Source: an optimization exercise on an open RTL-to-GDS flow (aim: small area, a short achievable clock period and few clock cycles). Production flows keep margins and buffers that such runs may drop.
Where RTL was checked, it was by simulation tests only, not by an equivalence proof against the original.
The series may have gaps, and a smaller design here may also do less where the tests do not look.
Only the layout flow was run in run 2; the RTL was not checked for function there.
Power and IR drop assume default switching activity.

$ cat design/flow/design.v
module LASER (
    input CLK,
    input RST,
    input  [3:0] X,
    input  [3:0] Y,
    output [3:0] C1X,
    output [3:0] C1Y,
    output [3:0] C2X,
    output [3:0] C2Y,
    output reg DONE
);
reg        scan;           
reg  [5:0] cnt;            
reg        first;          
reg        force_chg;      
reg        pv;             
reg        role;           
reg  [7:0] A;              
reg  [7:0] F;              
wire       read_last = ~scan & (cnt == 6'd39);
wire       t_last    = scan & (cnt == 6'd16);
wire [3:0] t         = cnt[3:0];
wire       rot       = scan & ~cnt[4];           
reg [15:0] B [0:15];       
reg  [5:0] best_val;
reg  [7:0] best_pos;
reg  [5:0] mcur;
wire       change = force_chg | (best_val > mcur);
wire       stop   = scan & (cnt == 6'd0) & ~first & ~change;
integer i;
always @(posedge CLK) begin
    for (i = 0; i < 16; i = i + 1) begin
        if (RST | stop)
            B[i] <= 16'd0;
        else if (rot)
            B[i] <= B[(i + 1) % 16];
        else if (~scan && Y == i)
            B[i] <= B[i] | (16'd1 << X);
    end
end
wire [15:0] win [0:8];
genvar gd, gc;
generate
for (gd = 0; gd < 9; gd = gd + 1) begin : g_row
    localparam integer D = gd - 4;
    wire [5:0] lr = {2'b00, t} + (D + 16);                
    wire [5:0] fr = {2'b01, F[7:4]};
    wire valid = (lr[5:4] == 2'b01);
    wire [5:0] ae = (lr > fr) ? (lr - fr) : (fr - lr);
    wire s4 = (ae == 6'd0);
    wire s3 = (ae == 6'd1) | (ae == 6'd2);
    wire s2 = (ae == 6'd3);
    wire s0 = (ae == 6'd4);
    for (gc = 0; gc < 16; gc = gc + 1) begin : g_col
        wire [3:0] adx = (F[3:0] > gc) ? (F[3:0] - gc) : (gc - F[3:0]);
        wire covf = (s4 & (adx <= 4)) | (s3 & (adx <= 3)) |
                    (s2 & (adx <= 2)) | (s0 & (adx == 0));
        assign win[gd][gc] = B[(D + 16) % 16][gc] & valid & ~covf;
    end
end
endgenerate
wire [3:0] S0 [0:15];
wire [3:0] S2 [0:15];
wire [3:0] S3 [0:15];
wire [3:0] S4 [0:15];
generate
for (gc = 0; gc < 16; gc = gc + 1) begin : g_vs
    assign S0[gc] = {3'd0, win[4][gc]};
    assign S2[gc] = win[2][gc] + win[3][gc] + win[4][gc] + win[5][gc] + win[6][gc];
    assign S3[gc] = S2[gc] + win[1][gc] + win[7][gc];
    assign S4[gc] = S3[gc] + win[0][gc] + win[8][gc];
end
endgenerate
wire [3:0] P0 [0:23];
wire [3:0] P2 [0:23];
wire [3:0] P3 [0:23];
wire [3:0] P4 [0:23];
generate
for (gc = 0; gc < 24; gc = gc + 1) begin : g_pad
    if (gc < 4 || gc > 19) begin : g_z
        assign P0[gc] = 4'd0; assign P2[gc] = 4'd0;
        assign P3[gc] = 4'd0; assign P4[gc] = 4'd0;
    end else begin : g_v
        assign P0[gc] = S0[gc - 4]; assign P2[gc] = S2[gc - 4];
        assign P3[gc] = S3[gc - 4]; assign P4[gc] = S4[gc - 4];
    end
end
endgenerate
reg [5:0] cov_r [0:15];
wire [5:0] cov [0:15];
generate
for (gc = 0; gc < 16; gc = gc + 1) begin : g_cov
    assign cov[gc] = P4[gc + 4] + P3[gc + 3] + P3[gc + 5]
                   + P3[gc + 2] + P3[gc + 6] + P2[gc + 1]
                   + P2[gc + 7] + P0[gc] + P0[gc + 8];
end
endgenerate
reg [3:0] row_r;            
always @(posedge CLK) begin
    if (rot) begin
        for (i = 0; i < 16; i = i + 1)
            cov_r[i] <= cov[i];
        row_r <= t;
    end
end
reg [15:0] alive;
reg [5:0]  rmax;
reg [3:0]  rarg;
reg [15:0] hit;
integer b, k;
always @(*) begin
    alive = 16'hffff;
    for (b = 5; b >= 0; b = b - 1) begin
        for (k = 0; k < 16; k = k + 1)
            hit[k] = alive[k] & cov_r[k][b];
        rmax[b] = |hit;
        if (|hit) alive = hit;
    end
    rarg = 4'd0;
    for (k = 15; k >= 0; k = k - 1)
        if (alive[k]) rarg = k[3:0];
end
wire       s2_on    = scan & (cnt != 6'd0);                  
wire       take     = (cnt == 6'd1) | (rmax > best_val);
wire [7:0] best_pos_n = take ? {row_r, rarg} : best_pos;
always @(posedge CLK) begin
    if (s2_on) begin
        if (take) begin
            best_val <= rmax;
            best_pos <= {row_r, rarg};
        end
        if (row_r == A[7:4])
            mcur <= cov_r[A[3:0]];
    end
end
always @(posedge CLK) begin
    if (RST) begin
        scan <= 1'b0;
        cnt  <= 6'd0;
        DONE <= 1'b0;
    end else begin
        DONE <= stop;
        if (~scan) begin
            cnt  <= read_last ? 6'd0 : cnt + 6'd1;
            scan <= read_last;
        end else if (stop) begin
            cnt  <= 6'd0;
            scan <= 1'b0;
        end else begin
            cnt  <= t_last ? 6'd0 : cnt + 6'd1;
        end
    end
end
always @(posedge CLK) begin
    if (~scan) begin
        A <= 8'd0; F <= 8'd0; role <= 1'b0;
        first <= 1'b1; pv <= 1'b0; force_chg <= 1'b0;
    end else if (t_last) begin
        F         <= best_pos_n;
        A         <= F;
        role      <= ~role;
        first     <= 1'b0;
        pv        <= pv | (best_pos_n != A);
        force_chg <= ~pv;
    end
end
assign C1X = role ? F[3:0] : A[3:0];
assign C1Y = role ? F[7:4] : A[7:4];
assign C2X = role ? A[3:0] : F[3:0];
assign C2Y = role ? A[7:4] : F[7:4];
endmodule
$ cat design/flow/run.sh
#!/bin/bash
# synth_recipe.tcl (not shown) runs the flow's synth.tcl, then flattens the netlist and writes it again
# the make line also repeats each setting of config.mk as NAME=value (left out here)
make -C /OpenROAD-flow-scripts/flow DESIGN_CONFIG=/design/flow/config.mk WORK_HOME=/design/flow/orfs CLKGATE_MAP_FILE= SYNTH_SCRIPT=/design/flow/synth_recipe.tcl finish
$ cat design/flow/config.mk
export PLATFORM = sky130hd
export DESIGN_NAME = LASER
export DESIGN_NICKNAME = LASER
export VERILOG_FILES = /design/flow/design.v
export SDC_FILE = /design/flow/constraint.sdc
export NUM_CORES = 4
export LEC_CHECK = 0
export CAP_MARGIN = 20
export CORE_MARGIN = 2
export CORE_UTILIZATION = 40
export SLEW_MARGIN = 20
$ cat design/flow/constraint.sdc
create_clock -name core_clock -period 11.0 [get_ports {CLK}]
set_input_delay 2.2000 -clock core_clock [delete_from_list [all_inputs] [get_ports {CLK}]]
set_output_delay 2.2000 -clock core_clock [all_outputs]
set_load 0.01 [all_outputs]
**Run 1: the clock network**

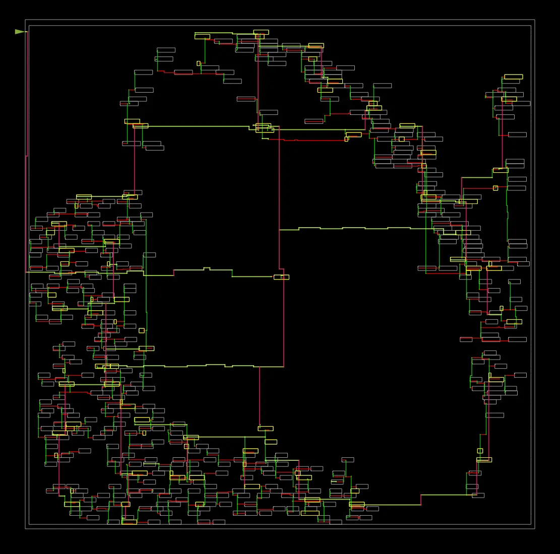
clock buffers created by TritonCTS: 49
clock tree skew after final layout: 0.0595 ns
Layout clock buffers: 68

**Run 1: I/O nets highlighted**

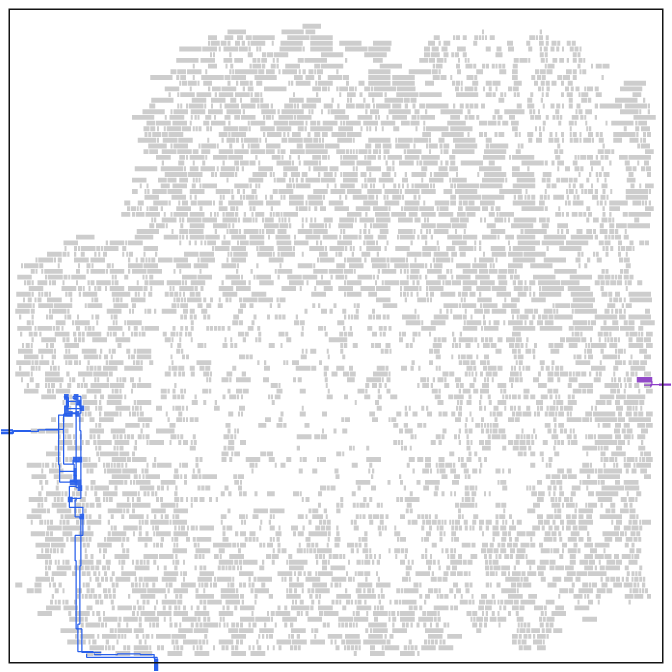
legend:
  purple:
    port: DONE
    bits: 1
    direction: output
    end_cells: 1
    buffers: 1
    wire: 11.4 um
  blue:
    port: Y
    bits: 4
    direction: input
    end_cells: 18
    buffers: 4
    wire: 551 um

**Run 1: cells colored by class**

Fill, decap, tap and diode cells in gray.
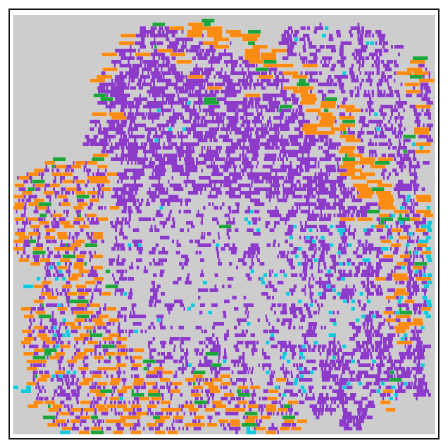
legend:
  green:
    class: clock drivers and dummy loads
    cells: 92
    share_of_their_area: 4.3%
  purple:
    class: remaining logic cells
    cells: 3889
    share_of_their_area: 69%
  cyan:
    class: remaining buffers and delay cells
    cells: 185
    share_of_their_area: 3.7%
  orange:
    class: registers
    cells: 404
    share_of_their_area: 23%

==> summary.txt, run 1 <==
Run status
The flow ran to the end and the layout has no timing, DRC or antenna violations.

Critical path
The number of cells on the worst reg-to-reg path is 34. Setup slack on the worst reg-to-reg path comes out at 0.60 ns. The slowest stage of the critical path is the sky130_fd_sc_hd__a311oi_1 cell. The critical path required time is 11.39 ns.

The maximum fanout along the worst path is 12. The startpoint identified for the worst register-to-register timing path is cnt[2]$_SDFF_PP0_. Data arrives at the worst endpoint at 10.78 ns.

Clock network
The number of hold buffers added after CTS was 0. Once the clock tree was built, the setup fixing pass inserted 0 buffers. After clock tree synthesis, the clock-pin slew on the worst setup and hold paths is 0.07 ns.

The number of resized instances in the post-cts repair step is 0. The TritonCTS clock tree is yes. The number of buffers on the longest clock path is 3. The tree is rooted in a sky130_fd_sc_hd__clkbuf_16.

Synthesis
Of the post-synthesis cell area, the dominant cell type holds 0.181. The mux contribution to synthesized area is 0.0168. For this run, the register share of the synthesized area comes to 0.246. By instance count, the leading cell after synthesis is sky130_fd_sc_hd__nor2_1. By area the synthesized netlist is led by sky130_fd_sc_hd__fa_1, sky130_fd_sc_hd__dfxtp_1, sky130_fd_sc_hd__edfxtp_1. In the synthesized netlist the dominant register cell turns out to be sky130_fd_sc_hd__dfxtp_1. A synthesized cell averages 8.29 um2. Sorting the synthesized cells by how often they occur yields sky130_fd_sc_hd__nor2_1, sky130_fd_sc_hd__inv_1, sky130_fd_sc_hd__a21oi_1. The number of flops mapped to enable cells by yosys is 120. The total number of yosys warnings is 3. By area, the combinational part of the netlist is dominated by adder cells. The share of flip-flops with an asynchronous set or reset after synthesis is 0.

Timing
The number of pins exceeding their max-slew limit in the final report is 0. Setup repair after global routing left no endpoint under its margin. In the final timing run, aggregate negative setup slack is 0 ns. The worst pin sits at a relative slew slack of 0.170. For the pin with the worst max-slew slack, the measured transition is 1.23 ns.

Of the available clock period, the critical path in the final layout requires 0.945. Setup violations remaining at the end of the flow were counted as 0. The minimum clock period after layout is 10.40 ns.

Finish
Multi-input combinational cells in the finished layout were counted as 3306. The fraction of final layout cells sized beyond drive strength 1 is 0.0694. The area fraction of clock buffers and clock inverters is 0.0412.

The register with the most flip-flops is B. The register with the most flip-flops in the layout has 256 of them. After layout, the inverter instance count without clock inverters stands at 583.

The area of the multi-input gates is 0.0253 mm2. 0 antenna diodes ended up in the layout. The area share of buffers outside the clock network is 0.0353. Across the whole layout, storage elements account for 0.00929 mm2.

Worst hold path
The classification of the worst-slack hold path is register to register. The depth of the worst hold-timing path is 2.

Floorplan
For this design the top-level I/O count stands at 27. The initialized floorplan defines 112 standard-cell rows. For this configuration, the core starts out at a cell density of 0.404. The die height is 311 um.

The total core area is 0.0933 mm2. The full die area is 0.0967 mm2.

Global route
For met1 alone, demand over resource in global routing was 0.470. The total overflow left after global routing is 0. The initial antenna violation count is 7.

The overall routing resource usage is 0.339. The met2 layer usage reported by global route is 0.490. After global routing, the most crowded layer is met2.

The number of global-route vias before repair was 33900.

Placed design
Detailed placement ended at an HPWL of 131000 um. Once placement completed, the tool counted placed cells totaling 5732. In this run the cell area measured after placement is 0.0398 mm2. During placement, the flow inserted port buffers numbering 26.

Route
In the final routing, the length of wire on met1 measures 69700 um. The number of nets with antenna violations after routing is 0. The detailed-router iteration count before antenna repair is 6.

The top layer used by detailed routing is met5. The wire length on met2 is 69000 um.

Pwr
For this design the ratio of total power to cell area is 96.4 mW/mm2.
Testbench counts for the RTL of run 1, summed over its fixed seeds: cycles 11,941.
==> run 1: worst max-delay path: cells and delay by family, from the launching register on <==
family          cells  cell delay [ns]
fa+ha+maj          12             5.62
xor+xnor            2             0.32
compound gates      7             1.42
buf+inv            10             0.93
simple gates        2             0.98
flops               1             0.48
mux                 1             0.33
==> run 1: how the worst max path moves through the flow <==
stage | start | endpoint | slack (ns)
floorplan | cnt[2]$_SDFF_PP0_ | cov_r[9][5]$_DFFE_PP_ | 1.48
global placement | cov_r[0][5]$_DFFE_PP_ | F[0]$_SDFFE_PN0P_ | 0.96
detailed placement | cnt[2]$_SDFF_PP0_ | cov_r[11][5]$_DFFE_PP_ | 0.75
CTS | cnt[2]$_SDFF_PP0_ | cov_r[11][5]$_DFFE_PP_ | 0.73
global route | cnt[2]$_SDFF_PP0_ | cov_r[11][5]$_DFFE_PP_ | 0.04
finish | cnt[2]$_SDFF_PP0_ | cov_r[11][5]$_DFFE_PP_ | 0.60
==> run 1: where the power goes <==
group | internal, mW | switching [mW] | leakage [nW]
Combinational | 0.212 | 0.546 | 13.5
Sequential | 1.53 | 0.00520 | 3.37
Clock | 0.982 | 0.724 | 0.837
Total | 2.73 | 1.28 | 17.7
## Run 2: files that changed since run 1, shown whole
==> design/flow/design.v <==
module LASER (
    input CLK,
    input RST,
    input  [3:0] X,
    input  [3:0] Y,
    output reg [3:0] C1X,
    output reg [3:0] C1Y,
    output reg [3:0] C2X,
    output reg [3:0] C2Y,
    output reg DONE
);
reg [2:0] current_state, next_state;
localparam READ     = 3'd0;
localparam FIND_C1  = 3'd1;
localparam FIND_C2  = 3'd2;
localparam CHECK    = 3'd3; 
localparam FINISH   = 3'd4;
reg last_find_state;
localparam FROM_C1 = 1'b0;
localparam FROM_C2 = 1'b1;
reg  [5:0] cnt_input;
wire cnt_done = (cnt_input == 6'd39);
reg [3:0] mem_x [0:39];
reg [3:0] mem_y [0:39];
wire [3:0] current_x = mem_x[cnt_input];
wire [3:0] current_y = mem_y[cnt_input];
reg [3:0] scan_x, scan_y;
wire scan_done_row = (scan_x == 4'd15);
wire scan_done_all = (scan_y == 4'd15 && scan_x == 4'd15);  
wire [7:0] coord = {scan_y, scan_x};
reg [3:0] abs_x, abs_y;
reg [8:0] dist_sq;
wire is_inside_scan;
reg [7:0] coordinate1;
reg [7:0] coordinate2;
reg [7:0] best_coord_temp;
wire [3:0] fixed_x = (current_state == FIND_C1) ? coordinate2[3:0] : coordinate1[3:0];
wire [3:0] fixed_y = (current_state == FIND_C1) ? coordinate2[7:4] : coordinate1[7:4];
reg [3:0] dist_x_fixed, dist_y_fixed;
reg [8:0] dist_sq_fixed;
wire is_in_fixed;
reg [5:0] union_sum;
wire [5:0] union_sum_next;
reg [5:0] best_union_sum;
reg [5:0] prev_best_union_sum;
reg change_update; 
always @(posedge CLK) begin
    if (RST)
        current_state <= READ;
    else
        current_state <= next_state;
end
always @(*) begin
    case (current_state)
        READ:    next_state = cnt_done ? FIND_C1 : READ;
        FIND_C1: begin
            if (scan_done_all && cnt_done)
                next_state = CHECK;
            else
                next_state = FIND_C1;
        end
        FIND_C2: begin
            if (scan_done_all && cnt_done)
                next_state = CHECK;
            else
                next_state = FIND_C2;
        end
        CHECK: begin
            if (change_update) begin
                if (last_find_state == FROM_C1)
                    next_state = FIND_C2;
                else
                    next_state = FIND_C1;
            end else
                next_state = FINISH;
        end
        FINISH:  next_state = READ;
        default: next_state = READ;
    endcase
end
always @(posedge CLK) begin
    if (RST) 
        change_update <= 0;
    else if ((current_state == FIND_C1 || current_state == FIND_C2) && 
             (scan_x == 0 && scan_y == 0 && cnt_input == 0)) begin
        change_update <= 0;
    end else if ((current_state == FIND_C1 || current_state == FIND_C2) && 
        cnt_done && (union_sum_next > prev_best_union_sum)) begin
        change_update <= 1;
    end
end
always @(posedge CLK) begin
    if (RST)
        last_find_state <= FROM_C1;
    else if (current_state == FIND_C1 && next_state == CHECK)
        last_find_state <= FROM_C1;
    else if (current_state == FIND_C2 && next_state == CHECK)
        last_find_state <= FROM_C2;
end
always @(posedge CLK) begin
    if (RST) begin
        for (int i=0; i<40; i=i+1) begin
            mem_x[i] <= 0;
            mem_y[i] <= 0;      
        end
    end else if (current_state == READ) begin
        mem_x[cnt_input] <= X;
        mem_y[cnt_input] <= Y;
    end
end
always @(posedge CLK) begin
    if (RST)
        cnt_input <= 0;
    else if (current_state == READ || current_state == FIND_C1 || current_state == FIND_C2) begin
        if (cnt_done)
            cnt_input <= 0;
        else
            cnt_input <= cnt_input + 1;
    end else
        cnt_input <= 0;
end
always @(posedge CLK) begin
    if (RST) begin
        scan_x <= 0;
        scan_y <= 0;
    end else if (current_state == FIND_C1 || current_state == FIND_C2) begin 
        if (scan_done_all && cnt_done) begin  
            scan_x <= 0;
            scan_y <= 0;
        end else if (scan_done_row && cnt_done) begin
            scan_x <= 0;
            scan_y <= scan_y + 1;
        end else if (cnt_done)
            scan_x <= scan_x + 1;
    end else if (current_state == CHECK) begin
        scan_x <= 0;
        scan_y <= 0;
    end
end
always @(*) begin
    abs_x = (current_x > scan_x) ? (current_x - scan_x) : (scan_x - current_x);
    abs_y = (current_y > scan_y) ? (current_y - scan_y) : (scan_y - current_y);
    dist_sq = abs_x * abs_x + abs_y * abs_y;
end
assign is_inside_scan = (dist_sq <= 9'd16);
always @(*) begin
    dist_x_fixed = (current_x > fixed_x) ? (current_x - fixed_x) : (fixed_x - current_x);
    dist_y_fixed = (current_y > fixed_y) ? (current_y - fixed_y) : (fixed_y - current_y);
    dist_sq_fixed = dist_x_fixed * dist_x_fixed + dist_y_fixed * dist_y_fixed;
end
assign is_in_fixed = (dist_sq_fixed <= 9'd16);
wire valid = (is_inside_scan || is_in_fixed);
assign union_sum_next = union_sum + valid;
always @(posedge CLK) begin
    if (RST)
        union_sum <= 0;
    else if (current_state == FIND_C1 || current_state == FIND_C2) begin
        if (cnt_done) 
            union_sum <= 0;
        else
            union_sum <= union_sum_next;   
    end else
        union_sum <= 0;
end
always @(posedge CLK) begin
    if (RST) begin
        best_union_sum <= 0;
        best_coord_temp <= 0;
    end else if (current_state == FIND_C1 || current_state == FIND_C2) begin
        if (scan_x == 0 && scan_y == 0 && cnt_input == 0) begin
            best_union_sum <= 0;
            best_coord_temp <= 0;
        end else if (cnt_done && (union_sum_next > best_union_sum)) begin
            best_union_sum <= union_sum_next;
            best_coord_temp <= coord;
        end
    end
end
always @(posedge CLK) begin
    if (RST) begin
        coordinate1 <= 8'h00; 
        coordinate2 <= 8'h00;
        prev_best_union_sum <= 0;
    end else if (current_state == READ) begin
        coordinate1 <= 8'h00;
        coordinate2 <= 8'h00;
        prev_best_union_sum <= 0;
    end else if (current_state == CHECK) begin
        if (last_find_state == FROM_C1) begin
            if (best_coord_temp != coordinate1) begin
                coordinate1 <= best_coord_temp;
                prev_best_union_sum <= best_union_sum;
            end
        end else begin
            if (best_coord_temp != coordinate2) begin
                coordinate2 <= best_coord_temp;
                prev_best_union_sum <= best_union_sum;
            end
        end
    end
end
always @(posedge CLK) begin
    if (RST) begin
        C1X <= 0; C1Y <= 0;
        C2X <= 0; C2Y <= 0;
    end else if (current_state == FINISH) begin
        C1X <= coordinate1[3:0];
        C1Y <= coordinate1[7:4];
        C2X <= coordinate2[3:0];
        C2Y <= coordinate2[7:4];
    end
end
always @(posedge CLK) begin
    if (RST)
        DONE <= 0;
    else if (current_state == FINISH)
        DONE <= 1;
    else
        DONE <= 0;
end
endmodule
**Run 2: register map, names as in the netlist**

Other sequential cells in the stronger gray, the rest of the logic in the fainter gray.
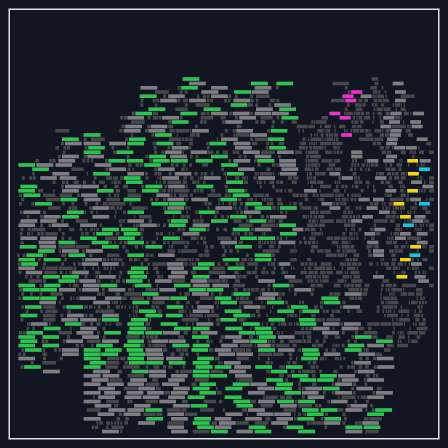
legend:
  green:
    signal: mem_x
    flops: 256
  cyan:
    signal: C2X
    flops: 4
    where: east
  yellow:
    signal: coordinate2
    flops: 8
    where: east
  magenta:
    signal: union_sum
    flops: 6
    where: north-east
not colored: 316

**Run 2: cells colored by class**

Fill, decap, tap and diode cells in gray.
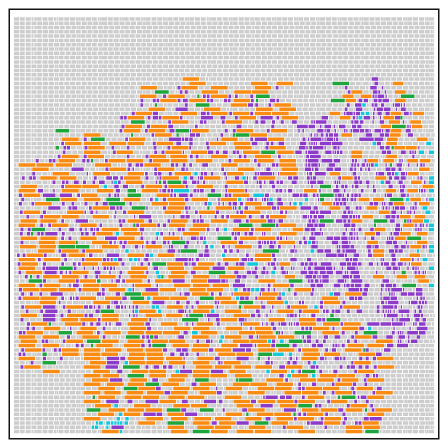
legend:
  cyan:
    class: remaining buffers and delay cells
    cells: 104
    share_of_their_area: 2.8%
  purple:
    class: remaining logic cells
    cells: 1467
    share_of_their_area: 36%
  green:
    class: clock drivers and dummy loads
    cells: 116
    share_of_their_area: 6.9%
  orange:
    class: registers
    cells: 590
    share_of_their_area: 55%

==> run 2 against run 1 <==
Effect of this change:
- cell area fell by 23%
- critical path depth rose by 1
- utilization up 1.3 points
- critical path type unchanged
- non-clock buffer count is 81 lower
- worst hold slack better by 0.0022 ns
- cell count fell by 45%
- sequential cell count grew 186
- synthesized cell count down 52%
- routed wire length is 52% lower
- via count down 49%
- critical endpoint is now best_union_sum[4]$_SDFFE_PP0P_
==> summary.txt, run 2 <==
Run status
The run finished with no timing, DRC or antenna violations.

Clock network
The clock transition time at the flip-flop clock pins of the worst setup and hold paths is 0.07 ns (about the same). The number of buffers on the longest clock path is 3 (unchanged). The total setup buffers inserted after CTS is 1 (+1).

In this run the clock root is driven by a sky130_fd_sc_hd__clkbuf_16. TritonCTS built the clock tree. The number of resized instances in the post-cts repair step came to 1 (+1). The number of buffers created by CTS came to 61 (+24%).

Floorplan
The floorplan row count is 97 (-13%). The full die area came to 0.0734 mm2 (-24%). The I/O pin total was 27 (unchanged). The die height came to 271 um (-13%). The total core area is 0.0703 mm2 (-25%).

The starting utilization of the core area is 0.405 (+0.00141).

Critical path
The data arrival time at the worst-slack endpoint is 11.16 ns (+0.38 ns). The launching point of the worst reg2reg path is cnt_input[1]$_SDFF_PP0_. The maximum fanout along the worst path came to 33 (+21).

The number of cells on the worst reg-to-reg path came to 35 (+2.9%). The logic depth of the worst path, buffers included was 35 (+2.9%). In this design, the largest share of critical-path delay is due to adder cells. The setup slack of the worst register-to-register path is 0.43 ns (-0.17 ns). In this run the worst setup path begins at cnt_input[1]$_SDFF_PP0_. The buffers plus inverters on the worst setup path is 2 (-8).

Finish
The area fraction of clock buffers and clock inverters was 0.0669 (+0.0257). The total area of sequential cells is 0.0169 mm2 (+82%). The area of the multi-input gates is 0.0107 mm2 (-58%).

The multi-input gate count was 1378 (-58%). The number of clock buffers in the layout came to 68 (unchanged). The antenna diode count is 1 (+1).

Route
In this run the top signal layer used is met5. The number of nets with antenna violations after routing is 0 (unchanged). The wire length on met2 was 38200 um (-45%).

Placed design
The HPWL after detailed placement is 53200 um (-59%). The quantity of I/O buffers inserted on ports is 26 (unchanged).

Pwr
The areal power density over the cells is 190 mW/mm2 (+97%).

Timing
The minimum clock period after layout is 10.57 ns (+0.172 ns). The worst slew margin relative to its limit is 0.279 (+0.109). The final count of negative-setup-slack endpoints is 0 (unchanged). Setup repair after global routing left no endpoint under its margin. The period utilization was 0.961 (+0.0157). The number of pins exceeding their max-slew limit in the final report is 0 (unchanged).

The clock skew is 0.0250 ns (-0.0346 ns).

Global route
met2 is the most crowded layer. The global route total overflow was 0 (unchanged). The met1 usage in global routing is 0.283 (-0.188). The met2 layer usage reported by global route is 0.357 (-0.133). The number of global-route vias before repair is 18600 (-45%). The initial antenna violation count came to 1 (-6). The overall routing resource usage came to 0.218 (-0.122).

Synthesis
The post-synthesis average cell area is 13.1 um2 (+57%). The leading register cell type out of synthesis is sky130_fd_sc_hd__edfxtp_1. sky130_fd_sc_hd__edfxtp_1 takes more of the synthesized area than any other cell. The cell with the most instances after synthesis is sky130_fd_sc_hd__edfxtp_1. The total number of yosys warnings is 1 (-2). The commonest cells after synthesis are sky130_fd_sc_hd__edfxtp_1, sky130_fd_sc_hd__and2_1, sky130_fd_sc_hd__nor2_1.

Worst hold path
The classification of the worst-slack hold path is register to register. The depth of the worst hold-timing path is 2 (unchanged).
**Run 2: ports around the boundary**

Pins as bars across the die edge, other pins in gray.
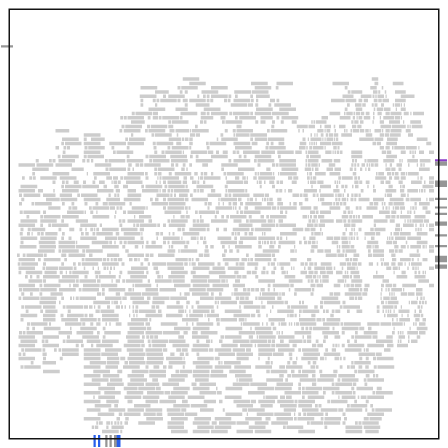
legend:
  blue:
    port: Y
    pins: 4
    direction: input
    edge: south
  purple:
    port: DONE
    pins: 1
    direction: output
    edge: east
all pins by edge: 18 east, 8 south, 1 west

==> run 2: cell count changes after synthesis, moves of 144 or more <==
cell,previous run,this run
sky130_fd_sc_hd__inv_1,578,86
sky130_fd_sc_hd__nor2_1,586,166
sky130_fd_sc_hd__edfxtp_1,120,512
sky130_fd_sc_hd__and2_1,19,335
sky130_fd_sc_hd__fa_1,340,30
sky130_fd_sc_hd__a21oi_1,385,80
sky130_fd_sc_hd__nand2_1,290,82
sky130_fd_sc_hd__dfxtp_1,284,78
sky130_fd_sc_hd__o22ai_1,199,21
sky130_fd_sc_hd__clkbuf_1,224,80
==> run 2: report_power, final <==
part / internal [mW] / switching, mW
sequential: 2.47 / 0.0244
combinational: 0.570 / 0.827
clock: 1.30 / 0.913
==> run 2: tightest hold or removal path, cell delays in order, from the launching register on <==
cell and delay (ns):
sky130_fd_sc_hd__dfxtp_1 0.31, sky130_fd_sc_hd__nand2_1 0.05, sky130_fd_sc_hd__a21oi_1 0.05
==> run 2: kinds of logic after synthesis <==
logic type	share of synthesized area
buffers and inverters	0.0322
AOI/OAI and AO/OA	0.0777
and+or+nand+nor	0.143
muxes	0.0840
adders and majority gates	0.0575
DFF	0.595
xor gates and xnor gates	0.0108
--- run 3 (changed files replaced; the others as in run 2) ---
==> design/flow/design.v <==
module LASER (
    input CLK,
    input RST,
    input  [3:0] X,
    input  [3:0] Y,
    output [3:0] C1X,
    output [3:0] C1Y,
    output [3:0] C2X,
    output [3:0] C2Y,
    output reg DONE
);
reg        scan;           
reg  [5:0] cnt;            
reg  [3:0] ph;             
reg        first;          
reg        pv;             
reg        role;           
reg  [7:0] A;              
reg  [7:0] F;              
wire       read_last = ~scan & (cnt == 6'd39);
wire       t_last    = scan & (cnt == 6'd18);
reg  [5:0] best_val;
reg  [7:0] best_pos;
reg  [5:0] mcur;
reg        eqA;            
wire       change = ~pv | (best_val > mcur);
wire       stop   = scan & (cnt == 6'd0) & ~first & ~change;
wire       clr    = RST | stop;
reg  [15:0] B [0:15];
wire [3:0]  yrow = Y - ph - 4'd1;      
integer i;
always @(posedge CLK) begin
    for (i = 0; i < 16; i = i + 1) begin
        if (clr)
            B[i] <= 16'd0;
        else
            B[i] <= B[(i + 1) % 16] | ((~scan && yrow == i) ? (16'd1 << X) : 16'd0);
    end
end
wire [4:0] dfy = {1'b0, ph} - {1'b0, F[7:4]};         
wire [16:0] h;                                        
genvar gd, gc, gk;
generate
for (gk = 0; gk < 17; gk = gk + 1) begin : g_h
    assign h[gk] = (dfy == ((gk - 8) & 31));
end
endgenerate
wire [8:0] B_w [0:15];                               
generate
for (gd = 0; gd < 9; gd = gd + 1) begin : g_row
    localparam integer D = gd - 4;
    wire valid = (D < 0) ? (ph >= -D) : (ph <= 15 - D);
    wire s4 = h[8 - D];
    wire s3 = h[8 - D + 1] | h[8 - D - 1] | h[8 - D + 2] | h[8 - D - 2];
    wire s2 = h[8 - D + 3] | h[8 - D - 3];
    wire s0 = ((8 - D + 4) <= 16 ? h[(8 - D + 4) % 17] : 1'b0) |
              ((8 - D - 4) >= 0  ? h[(8 - D - 4 + 17) % 17] : 1'b0);
    for (gc = 0; gc < 16; gc = gc + 1) begin : g_col
        wire le4 = (F[3:0] + 4 >= gc) && (F[3:0] <= gc + 4);
        wire le3 = (F[3:0] + 3 >= gc) && (F[3:0] <= gc + 3);
        wire le2 = (F[3:0] + 2 >= gc) && (F[3:0] <= gc + 2);
        wire le0 = (F[3:0] == gc);
        wire covf = (s4 & le4) | (s3 & le3) | (s2 & le2) | (s0 & le0);
        assign B_w[gc][gd] = B[(D + 16) % 16][gc] & valid & ~covf;
    end
end
endgenerate
function [1:0] fa;             
    input a, b, c;
    fa = {(a & b) | (a & c) | (b & c), a ^ b ^ c};
endfunction
function [1:0] ha;
    input a, b;
    ha = {a & b, a ^ b};
endfunction
wire [2:0] S2n [0:15];
wire [2:0] S3n [0:15];
generate
for (gc = 0; gc < 16; gc = gc + 1) begin : g_vs
    wire [8:0] w = B_w[gc];
    wire [1:0] f1 = fa(w[2], w[3], w[5]);
    wire [1:0] f2 = fa(f1[0], w[4], w[6]);
    wire [1:0] h1 = ha(f1[1], f2[1]);
    assign S2n[gc] = {h1[1], h1[0], f2[0]};
    wire [1:0] f3 = fa(f2[0], w[1], w[7]);
    wire [1:0] h2 = ha(h1[0], f3[1]);
    assign S3n[gc] = {h1[1] | h2[1], h2[0], f3[0]};
end
endgenerate
reg [2:0] S2 [0:15];
reg [2:0] S3 [0:15];
reg [8:0] V_w [0:15];      
reg [3:0] row1;            
reg       wr1;             
reg [3:0] r0;              
always @(posedge CLK) begin
    for (i = 0; i < 16; i = i + 1) begin
        S2[i]  <= S2n[i];
        S3[i]  <= S3n[i];
        V_w[i] <= B_w[i] & 9'b100010001;
    end
    row1 <= ph;
    wr1  <= (cnt != 6'd0) && (ph < r0);
    if (cnt == 6'd0)
        r0 <= ph;
end
wire [5:0] cov [0:15];
generate
for (gc = 0; gc < 16; gc = gc + 1) begin : g_cov
    wire [15:0] c1;   
    wire [15:0] c2;   
    wire [15:0] c4;   
    assign c1[0] = S3[gc][0];
    assign c1[1] = V_w[gc][0];
    assign c1[2] = V_w[gc][8];
    assign c1[3] = (gc >= 1)  ? S3[(gc + 15) % 16][0] : 1'b0;
    assign c1[4] = (gc <= 14) ? S3[(gc + 1) % 16][0]  : 1'b0;
    assign c1[5] = (gc >= 2)  ? S3[(gc + 14) % 16][0] : 1'b0;
    assign c1[6] = (gc <= 13) ? S3[(gc + 2) % 16][0]  : 1'b0;
    assign c1[7] = (gc >= 3)  ? S2[(gc + 13) % 16][0] : 1'b0;
    assign c1[8] = (gc <= 12) ? S2[(gc + 3) % 16][0]  : 1'b0;
    assign c1[9] = (gc >= 4)  ? V_w[(gc + 12) % 16][4] : 1'b0;
    assign c1[10] = (gc <= 11) ? V_w[(gc + 4) % 16][4] : 1'b0;
    assign c1[15:11] = 5'd0;
    assign c2[0] = S3[gc][1];
    assign c2[1] = (gc >= 1)  ? S3[(gc + 15) % 16][1] : 1'b0;
    assign c2[2] = (gc <= 14) ? S3[(gc + 1) % 16][1]  : 1'b0;
    assign c2[3] = (gc >= 2)  ? S3[(gc + 14) % 16][1] : 1'b0;
    assign c2[4] = (gc <= 13) ? S3[(gc + 2) % 16][1]  : 1'b0;
    assign c2[5] = (gc >= 3)  ? S2[(gc + 13) % 16][1] : 1'b0;
    assign c2[6] = (gc <= 12) ? S2[(gc + 3) % 16][1]  : 1'b0;
    assign c2[15:7] = 9'd0;
    assign c4[0] = S3[gc][2];
    assign c4[1] = (gc >= 1)  ? S3[(gc + 15) % 16][2] : 1'b0;
    assign c4[2] = (gc <= 14) ? S3[(gc + 1) % 16][2]  : 1'b0;
    assign c4[3] = (gc >= 2)  ? S3[(gc + 14) % 16][2] : 1'b0;
    assign c4[4] = (gc <= 13) ? S3[(gc + 2) % 16][2]  : 1'b0;
    assign c4[5] = (gc >= 3)  ? S2[(gc + 13) % 16][2] : 1'b0;
    assign c4[6] = (gc <= 12) ? S2[(gc + 3) % 16][2]  : 1'b0;
    assign c4[15:7] = 9'd0;
    wire [1:0] a1 = fa(c1[0], c1[1], c1[2]);
    wire [1:0] a2 = fa(c1[3], c1[4], c1[5]);
    wire [1:0] a3 = fa(c1[6], c1[7], c1[8]);
    wire [1:0] a4 = fa(c1[9], c1[10], a1[0]);
    wire [1:0] a5 = fa(a2[0], a3[0], a4[0]);        
    wire [1:0] b1 = fa(c2[0], c2[1], c2[2]);
    wire [1:0] b2 = fa(c2[3], c2[4], c2[5]);
    wire [1:0] b3 = fa(c2[6], a1[1], a2[1]);
    wire [1:0] b4 = fa(a3[1], a4[1], a5[1]);
    wire [1:0] b5 = fa(b1[0], b2[0], b3[0]);
    wire [1:0] b6 = ha(b4[0], b5[0]);               
    wire [1:0] e1 = fa(c4[0], c4[1], c4[2]);
    wire [1:0] e2 = fa(c4[3], c4[4], c4[5]);
    wire [1:0] e3 = fa(c4[6], b1[1], b2[1]);
    wire [1:0] e4 = fa(b3[1], b4[1], b5[1]);
    wire [1:0] e5 = fa(e1[0], e2[0], e3[0]);
    wire [1:0] e6 = fa(e4[0], e5[0], b6[1]);        
    wire [1:0] g1 = fa(e1[1], e2[1], e3[1]);
    wire [1:0] g2 = fa(e4[1], e5[1], e6[1]);
    wire [1:0] g3 = ha(g1[0], g2[0]);               
    wire [1:0] k1 = fa(g1[1], g2[1], g3[1]);        
    assign cov[gc] = {k1[1], k1[0], g3[0], e6[0], b6[0], a5[0]};
end
endgenerate
reg [5:0] cov_r [0:15];
reg [3:0] row2;
reg       wr2;
always @(posedge CLK) begin
    for (i = 0; i < 16; i = i + 1)
        cov_r[i] <= cov[i];
    row2 <= row1;
    wr2  <= wr1;
end
function [7:0] pick;           
    input [7:0] a, b;
    pick = (b[7:2] > a[7:2]) ? b : a;
endfunction
reg [5:0] gv_r [0:3];
reg [1:0] gi_r [0:3];
reg [3:0] row3;
reg       wr3;
genvar gg;
generate
for (gg = 0; gg < 4; gg = gg + 1) begin : g_grp
    wire [7:0] p01 = pick({cov_r[4*gg],     2'd0}, {cov_r[4*gg + 1], 2'd1});
    wire [7:0] p23 = pick({cov_r[4*gg + 2], 2'd2}, {cov_r[4*gg + 3], 2'd3});
    wire [7:0] p   = pick(p01, p23);
    always @(posedge CLK) begin
        gv_r[gg] <= p[7:2];
        gi_r[gg] <= p[1:0];
    end
end
endgenerate
always @(posedge CLK) begin
    row3 <= row2;
    wr3  <= wr2;
    if (scan && cnt >= 6'd2 && row2 == A[7:4])
        mcur <= cov_r[A[3:0]];
end
function [9:0] pick4;          
    input [9:0] a, b;
    pick4 = (b[9:4] > a[9:4]) ? b : a;
endfunction
wire [9:0] q01  = pick4({gv_r[0], 2'd0, gi_r[0]}, {gv_r[1], 2'd1, gi_r[1]});
wire [9:0] q23  = pick4({gv_r[2], 2'd2, gi_r[2]}, {gv_r[3], 2'd3, gi_r[3]});
wire [9:0] q    = pick4(q01, q23);
wire [5:0] rmax = q[9:4];
wire [3:0] rarg = q[3:0];
reg        best_wr;        
wire       tb       = wr3 & ~best_wr;
wire       s2_on    = scan & (cnt >= 6'd3);                  
wire       take     = (cnt == 6'd3) | ({rmax, tb} > {best_val, 1'b0});
wire [7:0] best_pos_n = take ? {row3, rarg} : best_pos;
always @(posedge CLK) begin
    if (s2_on && take) begin
        best_val <= rmax;
        best_pos <= {row3, rarg};
        best_wr  <= wr3;
        eqA      <= ({row3, rarg} == A);
    end
end
always @(posedge CLK) begin
    if (RST) begin
        scan <= 1'b0;
        cnt  <= 6'd0;
        DONE <= 1'b0;
        ph   <= 4'd0;
    end else begin
        DONE <= stop;
        ph   <= ph + 4'd1;
        if (~scan) begin
            cnt  <= read_last ? 6'd0 : cnt + 6'd1;
            scan <= read_last;
        end else if (stop) begin
            cnt  <= 6'd0;
            scan <= 1'b0;
        end else begin
            cnt  <= t_last ? 6'd0 : cnt + 6'd1;
        end
    end
end
always @(posedge CLK) begin
    if (~scan) begin
        A <= 8'd0; F <= 8'd0; role <= 1'b0;
        first <= 1'b1; pv <= 1'b0;
    end else begin
        if (cnt == 6'd0 && ~first)
            pv <= pv | ~eqA;
        if (t_last) begin
            F     <= best_pos_n;
            A     <= F;
            role  <= ~role;
            first <= 1'b0;
        end
    end
end
assign C1X = role ? F[3:0] : A[3:0];
assign C1Y = role ? F[7:4] : A[7:4];
assign C2X = role ? A[3:0] : F[3:0];
assign C2Y = role ? A[7:4] : F[7:4];
endmodule
**Run 3: cells colored by class**

Fill, decap, tap and diode cells in gray.
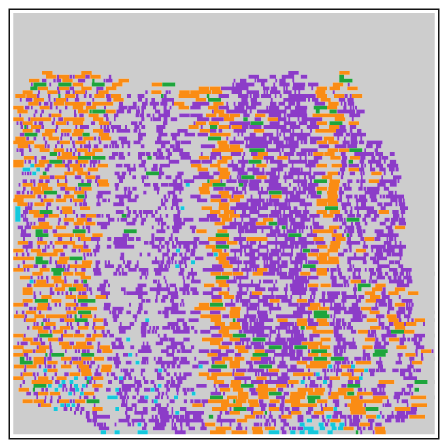
legend:
  green:
    class: clock drivers and dummy loads
    cells: 123
    share_of_their_area: 6.1%
  orange:
    class: registers
    cells: 600
    share_of_their_area: 33%
  cyan:
    class: remaining buffers and delay cells
    cells: 82
    share_of_their_area: 1.8%
  purple:
    class: remaining logic cells
    cells: 2924
    share_of_their_area: 59%

**Run 3: ports around the boundary**

Pins as bars across the die edge, other pins in gray.
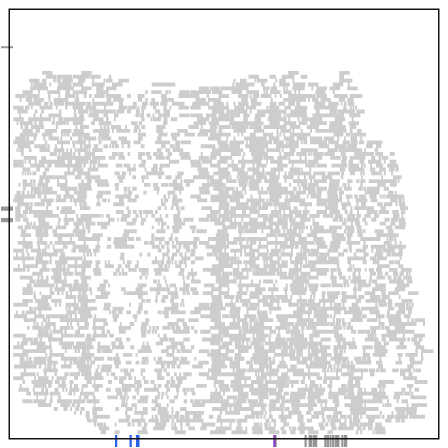
legend:
  blue:
    port: Y
    pins: 4
    direction: input
    edge: south
  purple:
    port: DONE
    pins: 1
    direction: output
    edge: south
all pins by edge: 22 south, 5 west

**Run 3: the clock network**

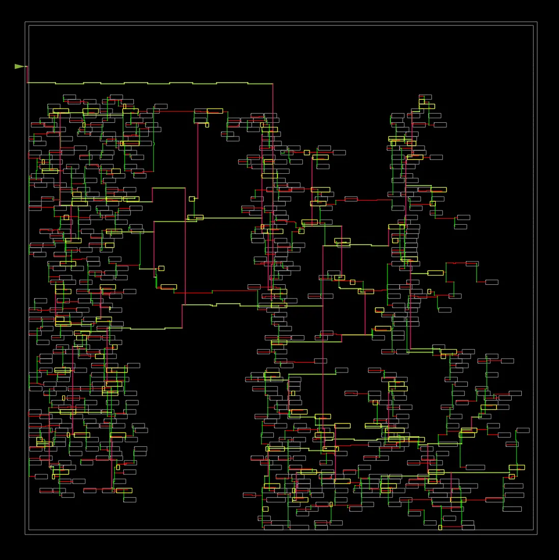
Seq cells: 600
Layout clock buffers: 93

==> run 3 against run 2 <==
Effect of this change:
- utilization decreased by 1.3 points
- count of clock-buffer cells in the layout increased by 25
- clock power increased by 4%
- largest cell class is now multi-input gates
- critical path type unchanged
- register-to-register slack improved by 4.6 ns
- highest routed layer is now met4
- still clean
- total power decreased by 11%
==> summary.txt, run 3 <==
Run status
The run finished with no timing, DRC or antenna violations.

Synthesis
The commonest cells after synthesis are sky130_fd_sc_hd__dfxtp_1, sky130_fd_sc_hd__inv_1, sky130_fd_sc_hd__nor2_1. The cell with the most instances after synthesis is sky130_fd_sc_hd__dfxtp_1. The total number of yosys warnings is 8 (+7). The mux contribution to synthesized area is 0.0325 (-0.0515). The post-synthesis average cell area is 9.55 um2 (-27%). The adder and majority gate portion of the synthesized area is 0.262 (+0.205). The area fraction in compound gates after synthesis is 0.168 (+0.0900). The share of the synthesized netlist area taken by xor and xnor gates is 0.00839 (-0.00237). After synthesis, the largest family of logic cells by area is adder cells. The simple-gate share of the synthesized area is 0.105 (-0.0379). The leading register cell type out of synthesis is sky130_fd_sc_hd__dfxtp_1. Synthesis handed over a netlist of 3704 instances. The cell type contributing the most total cell area after synthesis is sky130_fd_sc_hd__dfxtp_1. The post-synthesis cell area is 0.0354 mm2.

Route
The number of nets with antenna violations after routing was 0 (unchanged). The top layer used by detailed routing is met4. The wire length on met2 was 49900 um (+31%). The via density per instance is 5.55. Summed over all nets, wire length on met3 after detailed routing comes to 8650 um. After detailed routing, the number of remaining DRC violations is 0.

Floorplan
The I/O pin total is 27 (unchanged). The floorplan row count is 109 (+12%). Tap insertion was completed with 1165 tapcells. The die height is 301 um (+11%). The full die area came to 0.0908 mm2 (+24%). The starting utilization of the core area is 0.402 (-0.00342).

Timing
The clock skew is 0.0437 ns (+0.0188 ns). The period utilization is 0.544 (-0.417). The minimum clock period after layout is 5.98 ns (-4.59 ns). The number of pins exceeding their max-slew limit in the final report is 0 (unchanged). The worst slew margin relative to its limit was 0.226 (-0.0527). Setup repair after global routing left no endpoint under its margin. The final count of negative-setup-slack endpoints is 0 (unchanged). The number of hold-slack violations in the final timing report came to 0.

Finish
In the final layout, the share of cells above drive strength 1 is 0.0703. The antenna diode count is 1 (unchanged). In the layout the commonest cells are sky130_fd_sc_hd__dfxtp_1, sky130_fd_sc_hd__inv_1, sky130_fd_sc_hd__nor2_1. Counting flops per register, the top entry is B.

The area of the multi-input gates is 0.0204 mm2 (+92%). The count of plain and timing-repair buffers is 82. The total area of sequential cells was 0.0123 mm2 (-28%). After layout, the inverter instance count without clock inverters stands at 514. The multi-input gate count came to 2410 (+75%).

The area fraction of clock buffers and clock inverters is 0.0585 (-0.00841). The filler cell count is 8420.

Placed design
The quantity of I/O buffers inserted on ports was 26 (unchanged). The HPWL after detailed placement is 90600 um (+70%).

Clock network
The number of buffers created by CTS is 68 (+11%). The number of buffers on the longest clock path came to 3 (unchanged). TritonCTS built the clock tree. The CTS root buffer is sky130_fd_sc_hd__clkbuf_16. The number of resized instances in the post-cts repair step is 0 (-1). The clock transition time at the flip-flop clock pins of the worst setup and hold paths is 0.06 ns (about the same). The total setup buffers inserted after CTS is 0 (-1). The later pin in the worst-skew pair is clocked with a latency of 0.65 ns.

Critical path
STA classifies the critical path endpoint as a register. The cell family contributing the most delay on the critical path is adder cells. The logic depth of the worst path, buffers included is 17 (-51%).

The number of cells on the worst reg-to-reg path is 17 (-51%). The data arrival time at the worst-slack endpoint is 6.47 ns (-4.69 ns). The most frequent cell on the critical path is sky130_fd_sc_hd__fa_1. The buffers plus inverters on the worst setup path is 4 (+2). The maximum fanout along the worst path came to 17 (-48%).

Pwr
The internal power summed over all cells was 3.89 mW (-11%). The largest power group is registers. The share of power burned in registers was 0.423 (+0.014). The logic gate share of total power is 0.154 (-0.075). The clock group total power is 2.30 mW (+4%).

The switching part of the total was 0.287 (-0.00219). The part of the total power dissipated in the clock network was 0.423 (+0.060). The power drawn by the sequential cells came to 2.31 mW (-8%). The combinational gate power is 0.841 mW (-40%). The switching component of the power is 1.56 mW (-11%). The areal power density over the cells is 139 mW/mm2 (-27%).

Global route
The global route total overflow came to 0 (unchanged). The met1 usage in global routing is 0.345 (+0.0621). The number of global-route vias before repair is 26800 (+44%). The global routing stage identified its most utilized layer as met2. The overall routing resource usage is 0.253 (+0.0349). The initial antenna violation count is 0 (-1). The met2 layer usage reported by global route was 0.386 (+0.0286). The global-route wire length before repair is 172000 um.

Run
The reported max-cap violation count is 0.

Worst hold path
The classification of the worst-slack hold path is register to register. The depth of the worst hold-timing path was 0 (-2).
Testbench counts for the RTL of run 3, summed over its fixed seeds: cycles 12,767.
==> run 3: changes by cell type in the layout (fill, tap and decap cells not counted), sizes merged, moves of 278 or more <==
cell / delta
and2: -320
edfxtp: -486
inv: +429
dfxtp: +496
fa: +296
a21oi: +278
==> run 3: path summary, 6_finish.rpt <==
| kind | startpoint | to | slack, ns |
|---|---|---|---|
| setup / recovery | ph[0]$_SDFF_PP0_ | S3[0][1]$_DFF_P_ | 5.02 |
| hold / removal | row1[1]$_DFF_P_ | row2[1]$_DFF_P_ | 0.33 |
| setup reg to reg | ph[0]$_SDFF_PP0_ | S3[0][1]$_DFF_P_ | 5.02 |
| hold reg to reg | row1[1]$_DFF_P_ | row2[1]$_DFF_P_ | 0.33 |
==> run 3: logic make-up (layout without fill, tap and decap cells) <==
| logic type | Yosys count | count (layout) |
|---|---|---|
| muxes | 109 | 109 |
| xor gates and xnor gates | 33 | 33 |
| and+or+nand+nor | 841 | 841 |
| other | 0 | 1 |
| adders and majority gates | 546 | 546 |
| buffers and inverters | 694 | 719 |
| DFF | 600 | 600 |
| AOI/OAI and AO/OA | 881 | 881 |
==> run 3 -> run 4 <==
--- a/design/flow/design.v
+++ b/design/flow/design.v
@@ -13,17 +13,21 @@
 reg  [5:0] cnt;            
 reg  [3:0] ph;             
-reg        first;          
+reg  [3:0] icnt;           
+reg        isid;           
+reg  [3:0] r0;             
+reg  [7:0] Fm;             
 reg        pv;             
 reg        role;           
 reg  [7:0] A;              
 reg  [7:0] F;              
+reg        dec;            
 wire       read_last = ~scan & (cnt == 6'd39);
-wire       t_last    = scan & (cnt == 6'd18);
 reg  [5:0] best_val;
 reg  [7:0] best_pos;
-reg  [5:0] mcur;
+reg  [5:0] mcur;           
+reg  [5:0] mprev;          
 reg        eqA;            
-wire       change = ~pv | (best_val > mcur);
-wire       stop   = scan & (cnt == 6'd0) & ~first & ~change;
+wire       change = ~pv | (best_val > mprev);
+wire       stop   = dec & ~change;
 wire       clr    = RST | stop;
 reg  [15:0] B [0:15];
@@ -38,5 +42,5 @@
     end
 end
-wire [4:0] dfy = {1'b0, ph} - {1'b0, F[7:4]};         
+wire [4:0] dfy = {1'b0, ph} - {1'b0, Fm[7:4]};         
 wire [16:0] h;                                        
 genvar gd, gc, gk;
@@ -57,8 +61,8 @@
               ((8 - D - 4) >= 0  ? h[(8 - D - 4 + 17) % 17] : 1'b0);
     for (gc = 0; gc < 16; gc = gc + 1) begin : g_col
-        wire le4 = (F[3:0] + 4 >= gc) && (F[3:0] <= gc + 4);
-        wire le3 = (F[3:0] + 3 >= gc) && (F[3:0] <= gc + 3);
-        wire le2 = (F[3:0] + 2 >= gc) && (F[3:0] <= gc + 2);
-        wire le0 = (F[3:0] == gc);
+        wire le4 = (Fm[3:0] + 4 >= gc) && (Fm[3:0] <= gc + 4);
+        wire le3 = (Fm[3:0] + 3 >= gc) && (Fm[3:0] <= gc + 3);
+        wire le2 = (Fm[3:0] + 2 >= gc) && (Fm[3:0] <= gc + 2);
+        wire le0 = (Fm[3:0] == gc);
         wire covf = (s4 & le4) | (s3 & le3) | (s2 & le2) | (s0 & le0);
         assign B_w[gc][gd] = B[(D + 16) % 16][gc] & valid & ~covf;
@@ -92,6 +96,6 @@
 reg [8:0] V_w [0:15];      
 reg [3:0] row1;            
-reg       wr1;             
-reg [3:0] r0;              
+reg       v1, sid1, fst1, lst1, wr1;    
+wire      restart;
 always @(posedge CLK) begin
     for (i = 0; i < 16; i = i + 1) begin
@@ -101,6 +105,10 @@
     end
     row1 <= ph;
-    wr1  <= (cnt != 6'd0) && (ph < r0);
-    if (cnt == 6'd0)
+    v1   <= scan & ~clr & ~restart;
+    sid1 <= isid;
+    fst1 <= (icnt == 4'd0);
+    lst1 <= (icnt == 4'd15);
+    wr1  <= (icnt != 4'd0) && (ph < r0);
+    if (icnt == 4'd0)
         r0 <= ph;
 end
@@ -165,10 +173,11 @@
 reg [5:0] cov_r [0:15];
 reg [3:0] row2;
-reg       wr2;
+reg       v2, sid2, fst2, lst2, wr2;
 always @(posedge CLK) begin
     for (i = 0; i < 16; i = i + 1)
         cov_r[i] <= cov[i];
     row2 <= row1;
-    wr2  <= wr1;
+    v2   <= v1 & ~clr & ~(restart & (sid1 == isid));
+    sid2 <= sid1; fst2 <= fst1; lst2 <= lst1; wr2 <= wr1;
 end
 function [7:0] pick;           
@@ -192,9 +201,12 @@
 end
 endgenerate
+reg       v3, sid3, fst3, lst3;
+wire [7:0] Ac = (v3 & lst3) ? F : A;
 always @(posedge CLK) begin
     row3 <= row2;
-    wr3  <= wr2;
-    if (scan && cnt >= 6'd2 && row2 == A[7:4])
-        mcur <= cov_r[A[3:0]];
+    v3   <= v2 & ~clr & ~(restart & (sid2 == isid));
+    sid3 <= sid2; fst3 <= fst2; lst3 <= lst2; wr3 <= wr2;
+    if (v2 && row2 == Ac[7:4])
+        mcur <= cov_r[Ac[3:0]];
 end
 function [9:0] pick4;          
@@ -209,9 +221,9 @@
 reg        best_wr;        
 wire       tb       = wr3 & ~best_wr;
-wire       s2_on    = scan & (cnt >= 6'd3);                  
-wire       take     = (cnt == 6'd3) | ({rmax, tb} > {best_val, 1'b0});
+wire       take     = v3 & (fst3 | ({rmax, tb} > {best_val, 1'b0}));
 wire [7:0] best_pos_n = take ? {row3, rarg} : best_pos;
-always @(posedge CLK) begin
-    if (s2_on && take) begin
+assign     restart  = take & (sid3 != isid);
+always @(posedge CLK) begin
+    if (take) begin
         best_val <= rmax;
         best_pos <= {row3, rarg};
@@ -226,15 +238,14 @@
         DONE <= 1'b0;
         ph   <= 4'd0;
+        dec  <= 1'b0;
     end else begin
         DONE <= stop;
         ph   <= ph + 4'd1;
+        dec  <= v3 & lst3 & ~stop;
         if (~scan) begin
             cnt  <= read_last ? 6'd0 : cnt + 6'd1;
             scan <= read_last;
         end else if (stop) begin
-            cnt  <= 6'd0;
             scan <= 1'b0;
-        end else begin
-            cnt  <= t_last ? 6'd0 : cnt + 6'd1;
         end
     end
@@ -242,14 +253,29 @@
 always @(posedge CLK) begin
     if (~scan) begin
-        A <= 8'd0; F <= 8'd0; role <= 1'b0;
-        first <= 1'b1; pv <= 1'b0;
+        icnt <= 4'd0;
+        isid <= 1'b0;
+        Fm   <= 8'd0;
+    end else if (restart) begin
+        icnt <= 4'd0;
+        Fm   <= best_pos_n;
     end else begin
-        if (cnt == 6'd0 && ~first)
+        icnt <= icnt + 4'd1;
+        if (icnt == 4'd15) begin
+            isid <= ~isid;
+            Fm   <= best_pos_n;        
+        end
+    end
+end
+always @(posedge CLK) begin
+    if (~scan) begin
+        A <= 8'd0; F <= 8'd0; role <= 1'b0; pv <= 1'b0;
+    end else begin
+        if (dec)
             pv <= pv | ~eqA;
-        if (t_last) begin
+        if (v3 & lst3) begin
             F     <= best_pos_n;
             A     <= F;
             role  <= ~role;
-            first <= 1'b0;
+            mprev <= mcur;
         end
     end
--- a/design/flow/config.mk
+++ b/design/flow/config.mk
@@ -9,3 +9,4 @@
 export CORE_MARGIN = 2
 export CORE_UTILIZATION = 40
+export SETUP_SLACK_MARGIN = 5
 export SLEW_MARGIN = 20
**Run 4: ports around the boundary**

Pins as bars across the die edge, other pins in gray.
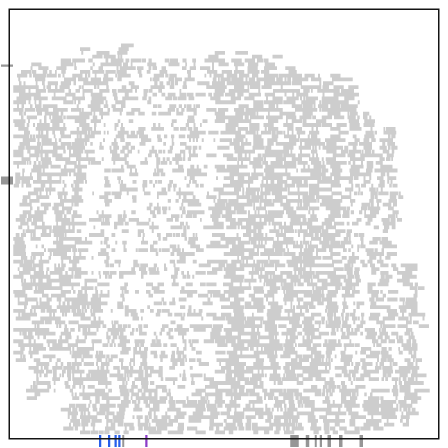
legend:
  blue:
    port: Y
    pins: 4
    direction: input
    edge: south
  purple:
    port: DONE
    pins: 1
    direction: output
    edge: south
all pins by edge: 22 south, 5 west

**Run 4: the clock network**

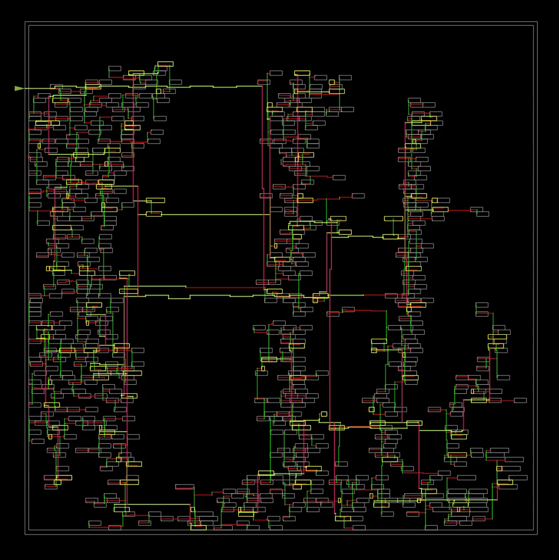
clock sink count: 631
clock network latency to the later pin of the worst-skew pair: 0.65 ns

==> run 4 against run 3 <==
Effect of this change:
- still clean
- cell area rose by 4.3%
- routed wire length increased by 7.7%
- count of clock-buffer cells in the layout decreased by 4
- worst hold slack better by 0.0020 ns
- critical path depth down 5
- combinational power grew 32%
- total power grew 9.6%
==> summary.txt, run 4 <==
Global route
The overall routing resource usage is 0.262 (+0.00908). The global route total overflow is 0 (unchanged). The number of global-route vias before repair is 28100 (+4.9%). The initial antenna violation count is 5 (+5). The global-route wire length before repair came to 184000 um (+6.8%).

Finish
The area fraction of clock buffers and clock inverters came to 0.0595 (+0.00102). The number of clock buffers in the layout came to 89 (-4.3%). The total area of sequential cells was 0.0129 mm2 (+4.9%). The leading cell type in the layout, fill and taps excluded is sky130_fd_sc_hd__dfxtp_1. The count of plain and timing-repair buffers is 94 (+15%). The multi-input gate count is 2486 (+3.2%). The filler cell count is 8680 (+3.1%). The register with the most flip-flops in the layout has 256 of them.

The antenna diode count is 1 (unchanged). The register with the most flip-flops in the final layout is B. The final-stage net count is 4366. The fraction of final layout cells sized beyond drive strength 1 is 0.0797 (+0.00943). Leaving out fill and tap cells, the most frequent cells in the layout are sky130_fd_sc_hd__dfxtp_1, sky130_fd_sc_hd__inv_1, sky130_fd_sc_hd__nor2_1. The area of the multi-input gates came to 0.0212 mm2 (+3.6%). The number of non-clock inverters is 528 (+2.7%). The number of non-filler instances in the completed layout is 5052. The layout sequential cell count was 631 (+5.2%).

Route
The via density per instance was 5.61 (+1.1%). The number of nets with antenna violations after routing is 0 (unchanged). For this block, the routed nets add up to 123000 um of wire. The final routed DRC violation total is 0 (unchanged).

Floorplan
The I/O pin total came to 27 (unchanged). The region available for standard cell placement spans 0.0912 mm2. The starting utilization of the core area was 0.402 (about the same). The floorplan row count came to 111 (+1.8%). The full die area is 0.0942 mm2 (+3.7%). The number of well-tap cells placed was 1186 (+1.8%).

The die height is 307 um (+1.8%).

Critical path
The most frequent cell on the critical path is sky130_fd_sc_hd__fa_1. The cell family contributing the most delay on the critical path is adder cells. The critical path required time is 11.51 ns. The data arrival time at the worst-slack endpoint is 6.33 ns (-0.14 ns). The endpoint of the worst register-to-register path is S3[7][1]$_DFF_P_. The worst register-to-register path begins at ph[3]$_SDFF_PP0_. The logic depth of the worst path, buffers included is 12 (-5).

The critical path ends at S3[7][1]$_DFF_P_. The number of cells on the worst reg-to-reg path was 12 (-5). The worst setup path is captured at a register.

The setup slack of the worst register-to-register path came to 5.18 ns (+0.16 ns). The maximum fanout along the worst path is 16 (-1). The most critical setup path has its startpoint at ph[3]$_SDFF_PP0_.

The buffers plus inverters on the worst setup path is 1 (-3). Walking the worst path, the cells encountered are ha_1 > nor2b_1 > a21boi_0 > a2111oi_2 > nand2_1 > o22ai_1 > or3_1 > fa_1 > inv_1 > fa_1 > fa_1 > fa_1. The category of the most critical setup path is register to register.

Worst hold path
The start point of the worst hold path is lst2$_DFF_P_. The depth of the worst hold-timing path was 0 (unchanged). For hold timing, the worst endpoint is lst3$_DFF_P_. The classification of the worst-slack hold path is register to register.

Synthesis
The adder and majority gate portion of the synthesized area came to 0.253 (-0.00986). The dominant combinational cell family by area after synthesis is adder cells. The share of the synthesized netlist area taken by xor and xnor gates came to 0.00877 (+0.000378). sky130_fd_sc_hd__dfxtp_1 is the most common cell in the netlist.

Summed over all instances, the cell type with the most area after synthesis is sky130_fd_sc_hd__dfxtp_1. The area fraction in compound gates after synthesis is 0.174 (+0.00657). The mux contribution to synthesized area came to 0.0311 (-0.00145). The total number of yosys warnings is 8 (unchanged). The simple-gate share of the synthesized area was 0.106 (+0.000958). The post-synthesis cell area is 0.0367 mm2 (+3.8%). The post-synthesis instance total is 3827 (+3.3%). The commonest cells after synthesis are sky130_fd_sc_hd__dfxtp_1, sky130_fd_sc_hd__inv_1, sky130_fd_sc_hd__nor2_1. The most used flip-flop cell after synthesis is sky130_fd_sc_hd__dfxtp_1. The post-synthesis average cell area is 9.59 um2 (+0.43%).

Placed design
The HPWL after detailed placement came to 95600 um (+5.6%). Routability-driven placement finished with a final weighted congestion of 1.01. The quantity of I/O buffers inserted on ports came to 26 (unchanged).

Timing
The number of pins exceeding their max-slew limit in the final report came to 0 (unchanged). Adding up every negative setup slack in the final design gives 0 ns. Setup repair after global routing left no endpoint under its margin. The period utilization came to 0.530 (-0.0143). The number of hold-slack violations in the final timing report was 0 (unchanged). The minimum clock period after layout is 5.82 ns (-0.158 ns). The worst slew margin relative to its limit is 0.215 (-0.0115). The clock skew came to 0.0390 ns (-0.00470 ns). The final count of negative-setup-slack endpoints is 0 (unchanged).

Run status
The flow ran to the end and the layout has no timing, DRC or antenna violations.

Pwr
The share of power burned in registers came to 0.405 (-0.018). The part of the total power dissipated in the clock network is 0.410 (-0.013). The largest part of the power goes to clock. The areal power density over the cells is 147 mW/mm2 (+5.1%). The combinational gate power is 1.11 mW (+32%). The internal power summed over all cells is 4.17 mW (+7.3%). The clock group total power is 2.45 mW (+7%).

The switching component of the power is 1.80 mW (+15%). The logic gate share of total power is 0.186 (+0.032). The switching part of the total is 0.301 (+0.0148). The power drawn by the sequential cells came to 2.42 mW (+5%).

Clock network
The TritonCTS clock tree is yes. The number of buffers created by CTS was 70 (+2.9%). Hold repair after CTS inserted 0 buffers. The number of buffers on the longest clock path was 3 (unchanged). The clock transition time at the flip-flop clock pins of the worst setup and hold paths is 0.06 ns (about the same). The tree is rooted in a sky130_fd_sc_hd__clkbuf_16.

Run
The reported max-cap violation count is 0 (unchanged).
Testbench counts for the RTL of run 4, summed over its fixed seeds: cycles 11,958.
**Run 4: cells colored by class**

Fill, decap, tap and diode cells in gray.
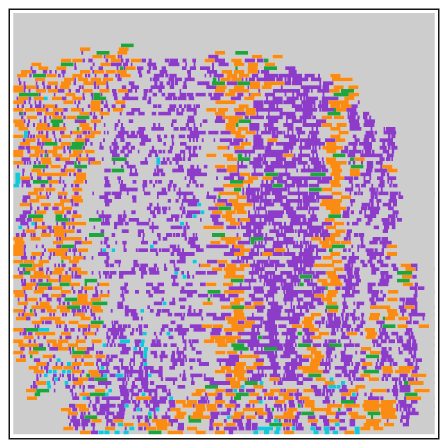
legend:
  purple:
    class: remaining logic cells
    cells: 3014
    share_of_their_area: 59%
  cyan:
    class: remaining buffers and delay cells
    cells: 94
    share_of_their_area: 2.0%
  green:
    class: clock drivers and dummy loads
    cells: 126
    share_of_their_area: 6.2%
  orange:
    class: registers
    cells: 631
    share_of_their_area: 33%

## run 4: cell types whose count changed in the layout (fill, tap and decap cells not counted), sizes merged, moves of 10 or more
| cell | before | now |
|---|---|---|
| dfxtp | 574 | 607 |
| o221ai | 26 | 41 |
| nand2b | 38 | 26 |
| o211a | 1 | 11 |
| o2111ai | 80 | 30 |
| inv | 520 | 533 |
| nor3 | 38 | 21 |
| buf | 56 | 68 |
| and2 | 15 | 31 |
| nand2 | 216 | 237 |
| or3 | 7 | 20 |
| a22oi | 7 | 47 |
| a211oi | 37 | 57 |
## run 4: timing repair
item                       in CTS  in global routing
resized for setup               1                  8
setup buffers                   1                  4
setup endpoints to repair      16                 55
## run 4: metal layers
layer,share of wire,up-vias,GRT usage
met1,0.43,13800,0.351
met2,0.45,1257,0.412
met4,0.052,4,0.123
met3,0.070,374,0.0456
li1,-,13000,-
met5,0.00019,-,0
## run 4: cells by family (layout without fill, tap and decap cells)
logic type      after synthesis  after routing
mux                         109            109
flops                       631            631
other cells                   0              1
compound gates              918            918
buf+inv                     710            748
xor+xnor                     32             32
fa+ha+maj                   545            545
simple gates                882            882
==> run 4 -> run 5 <==
--- a/design/flow/design.v
+++ b/design/flow/design.v
@@ -42,12 +42,31 @@
     end
 end
-wire [4:0] dfy = {1'b0, ph} - {1'b0, Fm[7:4]};         
-wire [16:0] h;                                        
-genvar gd, gc, gk;
-generate
-for (gk = 0; gk < 17; gk = gk + 1) begin : g_h
-    assign h[gk] = (dfy == ((gk - 8) & 31));
-end
-endgenerate
+reg  [16:0] h;
+reg  [15:0] fxh;           
+genvar gd, gc;
+function [16:0] hdec;          
+    input [3:0] p, fy;
+    reg [4:0] d;
+    integer k;
+    begin
+        d = {1'b0, p} - {1'b0, fy};
+        for (k = 0; k < 17; k = k + 1)
+            hdec[k] = (d == ((k - 8) & 31));
+    end
+endfunction
+function gt6;
+    input [5:0] a, b;
+    reg [5:0] g, l;
+    reg g10, l10, g32, l32, g54, l54, g30, l30;
+    begin
+        g = a & ~b;
+        l = ~a & b;
+        g10 = g[1] | (~l[1] & g[0]);  l10 = l[1] | (~g[1] & l[0]);
+        g32 = g[3] | (~l[3] & g[2]);  l32 = l[3] | (~g[3] & l[2]);
+        g54 = g[5] | (~l[5] & g[4]);  l54 = l[5] | (~g[5] & l[4]);
+        g30 = g32 | (~l32 & g10);     l30 = l32 | (~g32 & l10);
+        gt6 = g54 | (~l54 & g30);
+    end
+endfunction
 wire [8:0] B_w [0:15];                               
 generate
@@ -61,8 +80,8 @@
               ((8 - D - 4) >= 0  ? h[(8 - D - 4 + 17) % 17] : 1'b0);
     for (gc = 0; gc < 16; gc = gc + 1) begin : g_col
-        wire le4 = (Fm[3:0] + 4 >= gc) && (Fm[3:0] <= gc + 4);
-        wire le3 = (Fm[3:0] + 3 >= gc) && (Fm[3:0] <= gc + 3);
-        wire le2 = (Fm[3:0] + 2 >= gc) && (Fm[3:0] <= gc + 2);
-        wire le0 = (Fm[3:0] == gc);
+        wire le0 = fxh[gc];
+        wire le2 = |(fxh & (32'h1f << gc) >> 2);
+        wire le3 = |(fxh & (32'h7f << gc) >> 3);
+        wire le4 = |(fxh & (32'h1ff << gc) >> 4);
         wire covf = (s4 & le4) | (s3 & le3) | (s2 & le2) | (s0 & le0);
         assign B_w[gc][gd] = B[(D + 16) % 16][gc] & valid & ~covf;
@@ -181,21 +200,38 @@
     sid2 <= sid1; fst2 <= fst1; lst2 <= lst1; wr2 <= wr1;
 end
-function [7:0] pick;           
-    input [7:0] a, b;
-    pick = (b[7:2] > a[7:2]) ? b : a;
+function gt6c;
+    input [5:0] a, b;
+    input c;
+    reg [5:0] g, l;
+    reg g10, l10, g32, l32, g54, l54, g30, l30;
+    begin
+        g = a & ~b;
+        l = ~a & b;
+        g10 = g[1] | (~l[1] & (g[0] | (~l[0] & c)));  l10 = l[1] | (~g[1] & l[0]);
+        g32 = g[3] | (~l[3] & g[2]);  l32 = l[3] | (~g[3] & l[2]);
+        g54 = g[5] | (~l[5] & g[4]);  l54 = l[5] | (~g[5] & l[4]);
+        g30 = g32 | (~l32 & g10);     l30 = l32 | (~g32 & l10);
+        gt6c = g54 | (~l54 & g30);
+    end
 endfunction
-reg [5:0] gv_r [0:3];
-reg [1:0] gi_r [0:3];
+function [9:0] pick;           
+    input [9:0] a, b;
+    pick = gt6(b[9:4], a[9:4]) ? b : a;
+endfunction
+reg [5:0] gv_r [0:1];
+reg [2:0] gi_r [0:1];
 reg [3:0] row3;
 reg       wr3;
 genvar gg;
 generate
-for (gg = 0; gg < 4; gg = gg + 1) begin : g_grp
-    wire [7:0] p01 = pick({cov_r[4*gg],     2'd0}, {cov_r[4*gg + 1], 2'd1});
-    wire [7:0] p23 = pick({cov_r[4*gg + 2], 2'd2}, {cov_r[4*gg + 3], 2'd3});
-    wire [7:0] p   = pick(p01, p23);
+for (gg = 0; gg < 2; gg = gg + 1) begin : g_half
+    wire [9:0] p0 = pick({cov_r[8*gg],     4'd0}, {cov_r[8*gg + 1], 4'd1});
+    wire [9:0] p1 = pick({cov_r[8*gg + 2], 4'd2}, {cov_r[8*gg + 3], 4'd3});
+    wire [9:0] p2 = pick({cov_r[8*gg + 4], 4'd4}, {cov_r[8*gg + 5], 4'd5});
+    wire [9:0] p3 = pick({cov_r[8*gg + 6], 4'd6}, {cov_r[8*gg + 7], 4'd7});
+    wire [9:0] p  = pick(pick(p0, p1), pick(p2, p3));
     always @(posedge CLK) begin
-        gv_r[gg] <= p[7:2];
-        gi_r[gg] <= p[1:0];
+        gv_r[gg] <= p[9:4];
+        gi_r[gg] <= p[2:0];
     end
 end
@@ -210,16 +246,12 @@
         mcur <= cov_r[Ac[3:0]];
 end
-function [9:0] pick4;          
-    input [9:0] a, b;
-    pick4 = (b[9:4] > a[9:4]) ? b : a;
-endfunction
-wire [9:0] q01  = pick4({gv_r[0], 2'd0, gi_r[0]}, {gv_r[1], 2'd1, gi_r[1]});
-wire [9:0] q23  = pick4({gv_r[2], 2'd2, gi_r[2]}, {gv_r[3], 2'd3, gi_r[3]});
-wire [9:0] q    = pick4(q01, q23);
-wire [5:0] rmax = q[9:4];
-wire [3:0] rarg = q[3:0];
+wire       hi   = gt6(gv_r[1], gv_r[0]);
+wire [5:0] rmax = hi ? gv_r[1] : gv_r[0];
+wire [3:0] rarg = hi ? {1'b1, gi_r[1]} : {1'b0, gi_r[0]};
 reg        best_wr;        
 wire       tb       = wr3 & ~best_wr;
-wire       take     = v3 & (fst3 | ({rmax, tb} > {best_val, 1'b0}));
+wire       w0       = gt6c(gv_r[0], best_val, tb);
+wire       w1       = gt6c(gv_r[1], best_val, tb);
+wire       take     = v3 & (fst3 | (hi ? w1 : w0));
 wire [7:0] best_pos_n = take ? {row3, rarg} : best_pos;
 assign     restart  = take & (sid3 != isid);
@@ -251,4 +283,26 @@
     end
 end
+wire       fm_load = restart | (icnt == 4'd15);
+wire [3:0] ph1 = ph + 4'd1;
+always @(posedge CLK) begin
+    if (~scan)
+        fxh <= 16'd1;
+    else if (take & fm_load)
+        fxh <= 16'd1 << rarg;
+    else if (icnt == 4'd15)
+        fxh <= 16'd1 << best_pos[3:0];
+    else
+        fxh <= fxh;
+end
+always @(posedge CLK) begin
+    if (~scan)
+        h <= hdec(ph1, 4'd0);
+    else if (take & fm_load)
+        h <= hdec(ph1, row3);
+    else if (icnt == 4'd15)
+        h <= hdec(ph1, best_pos[7:4]);
+    else
+        h <= hdec(ph1, Fm[7:4]);
+end
 always @(posedge CLK) begin
     if (~scan) begin
**Run 5: the clock network**

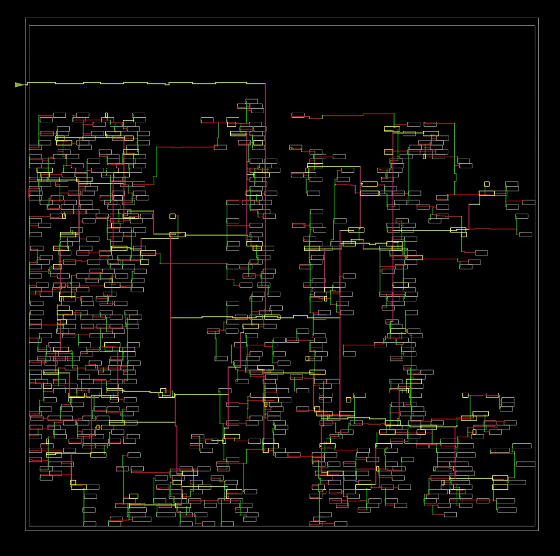
Seq cells: 646
Layout clock buffers: 98
clock sink count: 646

**Run 5: I/O nets highlighted**

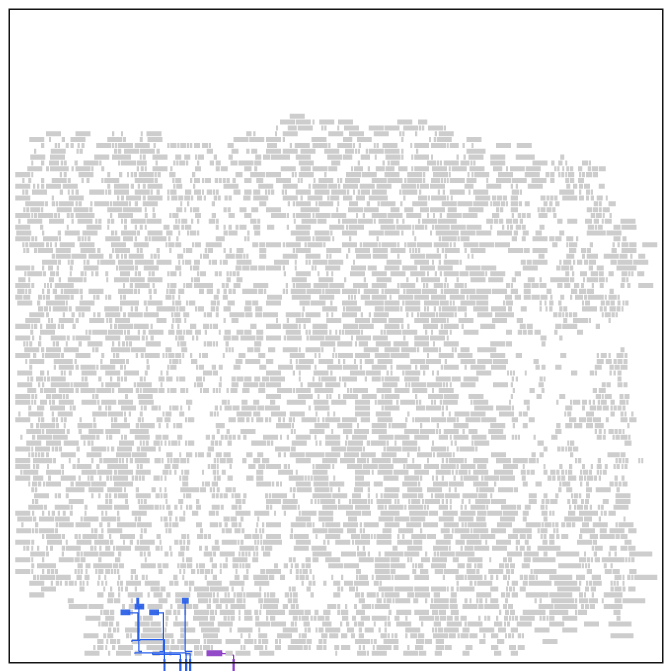
legend:
  blue:
    port: Y
    bits: 4
    direction: input
    end_cells: 5
    buffers: 4
    wire: 171 um
  purple:
    port: DONE
    bits: 1
    direction: output
    end_cells: 1
    buffers: 1
    wire: 5.90 um

**Run 5: register map, names as in the netlist**

Other sequential cells in the stronger gray, the rest of the logic in the fainter gray.
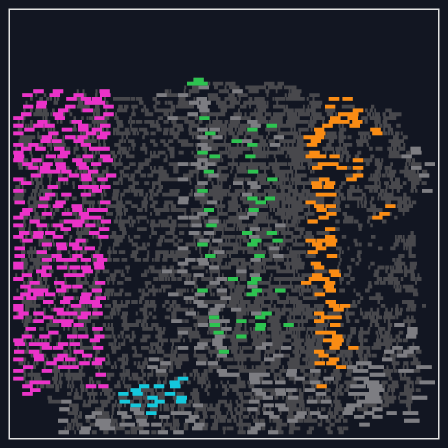
legend:
  green:
    signal: S2
    flops: 48
  orange:
    signal: cov_r
    flops: 96
  cyan:
    signal: h
    flops: 17
  magenta:
    signal: B
    flops: 256
not colored: 229

==> run 5 against run 4 <==
Effect of this change:
- combinational power fell by 46%
- utilization rose by 0.067 points
- clock skew fell by 0.0087 ns
==> summary.txt, run 5 <==
Timing
The final setup slack of the worst path is 5.99 ns. The number of pins exceeding their max-slew limit in the final report came to 0 (unchanged). The clock skew is 0.0303 ns (-0.00875 ns).

The period utilization came to 0.456 (-0.0739). The setup TNS after final layout came to 0 ns (unchanged). The minimum clock period after layout is 5.01 ns (-0.813 ns). The number of hold-slack violations in the final timing report was 0 (unchanged).

Setup repair after global routing left no endpoint under its margin. The worst slew margin relative to its limit is 0.193 (-0.0216). The final count of negative-setup-slack endpoints is 0 (unchanged). The hold slack is 0.324 ns.

Finish
The library cell used most frequently in the layout, excluding fill and tap cells, is sky130_fd_sc_hd__dfxtp_1. The number of non-filler instances in the completed layout is 5042 (-0.20%). The register with the most flip-flops is B. The filler cell count is 8480 (-2.3%). The final-stage net count was 4279 (-2.0%).

The flip-flop count of the largest register, all copies and words added was 256 (unchanged). The library cells used most frequently in the layout, excluding fill and tap cells, are sky130_fd_sc_hd__dfxtp_1, sky130_fd_sc_hd__inv_1, sky130_fd_sc_hd__nor2_1.

Route
The total length of routed met3 wires was 6870 um (-21%). The final routed DRC violation total is 0 (unchanged). The wire length on met2 is 48400 um (-12%).

The top layer used by detailed routing is met5. The via density per instance is 5.47 (-2.5%). The number of nets with antenna violations after routing was 0 (unchanged). The wire length after detailed routing came to 110000 um (-11%).

Clock network
TritonCTS built the clock tree. The number of buffers on the longest clock path is 3 (unchanged). The number of resized instances in the post-cts repair step is 0 (-1). The clock latency on the worst-skew pair is 0.63 ns (-0.02 ns). The number of hold buffers added after CTS is 0 (unchanged).

The clock transition time at the flip-flop clock pins of the worst setup and hold paths is 0.06 ns (about the same). The number of buffers created by CTS is 67 (-4.3%). The total setup buffers inserted after CTS was 0 (-1).

Synthesis
The biggest area contributor in the post-synthesis netlist is sky130_fd_sc_hd__dfxtp_1. The area fraction in compound gates after synthesis was 0.172 (-0.00272). In the synthesized netlist, the cells that appear most often are sky130_fd_sc_hd__dfxtp_1, sky130_fd_sc_hd__inv_1, sky130_fd_sc_hd__nor2_1. The post-synthesis cell area came to 0.0360 mm2 (-2.0%). The dominant combinational cell family by area after synthesis is adder cells.

The post-synthesis instance total is 3869 (+1.1%). The most common cell in the synthesized netlist is sky130_fd_sc_hd__dfxtp_1. The simple-gate share of the synthesized area is 0.119 (+0.0131). The post-synth net total is 4322. The total number of yosys warnings came to 8 (unchanged).

The mux contribution to synthesized area is 0.0240 (-0.00706). For this run, the leading register cell type out of synthesis is sky130_fd_sc_hd__dfxtp_1. The synthesized design contains 646 register bits. The share of the synthesized netlist area taken by xor and xnor gates was 0.00755 (-0.00122).

Floorplan
The full die area is 0.0923 mm2 (-1.9%). The floorplan row count is 109 (-1.8%). The total core area is 0.0888 mm2 (-2.7%).

The I/O pin total is 27 (unchanged). The die height is 304 um (-0.98%).

Critical path
The source of the critical timing path is fxh[3]$_SDFFE_PN0P_. The number of cells on the worst reg-to-reg path is 11 (-1). In this run the critical register-to-register path is launched from fxh[3]$_SDFFE_PN0P_. The most frequent cell on the critical path is sky130_fd_sc_hd__fa_1. The maximum fanout along the worst path is 15 (-1). The endpoint of the worst register-to-register path is S3[4][1]$_DFF_P_. The kind of cell with the highest combined delay along the critical path is simple AND/OR/NAND/NOR gates. The critical path required time came to 11.48 ns (-0.03 ns).

Walking the worst path, the cells encountered are nor2_1 > nand2_1 > nor2_1 > nand2_1 > or2_2 > a221o_1 > fa_1 > fa_1 > fa_1 > inv_1 > fa_1. The worst setup path is captured at a register. The setup slack of the worst register-to-register path is 5.99 ns (+0.81 ns). The end of the critical path is S3[4][1]$_DFF_P_.

The data arrival time at the worst-slack endpoint came to 5.49 ns (-0.84 ns). The buffers plus inverters on the worst setup path is 1 (unchanged).

Pwr
The combinational gate power was 0.594 mW (-46%). The group that draws the most power in this run is registers. The switching part of the total was 0.268 (-0.0329). The logic gate share of total power is 0.111 (-0.075).

The areal power density over the cells was 135 mW/mm2 (-8.0%). The part of the total power dissipated in the clock network came to 0.426 (+0.016). The switching component of the power is 1.44 mW (-20%). VDD sags by at most 0.146 mV. The share of power burned in registers is 0.463 (+0.058). The power drawn by the sequential cells is 2.48 mW (+2%).

Worst hold path
The depth of the worst hold-timing path is 0 (unchanged). The end point of the most critical hold path is fst3$_DFF_P_. The start point of the worst hold path is fst2$_DFF_P_. The path class of the tightest hold or removal check is register to register.

Placed design
The last weighted congestion value of the routability-driven placer was 0.999 (-1.1%). The quantity of I/O buffers inserted on ports was 26 (unchanged). The HPWL after detailed placement is 86800 um (-9.2%).

Run
The reported max-cap violation count is 0 (unchanged).

Global route
The overall routing resource usage was 0.236 (-0.0261). The global-route wire length before repair came to 168000 um (-8.9%). The number of global-route vias before repair is 26800 (-4.7%). The initial antenna violation count is 2 (-3).

Run status
The run finished with no timing, DRC or antenna violations.
Testbench counts for the RTL of run 5, summed over its fixed seeds: cycles 11,958.
==> run 5: changes by cell type after synthesis, moves of 25 or more <==
cell	delta
sky130_fd_sc_hd__a21oi_1	+25
sky130_fd_sc_hd__ha_1	-104
sky130_fd_sc_hd__mux2i_1	-30
sky130_fd_sc_hd__a221o_1	+72
sky130_fd_sc_hd__o2111ai_1	+80
sky130_fd_sc_hd__clkbuf_1	+67
sky130_fd_sc_hd__a221oi_1	-28
sky130_fd_sc_hd__o22ai_1	-33
sky130_fd_sc_hd__inv_1	+31
sky130_fd_sc_hd__a211oi_1	-39
sky130_fd_sc_hd__maj3_1	+29
sky130_fd_sc_hd__buf_2	-32
sky130_fd_sc_hd__nand2_1	+46
==> run 5: metal layers <==
layer  GRT usage  vias to the layer above
met5           0                        -
met4      0.0878                        2
met3      0.0341                      263
met2       0.364                     1075
met1       0.335                    13300
li1            -                    12900
==> run 5: area by class of cell <==
type	count	area, um2	share of cell area
clock inverter	21	193	0.00485
multi-input combinational	2468	20000	0.505
tap	1165	1460	0.0367
antenna	1	2.50	0.0000630
sequential	646	13200	0.332
inverter	558	2100	0.0528
timing repair buffer	85	736	0.0185
clock buffer	98	2010	0.0505
==> run 5 -> run 6 <==
--- a/design/flow/design.v
+++ b/design/flow/design.v
@@ -21,14 +21,12 @@
 reg  [7:0] A;              
 reg  [7:0] F;              
-reg        dec;            
 wire       read_last = ~scan & (cnt == 6'd39);
 reg  [5:0] best_val;
 reg  [7:0] best_pos;
 reg  [5:0] mcur;           
-reg  [5:0] mprev;          
 reg        eqA;            
-wire       change = ~pv | (best_val > mprev);
-wire       stop   = dec & ~change;
-wire       clr    = RST | stop;
+wire       stop;           
+wire       flush  = RST | stop;
+wire       clr    = RST | DONE;    
 reg  [15:0] B [0:15];
 wire [3:0]  yrow = Y - ph - 4'd1;      
@@ -36,8 +34,5 @@
 always @(posedge CLK) begin
     for (i = 0; i < 16; i = i + 1) begin
-        if (clr)
-            B[i] <= 16'd0;
-        else
-            B[i] <= B[(i + 1) % 16] | ((~scan && yrow == i) ? (16'd1 << X) : 16'd0);
+        B[i] <= (clr ? 16'd0 : B[(i + 1) % 16]) | ((~scan && ~RST && yrow == i) ? (16'd1 << X) : 16'd0);
     end
 end
@@ -124,5 +119,5 @@
     end
     row1 <= ph;
-    v1   <= scan & ~clr & ~restart;
+    v1   <= scan & ~flush & ~restart;
     sid1 <= isid;
     fst1 <= (icnt == 4'd0);
@@ -169,23 +164,20 @@
     wire [1:0] a2 = fa(c1[3], c1[4], c1[5]);
     wire [1:0] a3 = fa(c1[6], c1[7], c1[8]);
-    wire [1:0] a4 = fa(c1[9], c1[10], a1[0]);
-    wire [1:0] a5 = fa(a2[0], a3[0], a4[0]);        
     wire [1:0] b1 = fa(c2[0], c2[1], c2[2]);
     wire [1:0] b2 = fa(c2[3], c2[4], c2[5]);
-    wire [1:0] b3 = fa(c2[6], a1[1], a2[1]);
-    wire [1:0] b4 = fa(a3[1], a4[1], a5[1]);
-    wire [1:0] b5 = fa(b1[0], b2[0], b3[0]);
-    wire [1:0] b6 = ha(b4[0], b5[0]);               
     wire [1:0] e1 = fa(c4[0], c4[1], c4[2]);
     wire [1:0] e2 = fa(c4[3], c4[4], c4[5]);
-    wire [1:0] e3 = fa(c4[6], b1[1], b2[1]);
-    wire [1:0] e4 = fa(b3[1], b4[1], b5[1]);
-    wire [1:0] e5 = fa(e1[0], e2[0], e3[0]);
-    wire [1:0] e6 = fa(e4[0], e5[0], b6[1]);        
+    wire [1:0] a4 = fa(a1[0], a2[0], a3[0]);
+    wire [1:0] b3 = fa(b1[0], b2[0], c2[6]);
+    wire [1:0] b4 = fa(a1[1], a2[1], a3[1]);
+    wire [1:0] e3 = fa(e1[0], e2[0], c4[6]);
+    wire [1:0] a5 = fa(a4[0], c1[9], c1[10]);       
+    wire [1:0] b5 = fa(b3[0], b4[0], a4[1]);
+    wire [1:0] e4 = fa(e3[0], b1[1], b2[1]);
     wire [1:0] g1 = fa(e1[1], e2[1], e3[1]);
-    wire [1:0] g2 = fa(e4[1], e5[1], e6[1]);
-    wire [1:0] g3 = ha(g1[0], g2[0]);               
-    wire [1:0] k1 = fa(g1[1], g2[1], g3[1]);        
-    assign cov[gc] = {k1[1], k1[0], g3[0], e6[0], b6[0], a5[0]};
+    wire [1:0] e5 = fa(e4[0], b3[1], b4[1]);
+    wire [1:0] g2 = fa(g1[0], e4[1], e5[1]);
+    wire [4:0] hsum = {g1[1], g2[0], e5[0], b5[0]} + {g2[1], 1'b0, b5[1], a5[1]};
+    assign cov[gc] = {hsum, a5[0]};
 end
 endgenerate
@@ -197,5 +189,5 @@
         cov_r[i] <= cov[i];
     row2 <= row1;
-    v2   <= v1 & ~clr & ~(restart & (sid1 == isid));
+    v2   <= v1 & ~flush & ~(restart & (sid1 == isid));
     sid2 <= sid1; fst2 <= fst1; lst2 <= lst1; wr2 <= wr1;
 end
@@ -241,5 +233,5 @@
 always @(posedge CLK) begin
     row3 <= row2;
-    v3   <= v2 & ~clr & ~(restart & (sid2 == isid));
+    v3   <= v2 & ~flush & ~(restart & (sid2 == isid));
     sid3 <= sid2; fst3 <= fst2; lst3 <= lst2; wr3 <= wr2;
     if (v2 && row2 == Ac[7:4])
@@ -256,4 +248,9 @@
 wire [7:0] best_pos_n = take ? {row3, rarg} : best_pos;
 assign     restart  = take & (sid3 != isid);
+wire       m0       = gt6(gv_r[0], mcur);
+wire       m1       = gt6(gv_r[1], mcur);
+wire       change   = ~pv | gt6(best_val, mcur) | (take & (hi ? m1 : m0));
+wire       eqA_n    = take ? ({row3, rarg} == A) : eqA;
+assign     stop     = v3 & lst3 & ~change;
 always @(posedge CLK) begin
     if (take) begin
@@ -270,9 +267,7 @@
         DONE <= 1'b0;
         ph   <= 4'd0;
-        dec  <= 1'b0;
     end else begin
         DONE <= stop;
         ph   <= ph + 4'd1;
-        dec  <= v3 & lst3 & ~stop;
         if (~scan) begin
             cnt  <= read_last ? 6'd0 : cnt + 6'd1;
@@ -325,11 +320,9 @@
         A <= 8'd0; F <= 8'd0; role <= 1'b0; pv <= 1'b0;
     end else begin
-        if (dec)
-            pv <= pv | ~eqA;
         if (v3 & lst3) begin
+            pv    <= pv | ~eqA_n;
             F     <= best_pos_n;
             A     <= F;
             role  <= ~role;
-            mprev <= mcur;
         end
     end
**Run 6: I/O nets highlighted**

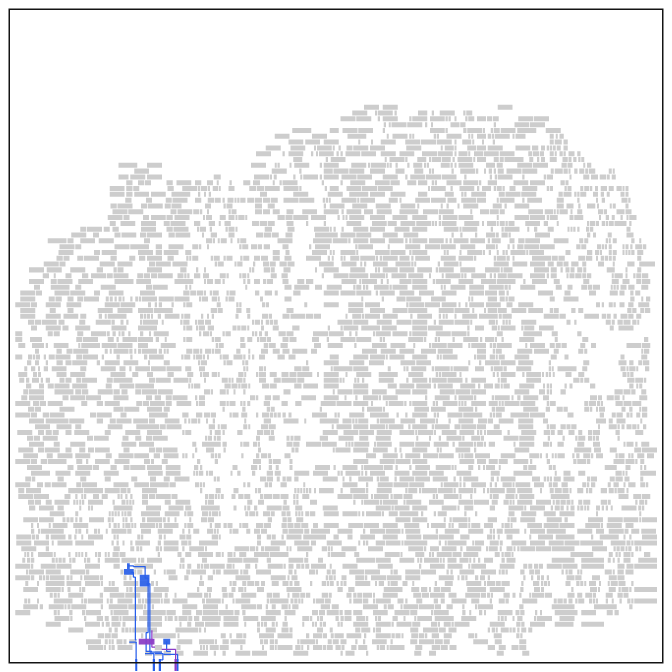
legend:
  blue:
    port: Y
    bits: 4
    direction: input
    end_cells: 5
    buffers: 4
    wire: 171 um
  purple:
    port: DONE
    bits: 1
    direction: output
    end_cells: 1
    buffers: 1
    wire: 22.2 um

**Run 6: cells colored by class**

Fill, decap, tap and diode cells in gray.
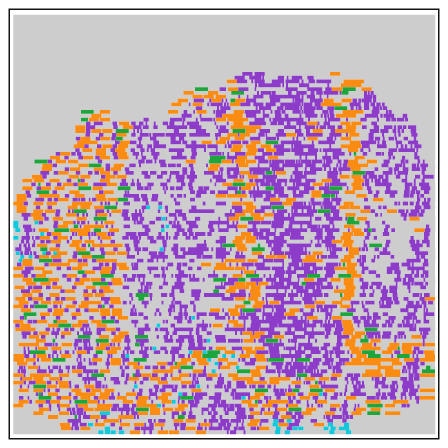
legend:
  green:
    class: clock drivers and dummy loads
    cells: 123
    share_of_their_area: 6.1%
  cyan:
    class: remaining buffers and delay cells
    cells: 61
    share_of_their_area: 1.4%
  purple:
    class: remaining logic cells
    cells: 2919
    share_of_their_area: 59%
  orange:
    class: registers
    cells: 639
    share_of_their_area: 34%

==> run 6 against run 5 <==
Effect of this change:
- largest power group unchanged
- critical path depth is the same
- via count shrank 0.29%
- worst hold slack gained 0.0019 ns
- largest cell class unchanged
- non-clock buffer count shrank 24
- still clean on timing, DRC and antenna
- cell count shrank 2.4%
- clock skew grew 0.011 ns
- synthesized cell count shrank 2.6%
- register-to-register slack gained 0.21 ns
- combinational power grew 3%
- setup slack gained 0.21 ns
- maximum frequency grew 4.4%
- sequential power shrank 2%
==> summary.txt, run 6 <==
Finish
The number of non-clock inverters is 535 (-4.1%). The area of the multi-input gates was 0.0206 mm2 (+2.8%). The antenna diode count is 3 (+2). The library cell used most frequently in the layout, excluding fill and tap cells, is sky130_fd_sc_hd__dfxtp_1. More flip-flops sit in one register than any other, and that register is B. The multi-input combinational area share is 0.516 (+0.0109). The fraction of area in registers came to 0.324 (-0.00731). The number of clock buffers in the layout is 84 (-14%). The final-stage net count came to 4136 (-3.3%). The count of plain and timing-repair buffers came to 61 (-28%). The leading cell category by total area is multi-input gates.

The filler cell count is 8609 (+1.5%). The area fraction of clock buffers and clock inverters is 0.0592 (+0.00382). The flip-flop count of the largest register, all copies and words added is 256 (unchanged). The area share of buffers outside the clock network is 0.0134 (-0.00512).

The layout sequential cell count is 639 (-1.1%). In the layout the commonest cells are sky130_fd_sc_hd__dfxtp_1, sky130_fd_sc_hd__inv_1, sky130_fd_sc_hd__nand2_1.

Synthesis
The post-synthesis cell area is 0.0363 mm2 (+0.97%). The total number of yosys warnings is 8 (unchanged). The post-synth net total is 4215 (-2.5%).

The post-synthesis instance total is 3768 (-2.6%). By area, the combinational part of the netlist is dominated by adder cells. The count of state elements after synthesis is 639 (-1.1%). sky130_fd_sc_hd__dfxtp_1 takes more of the synthesized area than any other cell. The simple-gate share of the synthesized area is 0.103 (-0.0164). By count the netlist is led by sky130_fd_sc_hd__dfxtp_1, sky130_fd_sc_hd__inv_1, sky130_fd_sc_hd__nand2_1.

The cell with the most instances after synthesis is sky130_fd_sc_hd__dfxtp_1. The area fraction in compound gates after synthesis is 0.198 (+0.0265). The most used flip-flop cell after synthesis is sky130_fd_sc_hd__dfxtp_1.

Floorplan
The I/O pin total is 27 (unchanged). The full die area came to 0.0932 mm2 (+0.95%). The floorplan row count is 110 (+0.92%). The total core area was 0.0900 mm2 (+1.4%). The number of well-tap cells placed is 1176 (+0.94%).

Pwr
The areal power density over the cells is 136 mW/mm2 (+1.2%). The maximum resistive drop on vdd is 0.118 mV (-19%).

Clock network
The number of resized instances in the post-cts repair step was 0 (unchanged). The number of sinks driven by the clock tree was 639 (-1.1%). The number of hold buffers added after CTS was 0 (unchanged). The number of buffers on the longest clock path is 3 (unchanged). The clock transition time at the flip-flop clock pins of the worst setup and hold paths is 0.07 ns (about the same). The number of buffers created by CTS came to 68 (+1.5%). TritonCTS built the clock tree.

The total setup buffers inserted after CTS came to 0 (unchanged). The clock latency on the worst-skew pair is 0.65 ns (+0.02 ns).

Global route
The initial antenna violation count was 3 (+1). The number of global-route vias before repair was 26700 (-0.44%). The global-route wire length before repair is 172000 um (+2.6%).

The overall routing resource usage came to 0.242 (+0.00664).

Critical path
The signal on the critical path passes through nor2_1 > nand2_1 > nor2_1 > nand2_1 > or2_2 > a221o_1 > fa_1 > fa_1 > fa_1 > inv_1 > fa_1. The delay of the slowest cell on the worst path is 0.57 ns. By instance count, the cell type seen most on the critical path is sky130_fd_sc_hd__fa_1. The worst setup path is launched from a register. On the critical path the largest part of the delay comes from adder cells. The critical path endpoint category is a register. The data arrival time at the worst-slack endpoint is 5.30 ns (-0.19 ns). The maximum fanout along the worst path is 15 (unchanged).

The buffers plus inverters on the worst setup path came to 1 (unchanged). The critical path required time is 11.50 ns (+0.02 ns).

Worst hold path
The path class of the tightest hold or removal check is register to register.

Route
The via density per instance was 5.59 (+2.2%). The wire length after detailed routing is 114000 um (+3.4%). The final routed DRC violation total came to 0 (unchanged).

Timing
The final count of negative-setup-slack endpoints is 0 (unchanged). The number of pins exceeding their max-slew limit in the final report is 0 (unchanged). The hold slack is 0.326 ns (+0.00195 ns). The clock skew is 0.0409 ns (+0.0106 ns). The period utilization came to 0.436 (-0.0193).

The worst slew margin relative to its limit is 0.172 (-0.0209). The final setup slack of the worst path is 6.20 ns (+0.212 ns). The minimum clock period after layout is 4.80 ns (-0.212 ns).

Placed design
The HPWL after detailed placement is 90000 um (+3.7%). The quantity of I/O buffers inserted on ports is 26 (unchanged). The last weighted congestion value of the routability-driven placer is 0.972 (-2.7%).

Run status
The flow ran to the end and the layout has no timing, DRC or antenna violations.

Run
The reported max-cap violation count is 0 (unchanged).
Testbench counts for the RTL of run 6, summed over its fixed seeds: cycles 11,859.
**Run 6: ports around the boundary**

Pins as bars across the die edge, other pins in gray.
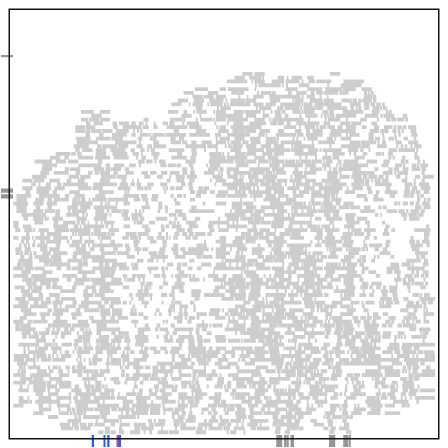
legend:
  purple:
    port: DONE
    pins: 1
    direction: output
    edge: south
  blue:
    port: Y
    pins: 4
    direction: input
    edge: south

[run 6: through the flow]
stage	std cells	cell area (um2)
floorplan	3768	36300
global placement	4793	37600
detailed placement	4793	37600
CTS	4916	39900
global route	4918	39900
finish	4921	40000
[run 6: routing by layer]
metal	part of all wire	vias up	GRT usage
met4	0.040	2	0.0886
met5	0.00011	-	0
met1	0.45	13300	0.341
li1	-	12900	-
met2	0.44	1167	0.374
met3	0.073	240	0.0404
[run 6: worst paths after layout]
| kind | startpoint | endpoint | slack, ns | cells after the start |
|---|---|---|---|---|
| setup reg to reg | fxh[3]$_SDFFE_PN0P_ | S3[4][1]$_DFF_P_ | 6.20 | 11 |
| setup / recovery | fxh[3]$_SDFFE_PN0P_ | S3[4][1]$_DFF_P_ | 6.20 | 11 |
| hold / removal | lst2$_DFF_P_ | lst3$_DFF_P_ | 0.33 | 0 |
| hold reg to reg | lst2$_DFF_P_ | lst3$_DFF_P_ | 0.33 | 0 |
[run 6: power breakdown]
group / switching (mW) / internal (mW)
logic: 0.404 / 0.210
registers: 0.0540 / 2.37
clock network: 1.00 / 1.41
**Run 6: the clock network**

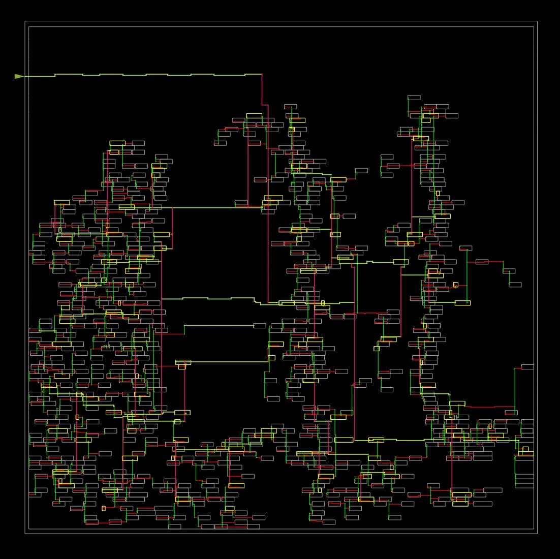

==> run 6 -> run 7 <==
--- a/design/flow/design.v
+++ b/design/flow/design.v
@@ -21,5 +21,5 @@
 reg  [7:0] A;              
 reg  [7:0] F;              
-wire       read_last = ~scan & (cnt == 6'd39);
+wire       read_last = ~scan & (cnt == 6'd40);    
 reg  [5:0] best_val;
 reg  [7:0] best_pos;
@@ -28,15 +28,28 @@
 wire       stop;           
 wire       flush  = RST | stop;
-wire       clr    = RST | DONE;    
+reg        RSTr;           
+wire       clr    = RSTr | DONE;   
 reg  [15:0] B [0:15];
-wire [3:0]  yrow = Y - ph - 4'd1;      
+reg  [3:0]  Xr, Yr;        
+reg         pt;            
+wire [3:0]  yrow = Yr - ph - 4'd1;     
 integer i;
 always @(posedge CLK) begin
+    RSTr <= RST;
+    Xr <= X;
+    Yr <= Y;
+    pt <= ~RST & ~scan & (cnt != 6'd40);
     for (i = 0; i < 16; i = i + 1) begin
-        B[i] <= (clr ? 16'd0 : B[(i + 1) % 16]) | ((~scan && ~RST && yrow == i) ? (16'd1 << X) : 16'd0);
+        B[i] <= (clr ? 16'd0 : B[(i + 1) % 16]) | ((pt && yrow == i) ? (16'd1 << Xr) : 16'd0);
     end
 end
 reg  [16:0] h;
 reg  [15:0] fxh;           
+reg  [8:0]  vrow;          
+wire [3:0]  ph_n = ph + 4'd1;
+integer vd;
+always @(posedge CLK)
+    for (vd = 0; vd < 9; vd = vd + 1)
+        vrow[vd] <= ({2'b00, ph_n} + vd >= 4) && ({2'b00, ph_n} + vd <= 19);
 genvar gd, gc;
 function [16:0] hdec;          
@@ -68,5 +81,5 @@
 for (gd = 0; gd < 9; gd = gd + 1) begin : g_row
     localparam integer D = gd - 4;
-    wire valid = (D < 0) ? (ph >= -D) : (ph <= 15 - D);
+    wire valid = vrow[gd];
     wire s4 = h[8 - D];
     wire s3 = h[8 - D + 1] | h[8 - D - 1] | h[8 - D + 2] | h[8 - D - 2];
**Run 7: the clock network**

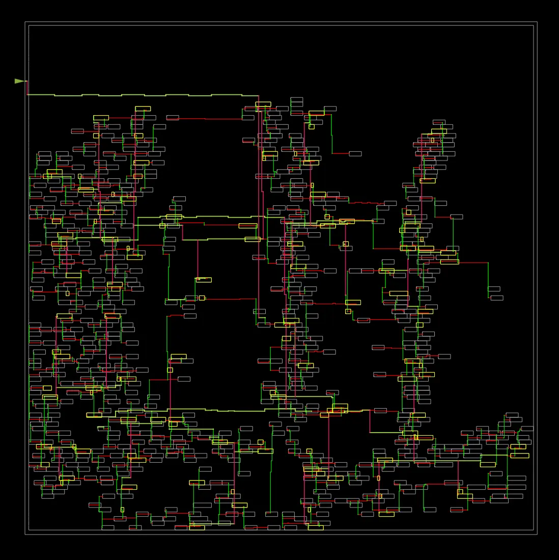
clock sink count: 658
clock buffers created by TritonCTS: 72

**Run 7: register map, names as in the netlist**

Other sequential cells in the stronger gray, the rest of the logic in the fainter gray.
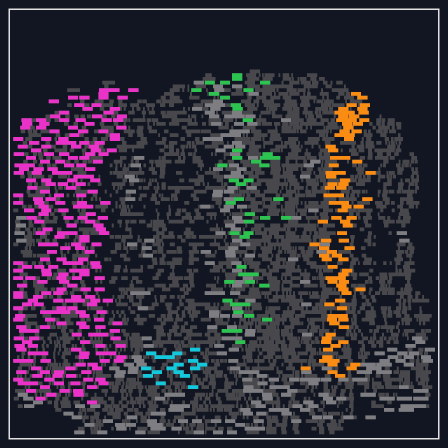
legend:
  orange:
    signal: cov_r
    flops: 96
  magenta:
    signal: B
    flops: 256
  green:
    signal: S2
    flops: 48
  cyan:
    signal: h
    flops: 17
    where: south
not colored: 241

**Run 7: cells colored by class**

Fill, decap, tap and diode cells in gray.
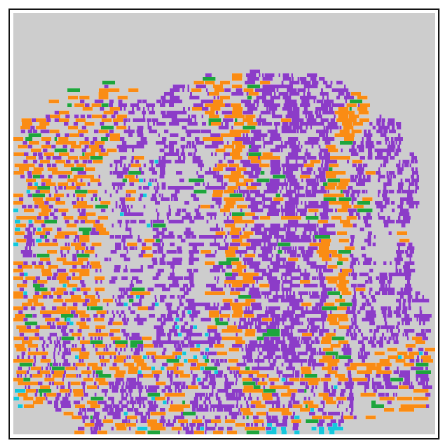
legend:
  purple:
    class: remaining logic cells
    cells: 3003
    share_of_their_area: 59%
  cyan:
    class: remaining buffers and delay cells
    cells: 76
    share_of_their_area: 1.6%
  green:
    class: clock drivers and dummy loads
    cells: 129
    share_of_their_area: 6.1%
  orange:
    class: registers
    cells: 658
    share_of_their_area: 34%

==> run 7 against run 6 <==
Effect of this change:
- still clean
- sequential cell count is 19 higher
- worst hold slack got worse by 0.0099 ns
- routed wire length grew 6.1%
- die area up 2.8%
- sequential share of layout area is essentially flat
- critical path depth down 1
- via count rose by 4.6%
- non-clock buffer count rose by 15
- global-route usage is 0.99 points higher
- count of clock-buffer cells in the layout rose by 14
- combinational power is about 20% higher
- clock power is 2% higher
==> summary.txt, run 7 <==
Placed design
The area after detailed placement is 0.0387 mm2 (+3.1%). The HPWL after detailed placement is 94400 um (+4.9%). The instance count after placement with tap cells included is 4988 (+4.1%).

Finish
The area share of buffers outside the clock network is 0.0155 (+0.00213). The register with the most flip-flops is B. The filler cell count is 8891 (+3.3%). The number of non-clock inverters was 540 (+0.93%).

The number of clock buffers in the layout is 98 (+17%). The leading cell category by total area is multi-input gates. The leading cell type in the layout, fill and taps excluded is sky130_fd_sc_hd__dfxtp_1.

The final-stage net count is 4279 (+3.5%). The antenna diode count is 1 (-2). The count of plain and timing-repair buffers is 76 (+25%).

Clock network
The number of hold buffers added after CTS came to 0 (unchanged). The total setup buffers inserted after CTS is 0 (unchanged). The clock latency on the worst-skew pair is 0.64 ns (about the same). The number of resized instances in the post-cts repair step is 0 (unchanged). The number of buffers on the longest clock path is 3 (unchanged).

Synthesis
The largest total area in the synthesized netlist belongs to sky130_fd_sc_hd__dfxtp_1. The total number of yosys warnings came to 8 (unchanged). Among all flip-flop cells after synthesis, the most frequent one is sky130_fd_sc_hd__dfxtp_1. The post-synth net total was 4354 (+3.3%).

Global route
The initial antenna violation count is 0 (-3). The global-route wire length before repair is 181000 um (+5.4%). The overall routing resource usage is 0.252 (+0.00986).

The number of global-route vias before repair is 27900 (+4.4%).

Critical path
The setup slack of the worst register-to-register path was 5.77 ns (-0.43 ns). The logic depth of the worst path, buffers included is 10 (-1). The number of cells on the worst reg-to-reg path is 10 (-1). The source of the critical timing path is fxh[8]$_SDFFE_PN0P_. The delay of the slowest cell on the worst path is 0.72 ns (+0.15 ns). In this run the critical register-to-register path is captured at S3[9][1]$_DFF_P_. The maximum fanout along the worst path is 17 (+2). Walking the worst path, the cells encountered are nor3_1 > nor2b_1 > nand2_1 > or3_1 > a221o_1 > fa_1 > fa_1 > fa_1 > inv_1 > fa_1. The kind of cell with the highest combined delay along the critical path is simple AND/OR/NAND/NOR gates.

Floorplan
The floorplan row count came to 112 (+1.8%). The total core area is 0.0929 mm2 (+3.2%).

Run status
The flow ran to the end and the layout has no timing, DRC or antenna violations.

Route
The wire length after detailed routing came to 121000 um (+6.1%). The via density per instance is 5.62 (+0.54%).

Worst hold path
The depth of the worst hold-timing path came to 0 (unchanged). The worst hold path belongs to the class register to register. The start point of the worst hold path is lst1$_DFF_P_.

Timing
The minimum clock period after layout is 5.23 ns (+0.433 ns). The number of pins exceeding their max-slew limit in the final report is 0 (unchanged).

Pwr
The maximum resistive drop on vdd is 0.121 mV (+2.3%).
Testbench counts for the RTL of run 7, summed over its fixed seeds: cycles 11,952.
-- run 7: cell families after synthesis --
group / after synthesis / share of synthesized area
XOR/XNOR: 69 / 0.0162
flip-flops: 658 / 0.357
AO/OA/AOI/OAI: 971 / 0.198
AND/OR/NAND/NOR: 847 / 0.102
multiplexers: 79 / 0.0227
adder cells (fa/ha/maj): 497 / 0.227
buffers and inverters: 765 / 0.0773
-- run 7: layer usage --
metal,part of all wire,vias up,global-route usage
li1,-,13300,-
met1,0.44,14000,0.346
met2,0.44,1208,0.385
met3,0.068,338,0.0471
met4,0.052,0,0.115
met5,0,-,0
-- run 7: through the flow --
stage / power (mW) / setup WS (ns) / hold WS [ns] / utilization
2_1_floorplan: 3.07 / 6.66 / 0.310 / -
3_3_place_gp: 3.32 / 5.99 / 0.311 / 0.417
3_5_place_dp: 3.31 / 5.88 / 0.312 / 0.417
4_1_cts: 5.78 / 5.87 / 0.313 / 0.443
5_1_grt: 5.95 / 5.56 / 0.316 / 0.443
6_report: 5.75 / 5.77 / 0.316 / 0.443
-- run 7: where the power goes --
group	leakage [nW]	internal (mW)	switching, mW
combinational	10.7	0.254	0.482
clock	1.19	1.45	1.02
sequential	5.34	2.45	0.0920
**Run 7: I/O nets highlighted**

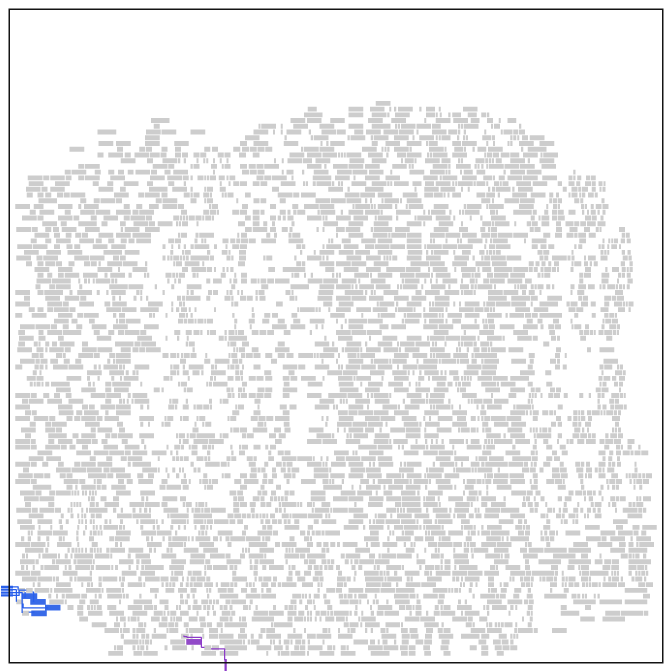

==> run 7 -> run 8 <==
--- a/design/flow/design.v
+++ b/design/flow/design.v
@@ -19,6 +19,7 @@
 reg        pv;             
 reg        role;           
-reg  [7:0] A;              
-reg  [7:0] F;              
+reg  [7:0] C1r, C2r;       
+wire [7:0] A = role ? C2r : C1r;
+wire [7:0] F = role ? C1r : C2r;
 wire       read_last = ~scan & (cnt == 6'd40);    
 reg  [5:0] best_val;
@@ -45,5 +46,6 @@
 end
 reg  [16:0] h;
-reg  [15:0] fxh;           
+reg  [15:1] fxt;           
+wire [31:0] fge = {8'h00, fxt, 9'h1ff};
 reg  [8:0]  vrow;          
 wire [3:0]  ph_n = ph + 4'd1;
@@ -88,8 +90,8 @@
               ((8 - D - 4) >= 0  ? h[(8 - D - 4 + 17) % 17] : 1'b0);
     for (gc = 0; gc < 16; gc = gc + 1) begin : g_col
-        wire le0 = fxh[gc];
-        wire le2 = |(fxh & (32'h1f << gc) >> 2);
-        wire le3 = |(fxh & (32'h7f << gc) >> 3);
-        wire le4 = |(fxh & (32'h1ff << gc) >> 4);
+        wire le0 = fge[gc + 8]     & ~fge[gc + 8 + 1];
+        wire le2 = fge[gc + 8 - 2] & ~fge[gc + 8 + 3];
+        wire le3 = fge[gc + 8 - 3] & ~fge[gc + 8 + 4];
+        wire le4 = fge[gc + 8 - 4] & ~fge[gc + 8 + 5];
         wire covf = (s4 & le4) | (s3 & le3) | (s2 & le2) | (s0 & le0);
         assign B_w[gc][gd] = B[(D + 16) % 16][gc] & valid & ~covf;
@@ -122,7 +124,6 @@
 reg [2:0] S3 [0:15];
 reg [8:0] V_w [0:15];      
-reg [3:0] row1;            
 reg       v1, sid1, fst1, lst1, wr1;    
-wire      restart;
+reg       restart;         
 always @(posedge CLK) begin
     for (i = 0; i < 16; i = i + 1) begin
@@ -131,5 +132,4 @@
         V_w[i] <= B_w[i] & 9'b100010001;
     end
-    row1 <= ph;
     v1   <= scan & ~flush & ~restart;
     sid1 <= isid;
@@ -196,10 +196,9 @@
 endgenerate
 reg [5:0] cov_r [0:15];
-reg [3:0] row2;
+wire [3:0] row2 = ph - 4'd2;    
 reg       v2, sid2, fst2, lst2, wr2;
 always @(posedge CLK) begin
     for (i = 0; i < 16; i = i + 1)
         cov_r[i] <= cov[i];
-    row2 <= row1;
     v2   <= v1 & ~flush & ~(restart & (sid1 == isid));
     sid2 <= sid1; fst2 <= fst1; lst2 <= lst1; wr2 <= wr1;
@@ -226,5 +225,5 @@
 reg [5:0] gv_r [0:1];
 reg [2:0] gi_r [0:1];
-reg [3:0] row3;
+wire [3:0] row3 = ph - 4'd3;
 reg       wr3;
 genvar gg;
@@ -243,7 +242,6 @@
 endgenerate
 reg       v3, sid3, fst3, lst3;
-wire [7:0] Ac = (v3 & lst3) ? F : A;
+wire [7:0] Ac = (v3e & lst3) ? F : A;
 always @(posedge CLK) begin
-    row3 <= row2;
     v3   <= v2 & ~flush & ~(restart & (sid2 == isid));
     sid3 <= sid2; fst3 <= fst2; lst3 <= lst2; wr3 <= wr2;
@@ -258,12 +256,14 @@
 wire       w0       = gt6c(gv_r[0], best_val, tb);
 wire       w1       = gt6c(gv_r[1], best_val, tb);
-wire       take     = v3 & (fst3 | (hi ? w1 : w0));
+wire       v3e      = v3 & ~(restart & (sid3 == isid));
+wire       take     = v3e & (fst3 | (hi ? w1 : w0));
 wire [7:0] best_pos_n = take ? {row3, rarg} : best_pos;
-assign     restart  = take & (sid3 != isid);
+always @(posedge CLK)
+    restart <= scan & ~flush & take & ((sid3 != isid) | (icnt == 4'd15));
 wire       m0       = gt6(gv_r[0], mcur);
 wire       m1       = gt6(gv_r[1], mcur);
 wire       change   = ~pv | gt6(best_val, mcur) | (take & (hi ? m1 : m0));
 wire       eqA_n    = take ? ({row3, rarg} == A) : eqA;
-assign     stop     = v3 & lst3 & ~change;
+assign     stop     = v3e & lst3 & ~change;
 always @(posedge CLK) begin
     if (take) begin
@@ -295,18 +295,13 @@
 always @(posedge CLK) begin
     if (~scan)
-        fxh <= 16'd1;
-    else if (take & fm_load)
-        fxh <= 16'd1 << rarg;
-    else if (icnt == 4'd15)
-        fxh <= 16'd1 << best_pos[3:0];
-    else
-        fxh <= fxh;
+        fxt <= 15'd0;
+    else if (fm_load)
+        for (vd = 1; vd < 16; vd = vd + 1)
+            fxt[vd] <= (best_pos[3:0] >= vd);
 end
 always @(posedge CLK) begin
     if (~scan)
         h <= hdec(ph1, 4'd0);
-    else if (take & fm_load)
-        h <= hdec(ph1, row3);
-    else if (icnt == 4'd15)
+    else if (fm_load)
         h <= hdec(ph1, best_pos[7:4]);
     else
@@ -320,10 +315,10 @@
     end else if (restart) begin
         icnt <= 4'd0;
-        Fm   <= best_pos_n;
+        Fm   <= best_pos;
     end else begin
         icnt <= icnt + 4'd1;
         if (icnt == 4'd15) begin
             isid <= ~isid;
-            Fm   <= best_pos_n;        
+            Fm   <= best_pos;          
         end
     end
@@ -331,17 +326,24 @@
 always @(posedge CLK) begin
     if (~scan) begin
-        A <= 8'd0; F <= 8'd0; role <= 1'b0; pv <= 1'b0;
+        role <= 1'b0; pv <= 1'b0;
     end else begin
-        if (v3 & lst3) begin
+        if (v3e & lst3) begin
             pv    <= pv | ~eqA_n;
-            F     <= best_pos_n;
-            A     <= F;
             role  <= ~role;
         end
     end
 end
-assign C1X = role ? F[3:0] : A[3:0];
-assign C1Y = role ? F[7:4] : A[7:4];
-assign C2X = role ? A[3:0] : F[3:0];
-assign C2Y = role ? A[7:4] : F[7:4];
+always @(posedge CLK) begin
+    if (~scan) begin
+        C1r <= 8'd0;
+        C2r <= 8'd0;
+    end else if (v3e & lst3) begin
+        if (role) C2r <= best_pos_n;
+        else      C1r <= best_pos_n;
+    end
+end
+assign C1X = C1r[3:0];
+assign C1Y = C1r[7:4];
+assign C2X = C2r[3:0];
+assign C2Y = C2r[7:4];
 endmodule
==> design/flow/flow/run.sh (new file) <==
#!/bin/bash
set -e
sed -i 's/^export SETUP_SLACK_MARGIN.*$//' config.mk
echo "export SETUP_SLACK_MARGIN = 7" >> config.mk
echo "export BUFFER_PORTS_ARGS = -buffer_cell sky130_fd_sc_hd__buf_2" >> config.mk
bash standard.sh > standard.log 2>&1
==> design/flow/standard.sh (new file) <==
#!/bin/bash
# synth_recipe.tcl (not shown) runs the flow's synth.tcl, then flattens the netlist and writes it again
# the make line also repeats each setting of config.mk as NAME=value (left out here)
make -C /OpenROAD-flow-scripts/flow DESIGN_CONFIG=/design/flow/config.mk WORK_HOME=/design/flow/orfs CLKGATE_MAP_FILE= SYNTH_SCRIPT=/design/flow/synth_recipe.tcl "${@:-finish}"
--- a/design/flow/config.mk
+++ b/design/flow/config.mk
@@ -9,4 +9,7 @@
 export CORE_MARGIN = 2
 export CORE_UTILIZATION = 40
-export SETUP_SLACK_MARGIN = 5
+export CTS_BUF_LIST = sky130_fd_sc_hd__clkbuf_8
+export CTS_CLUSTER_SIZE = 30
 export SLEW_MARGIN = 20
+export SETUP_SLACK_MARGIN = 7
+export BUFFER_PORTS_ARGS = -buffer_cell sky130_fd_sc_hd__buf_2
removed: design/flow/run.sh
**Run 8: I/O nets highlighted**

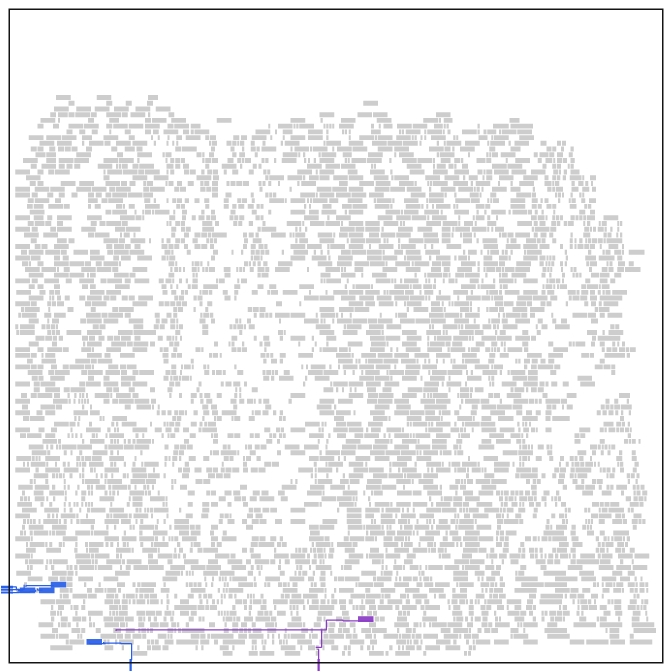
legend:
  purple:
    port: DONE
    bits: 1
    direction: output
    end_cells: 1
    buffers: 1
    wire: 145 um
  blue:
    port: Y
    bits: 4
    direction: input
    end_cells: 4
    buffers: 4
    wire: 75.2 um

**Run 8: cells colored by class**

Fill, decap, tap and diode cells in gray.
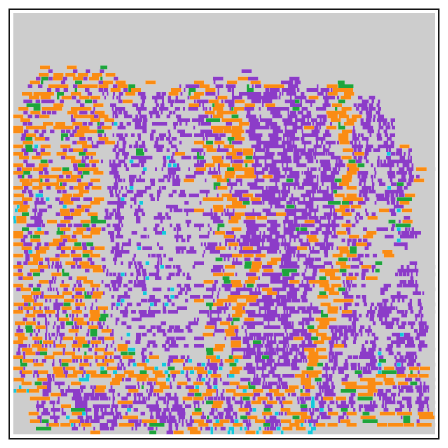
legend:
  purple:
    class: remaining logic cells
    cells: 3067
    share_of_their_area: 59%
  green:
    class: clock drivers and dummy loads
    cells: 188
    share_of_their_area: 5.9%
  cyan:
    class: remaining buffers and delay cells
    cells: 102
    share_of_their_area: 1.8%
  orange:
    class: registers
    cells: 646
    share_of_their_area: 33%

==> run 8 against run 7 <==
Effect of this change:
- combinational power is 4.8% higher
- cell area grew 0.56%
- die area barely moved
- setup slack improved by 1.2 ns
- maximum frequency increased by 30%
- cell count increased by 2.7%
- total power down 2.3%
- clock power down 6%
- largest power group unchanged
==> summary.txt, run 8 <==
Run status
The run finished with no timing, DRC or antenna violations.

Finish
The final core area utilization is 0.446 (+0.00248). Ranked by flip-flop count, first place goes to B. The final-stage net count is 4381 (+2.4%). The growth of design area from synthesis to finish is 11.0%.

The filler cell count is 9011 (+1.3%). Leaving out fill and tap cells, the most frequent cell in the layout is sky130_fd_sc_hd__dfxtp_1. In the final layout, flip-flops and latches occupy 0.0131 mm2.

Worst hold path
The start point of the worst hold path is lst1$_DFF_P_. The classification of the worst-slack hold path is register to register. The end point of the most critical hold path is lst2$_DFF_P_. The depth of the worst hold-timing path came to 0 (unchanged).

Route
The wire length per cell after detailed routing is 24.6 um. The via density per instance is 5.62 (about the same). The sum of routed wire segments on met1 is 55500 um (+3.1%). The wire length on met2 is 57200 um (+8.6%). The total length of routed met3 wires is 8470 um (+3.1%).

The wire length after detailed routing is 129000 um (+7.0%). The detailed router used layers up to and including met5. The routed via count is 29600.

Clock network
The number of buffers on the longest clock path is 3 (unchanged). The number of buffers created by CTS is 103 (+43%). The number of hold buffers added after CTS was 0 (unchanged). Clock-pin slew was measured on the worst setup and hold paths at 0.07 ns. TritonCTS built the clock tree.

Pwr
The part of the total power dissipated in the clock network was 0.413 (-0.016). The total power after layout is 5.62 mW (-2.3%). The share of power burned in registers is 0.449 (+0.006). The switching part of the total was 0.289 (+0.0125). The switching component of the power is 1.62 mW (+2.1%). Of all power groups, the one with the highest power is registers.

The combinational gate power is 0.771 mW (+4.8%). The power drawn by the sequential cells is 2.52 mW (about the same). The maximum resistive drop on vdd was 0.132 mV (+9.3%). The internal power summed over all cells is 3.99 mW (-4.0%). The logic gate share of total power is 0.137 (+0.009).

Critical path
The delay of the slowest cell on the worst path is 1.01 ns (+0.29 ns). The number of cells on the worst reg-to-reg path is 9 (-1). The signal on the critical path passes through buf_4 > nor2_1 > o211ai_1 > a221oi_1 > o21ai_0 > fa_1 > fa_1 > inv_1 > fa_1. The maximum fanout along the worst path is 22 (+5).

The most critical setup path has its startpoint at h[10]$_DFF_P_. The data arrival time at the worst-slack endpoint is 4.65 ns. The setup slack of the worst register-to-register path was 6.97 ns (+1.20 ns).

The endpoint of the worst register-to-register path is S3[7][1]$_DFF_P_.

Synthesis
Synthesis inferred 646 register bits. The cell type contributing the most total cell area after synthesis is sky130_fd_sc_hd__dfxtp_1. The post-synth net total is 4389 (+0.80%). The commonest cells after synthesis are sky130_fd_sc_hd__dfxtp_1, sky130_fd_sc_hd__inv_1, sky130_fd_sc_hd__fa_1. The simple-gate share of the synthesized area is 0.110 (+0.00798). The share of the synthesized netlist area taken by xor and xnor gates was 0.0171 (+0.000949).

The dominant combinational cell family by area after synthesis is adder cells. The mux contribution to synthesized area is 0.0183 (-0.00431). The adder and majority gate portion of the synthesized area came to 0.224 (-0.00247). The area fraction in compound gates after synthesis was 0.203 (+0.00509).

The total number of yosys warnings was 8 (unchanged). The leading register cell type out of synthesis is sky130_fd_sc_hd__dfxtp_1.

Placed design
The instance count after placement with tap cells included is 5050 (+1.2%). The area after detailed placement is 0.0387 mm2 (-0.15%). The quantity of I/O buffers inserted on ports is 26.

The HPWL after detailed placement is 101000 um (+6.9%).

Timing
The number of pins exceeding their max-slew limit in the final report is 0 (unchanged). Headroom to the max-slew limit came out at 0.134. The minimum clock period after layout came to 4.03 ns (-1.20 ns). The period utilization is 0.366. The timing-limited maximum frequency is 248 MHz.

The setup TNS after final layout is 0 ns.

Global route
The number of global-route vias before repair was 28700 (+3.1%). The initial antenna violation count is 4 (+4). The global route total overflow is 0. In this run the most used layer during global routing was met2.

The global-route wire length before repair is 192000 um (+5.9%). The overall routing resource usage is 0.270 (+0.0183). The met1 usage in global routing is 0.356 (+0.0103).

The met2 layer usage reported by global route is 0.419 (+0.0335). The met3 layer usage reported by global route is 0.0486 (+0.00150).

Floorplan
The total core area came to 0.0929 mm2 (unchanged). The starting utilization of the core area is 0.402. The floorplan row count is 112 (unchanged).
Testbench counts for the RTL of run 8, summed over its fixed seeds: cycles 12,021.
**Run 8: the clock network**

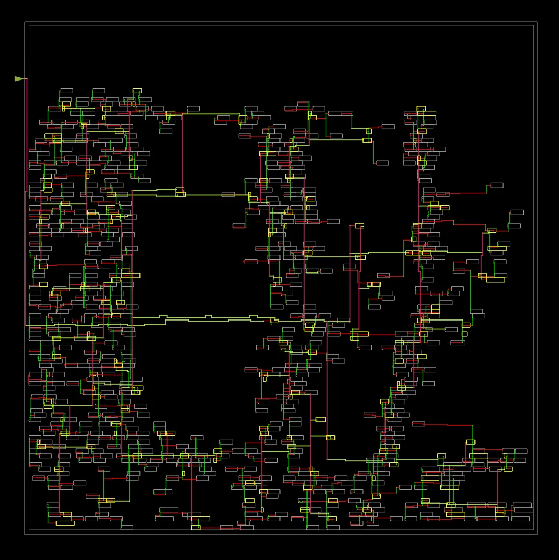
clock network latency to the later pin of the worst-skew pair: 0.77 ns
clock tree skew after final layout: 0.0318 ns
clock group power: 2.32 mW
clock sink count: 646

==> run 8: changes by cell type in the layout (fill, tap and decap cells not counted), sizes merged, moves of 46 or more <==
cell / delta
nand2: -85
buf: +52
o2111ai: -101
nor2: +72
o211ai: +77
a221o: -46
o21ai: +65
==> run 8: layout make-up <==
type	instances	share of cell area
well taps	1254	0.0379
clock buffers	124	0.0412
multi-input cells	2534	0.523
clock inverters	64	0.0152
flip-flops and latches	646	0.317
diodes	2	0.000121
repair buffers	102	0.0173
inverters	533	0.0485
==> run 8: worst max-delay path, delay by kind of cell, from the launching register on <==
family	cells	cell delay, ns
compound gates	3	0.89
fa+ha+maj	3	1.39
buf+inv	2	0.31
flops	1	0.30
simple gates	1	1.01
==> run 8: through the flow <==
stage	hold WS, ns	setup slack (ns)
final	0.318	6.97
after global routing	0.323	6.97
after CTS	0.316	7.00
after detailed placement	0.314	6.77
after global placement	0.311	6.76
after floorplan	0.310	7.27
==> run 8: timing repair <==
action / CTS / global route
pin swaps: 1 / 12
endpoints found under the setup margin: 96 / 49
resized for setup: 14 / 57
setup buffers: 1 / 17
==> run 8 -> run 9 <==
--- a/design/flow/config.mk
+++ b/design/flow/config.mk
@@ -9,6 +9,4 @@
 export CORE_MARGIN = 2
 export CORE_UTILIZATION = 40
-export CTS_BUF_LIST = sky130_fd_sc_hd__clkbuf_8
-export CTS_CLUSTER_SIZE = 30
 export SLEW_MARGIN = 20
 export SETUP_SLACK_MARGIN = 7
**Run 9: register map, names as in the netlist**

Other sequential cells in the stronger gray, the rest of the logic in the fainter gray.
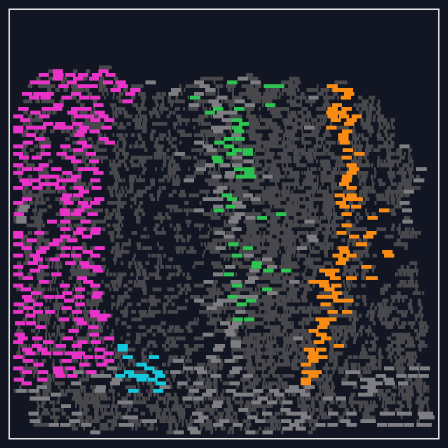
legend:
  cyan:
    signal: h
    flops: 17
  green:
    signal: S2
    flops: 48
  magenta:
    signal: B
    flops: 256
    where: a vertical strip on the left
  orange:
    signal: cov_r
    flops: 96
not colored: 229

**Run 9: I/O nets highlighted**

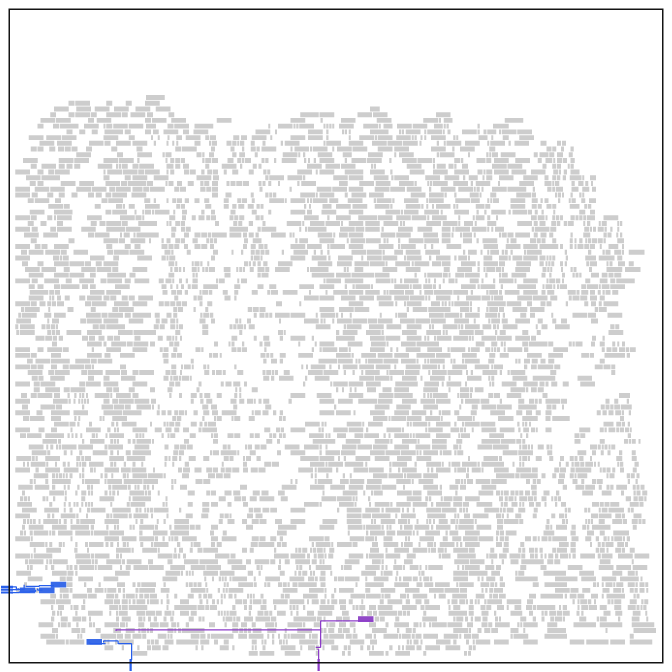
legend:
  blue:
    port: Y
    bits: 4
    direction: input
    end_cells: 4
    buffers: 4
    wire: 76.2 um
  purple:
    port: DONE
    bits: 1
    direction: output
    end_cells: 1
    buffers: 1
    wire: 143 um

==> run 9 against run 8 <==
Effect of this change:
- global-route usage is 0.076 points lower
- still clean on timing, DRC and antenna
- die area stayed put
- largest power group is now clock
- critical path depth stayed put
- first-iteration DRC count hardly changed
- register-to-register slack hardly changed
- count of clock-buffer cells in the layout is 30 lower
- sequential power hardly changed
- combinational power hardly changed
==> summary.txt, run 9 <==
Route
The wire length per cell after detailed routing is 24.8 um (+0.94%). The total length of routed met3 wires is 8810 um (+4.0%). The routed via count was 29300 (-0.81%).

The wire length after detailed routing came to 129000 um (-0.27%). The sum of routed wire segments on met1 is 55100 um (-0.72%). The wire length on met2 is 56700 um (-0.85%).

Critical path
The number of cells on the worst reg-to-reg path is 9 (unchanged). The setup slack of the worst register-to-register path is 6.97 ns (about the same). The logic depth of the worst path, buffers included is 9 (unchanged). The delay of the slowest cell on the worst path came to 1.01 ns (about the same). The source of the critical timing path is h[10]$_DFF_P_. The endpoint of the worst register-to-register path is S3[7][1]$_DFF_P_. The maximum fanout along the worst path is 22 (unchanged). The buffers plus inverters on the worst setup path is 2 (unchanged).

Global route
The initial antenna violation count was 1 (-3). The met3 layer usage reported by global route is 0.0465 (-0.00212). The met1 usage in global routing is 0.357 (+0.00154). met2 is the most crowded layer.

The overall routing resource usage is 0.270 (-0.000763). The global route total overflow is 0 (unchanged). The number of global-route vias before repair is 28500 (-0.79%).

Pwr
The maximum resistive drop on vdd was 0.122 mV (-7.1%).

Finish
The register with the most flip-flops is B. The area share of buffers outside the clock network is 0.0173 (-0.0000615). The fraction of area in registers came to 0.316 (-0.00113). The total area of sequential cells came to 0.0131 mm2 (unchanged).

Relative to the synthesized area, the layout overhead comes to 11.4%. The antenna diode count is 1 (-1). The count of plain and timing-repair buffers was 102 (unchanged). The area fraction of clock buffers and clock inverters was 0.0600 (+0.00359). The final-stage net count was 4348 (-0.75%). The multi-input combinational area share came to 0.521 (-0.00204).

The number of clock buffers in the layout is 94 (-24%). The layout sequential cell count came to 646 (unchanged). The multi-input gate count came to 2534 (unchanged). The filler cell count is 8973 (-0.42%). The library cell used most frequently in the layout, excluding fill and tap cells, is sky130_fd_sc_hd__dfxtp_1.

Placed design
The quantity of I/O buffers inserted on ports is 26 (unchanged). The area after detailed placement is 0.0387 mm2 (unchanged). The HPWL after detailed placement is 101000 um (unchanged).

Worst hold path
The worst hold path terminates at fst2$_DFF_P_. The worst hold path begins at fst1$_DFF_P_. The classification of the worst-slack hold path is register to register. The depth of the worst hold-timing path was 0 (unchanged).

Clock network
The number of resized instances in the post-cts repair step is 15 (+1). The total setup buffers inserted after CTS came to 2 (+1). The number of hold buffers added after CTS is 0 (unchanged). The clock transition time at the flip-flop clock pins of the worst setup and hold paths is 0.06 ns (about the same). The clock latency on the worst-skew pair is 0.64 ns (-0.13 ns).

TritonCTS built the clock tree. The number of buffers created by CTS is 70 (-32%).

Synthesis
The area fraction in compound gates after synthesis is 0.203 (unchanged). The total number of yosys warnings is 8 (unchanged). Sorting the synthesized cells by how often they occur yields sky130_fd_sc_hd__dfxtp_1, sky130_fd_sc_hd__inv_1, sky130_fd_sc_hd__fa_1. The simple-gate share of the synthesized area is 0.110 (unchanged). The adder and majority gate portion of the synthesized area is 0.224 (unchanged).

By area, the combinational part of the netlist is dominated by adder cells. Among all flip-flop cells after synthesis, the most frequent one is sky130_fd_sc_hd__dfxtp_1. The count of state elements after synthesis was 646 (unchanged).

The synthesized design spends more area on one cell type than any other, namely sky130_fd_sc_hd__dfxtp_1. The post-synth net total is 4389 (unchanged). The mux contribution to synthesized area is 0.0183 (unchanged).

Floorplan
The total core area is 0.0929 mm2 (unchanged). The starting utilization of the core area came to 0.402 (unchanged). The floorplan row count is 112 (unchanged).

Timing
The clock skew is 0.0290 ns (-0.00283 ns). The setup TNS after final layout is 0 ns (unchanged). The hold slack is 0.328 ns (+0.0103 ns). The period utilization came to 0.366 (about the same).

The timing-limited maximum frequency is 248 MHz (about the same). The minimum clock period after layout came to 4.03 ns (-0.00341 ns). The number of pins exceeding their max-slew limit in the final report was 0 (unchanged). The worst slew margin relative to its limit is 0.146 (+0.0121).

Run status
The run finished with no timing, DRC or antenna violations.
**Run 9: ports around the boundary**

Pins as bars across the die edge, other pins in gray.
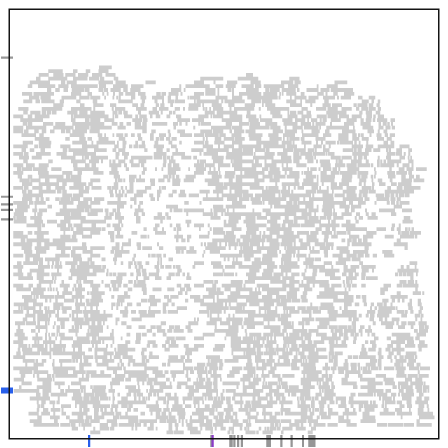
legend:
  blue:
    port: Y
    pins: 4
    direction: input
    edge: 3 west, 1 south
  purple:
    port: DONE
    pins: 1
    direction: output
    edge: south
all pins by edge: 19 south, 8 west

[run 9: cell types whose count changed in the layout (fill, tap and decap cells not counted), moves of 3 or more]
| cell | change |
|---|---|
| sky130_fd_sc_hd__clkbuf_16 | +72 |
| sky130_fd_sc_hd__clkbuf_1 | +12 |
| sky130_fd_sc_hd__inv_6 | +5 |
| sky130_fd_sc_hd__inv_12 | -3 |
| sky130_fd_sc_hd__clkinv_2 | -3 |
| sky130_fd_sc_hd__inv_1 | -32 |
| sky130_fd_sc_hd__clkbuf_8 | -114 |
[run 9: stage by stage]
stage               utilization  std cells  total power [mW]  worst slack (ns)
floorplan                     -       3928              3.02              7.27
global placement          0.416       5050              3.28              6.76
detailed placement        0.416       5050              3.28              6.77
CTS                       0.444       5178              5.83              7.00
global route              0.447       5195              6.03              6.93
finish                    0.447       5196              5.84              6.97
[run 9: power breakdown]
group / internal, mW / switching [mW]
clock: 1.52 / 1.03
combinational: 0.284 / 0.487
sequential: 2.41 / 0.112
total: 4.22 / 1.63

## static timing again, ports no longer ideal
Ports are ideal in the flow. The routed layouts listed here were re-timed in OpenROAD. Step 1, drivers: a clkbuf_16 drives CLK and a buf_2 each remaining input, both assumed. Step 2 also shifts input and output timing later by t, the mid clock arrival at the registers, as if the neighbouring blocks saw the same clock. Slacks: ideal / step 1 / step 2; pairs: ideal / step 1.
run | t, ns | slack for setup (ns) | worst hold slack (ns) | slew at the worst register clock pin (ns) | worst data-port slew with drivers (ns)
run 1 | 0.714 | 0.605 / 0.605 / 0.605 | 0.453 / 0.453 / 0.453 | 0.07 / 0.07 | 0.05
run 2 | 0.702 | 0.432 / 0.432 / 0.432 | 0.455 / 0.455 / 0.455 | 0.07 / 0.07 | 0.03
run 3 | 0.684 | 5.017 / 5.017 / 5.017 | 0.326 / 0.326 / 0.326 | 0.07 / 0.07 | 0.03
run 4 | 0.701 | 5.175 / 5.175 / 5.175 | 0.328 / 0.328 / 0.328 | 0.08 / 0.08 | 0.03
run 5 | 0.674 | 5.988 / 5.988 / 5.988 | 0.324 / 0.324 / 0.324 | 0.07 / 0.07 | 0.04
run 6 | 0.690 | 6.200 / 6.200 / 5.789 | 0.326 / 0.326 / 0.326 | 0.07 / 0.07 | 0.04
run 7 | 0.682 | 5.768 / 5.768 / 5.768 | 0.316 / 0.316 / 0.316 | 0.07 / 0.07 | 0.03
run 8 | 0.817 | 6.971 / 6.971 / 6.971 | 0.318 / 0.318 / 0.318 | 0.07 / 0.07 | 0.04
run 9 | 0.692 | 6.974 / 6.974 / 6.974 | 0.328 / 0.328 / 0.328 | 0.07 / 0.07 | 0.04
After both steps setup and hold are still met in every run listed. The setup slack of run 6, which loses most, moves by 0.000 ns with the drivers and by -0.411 ns with both steps.
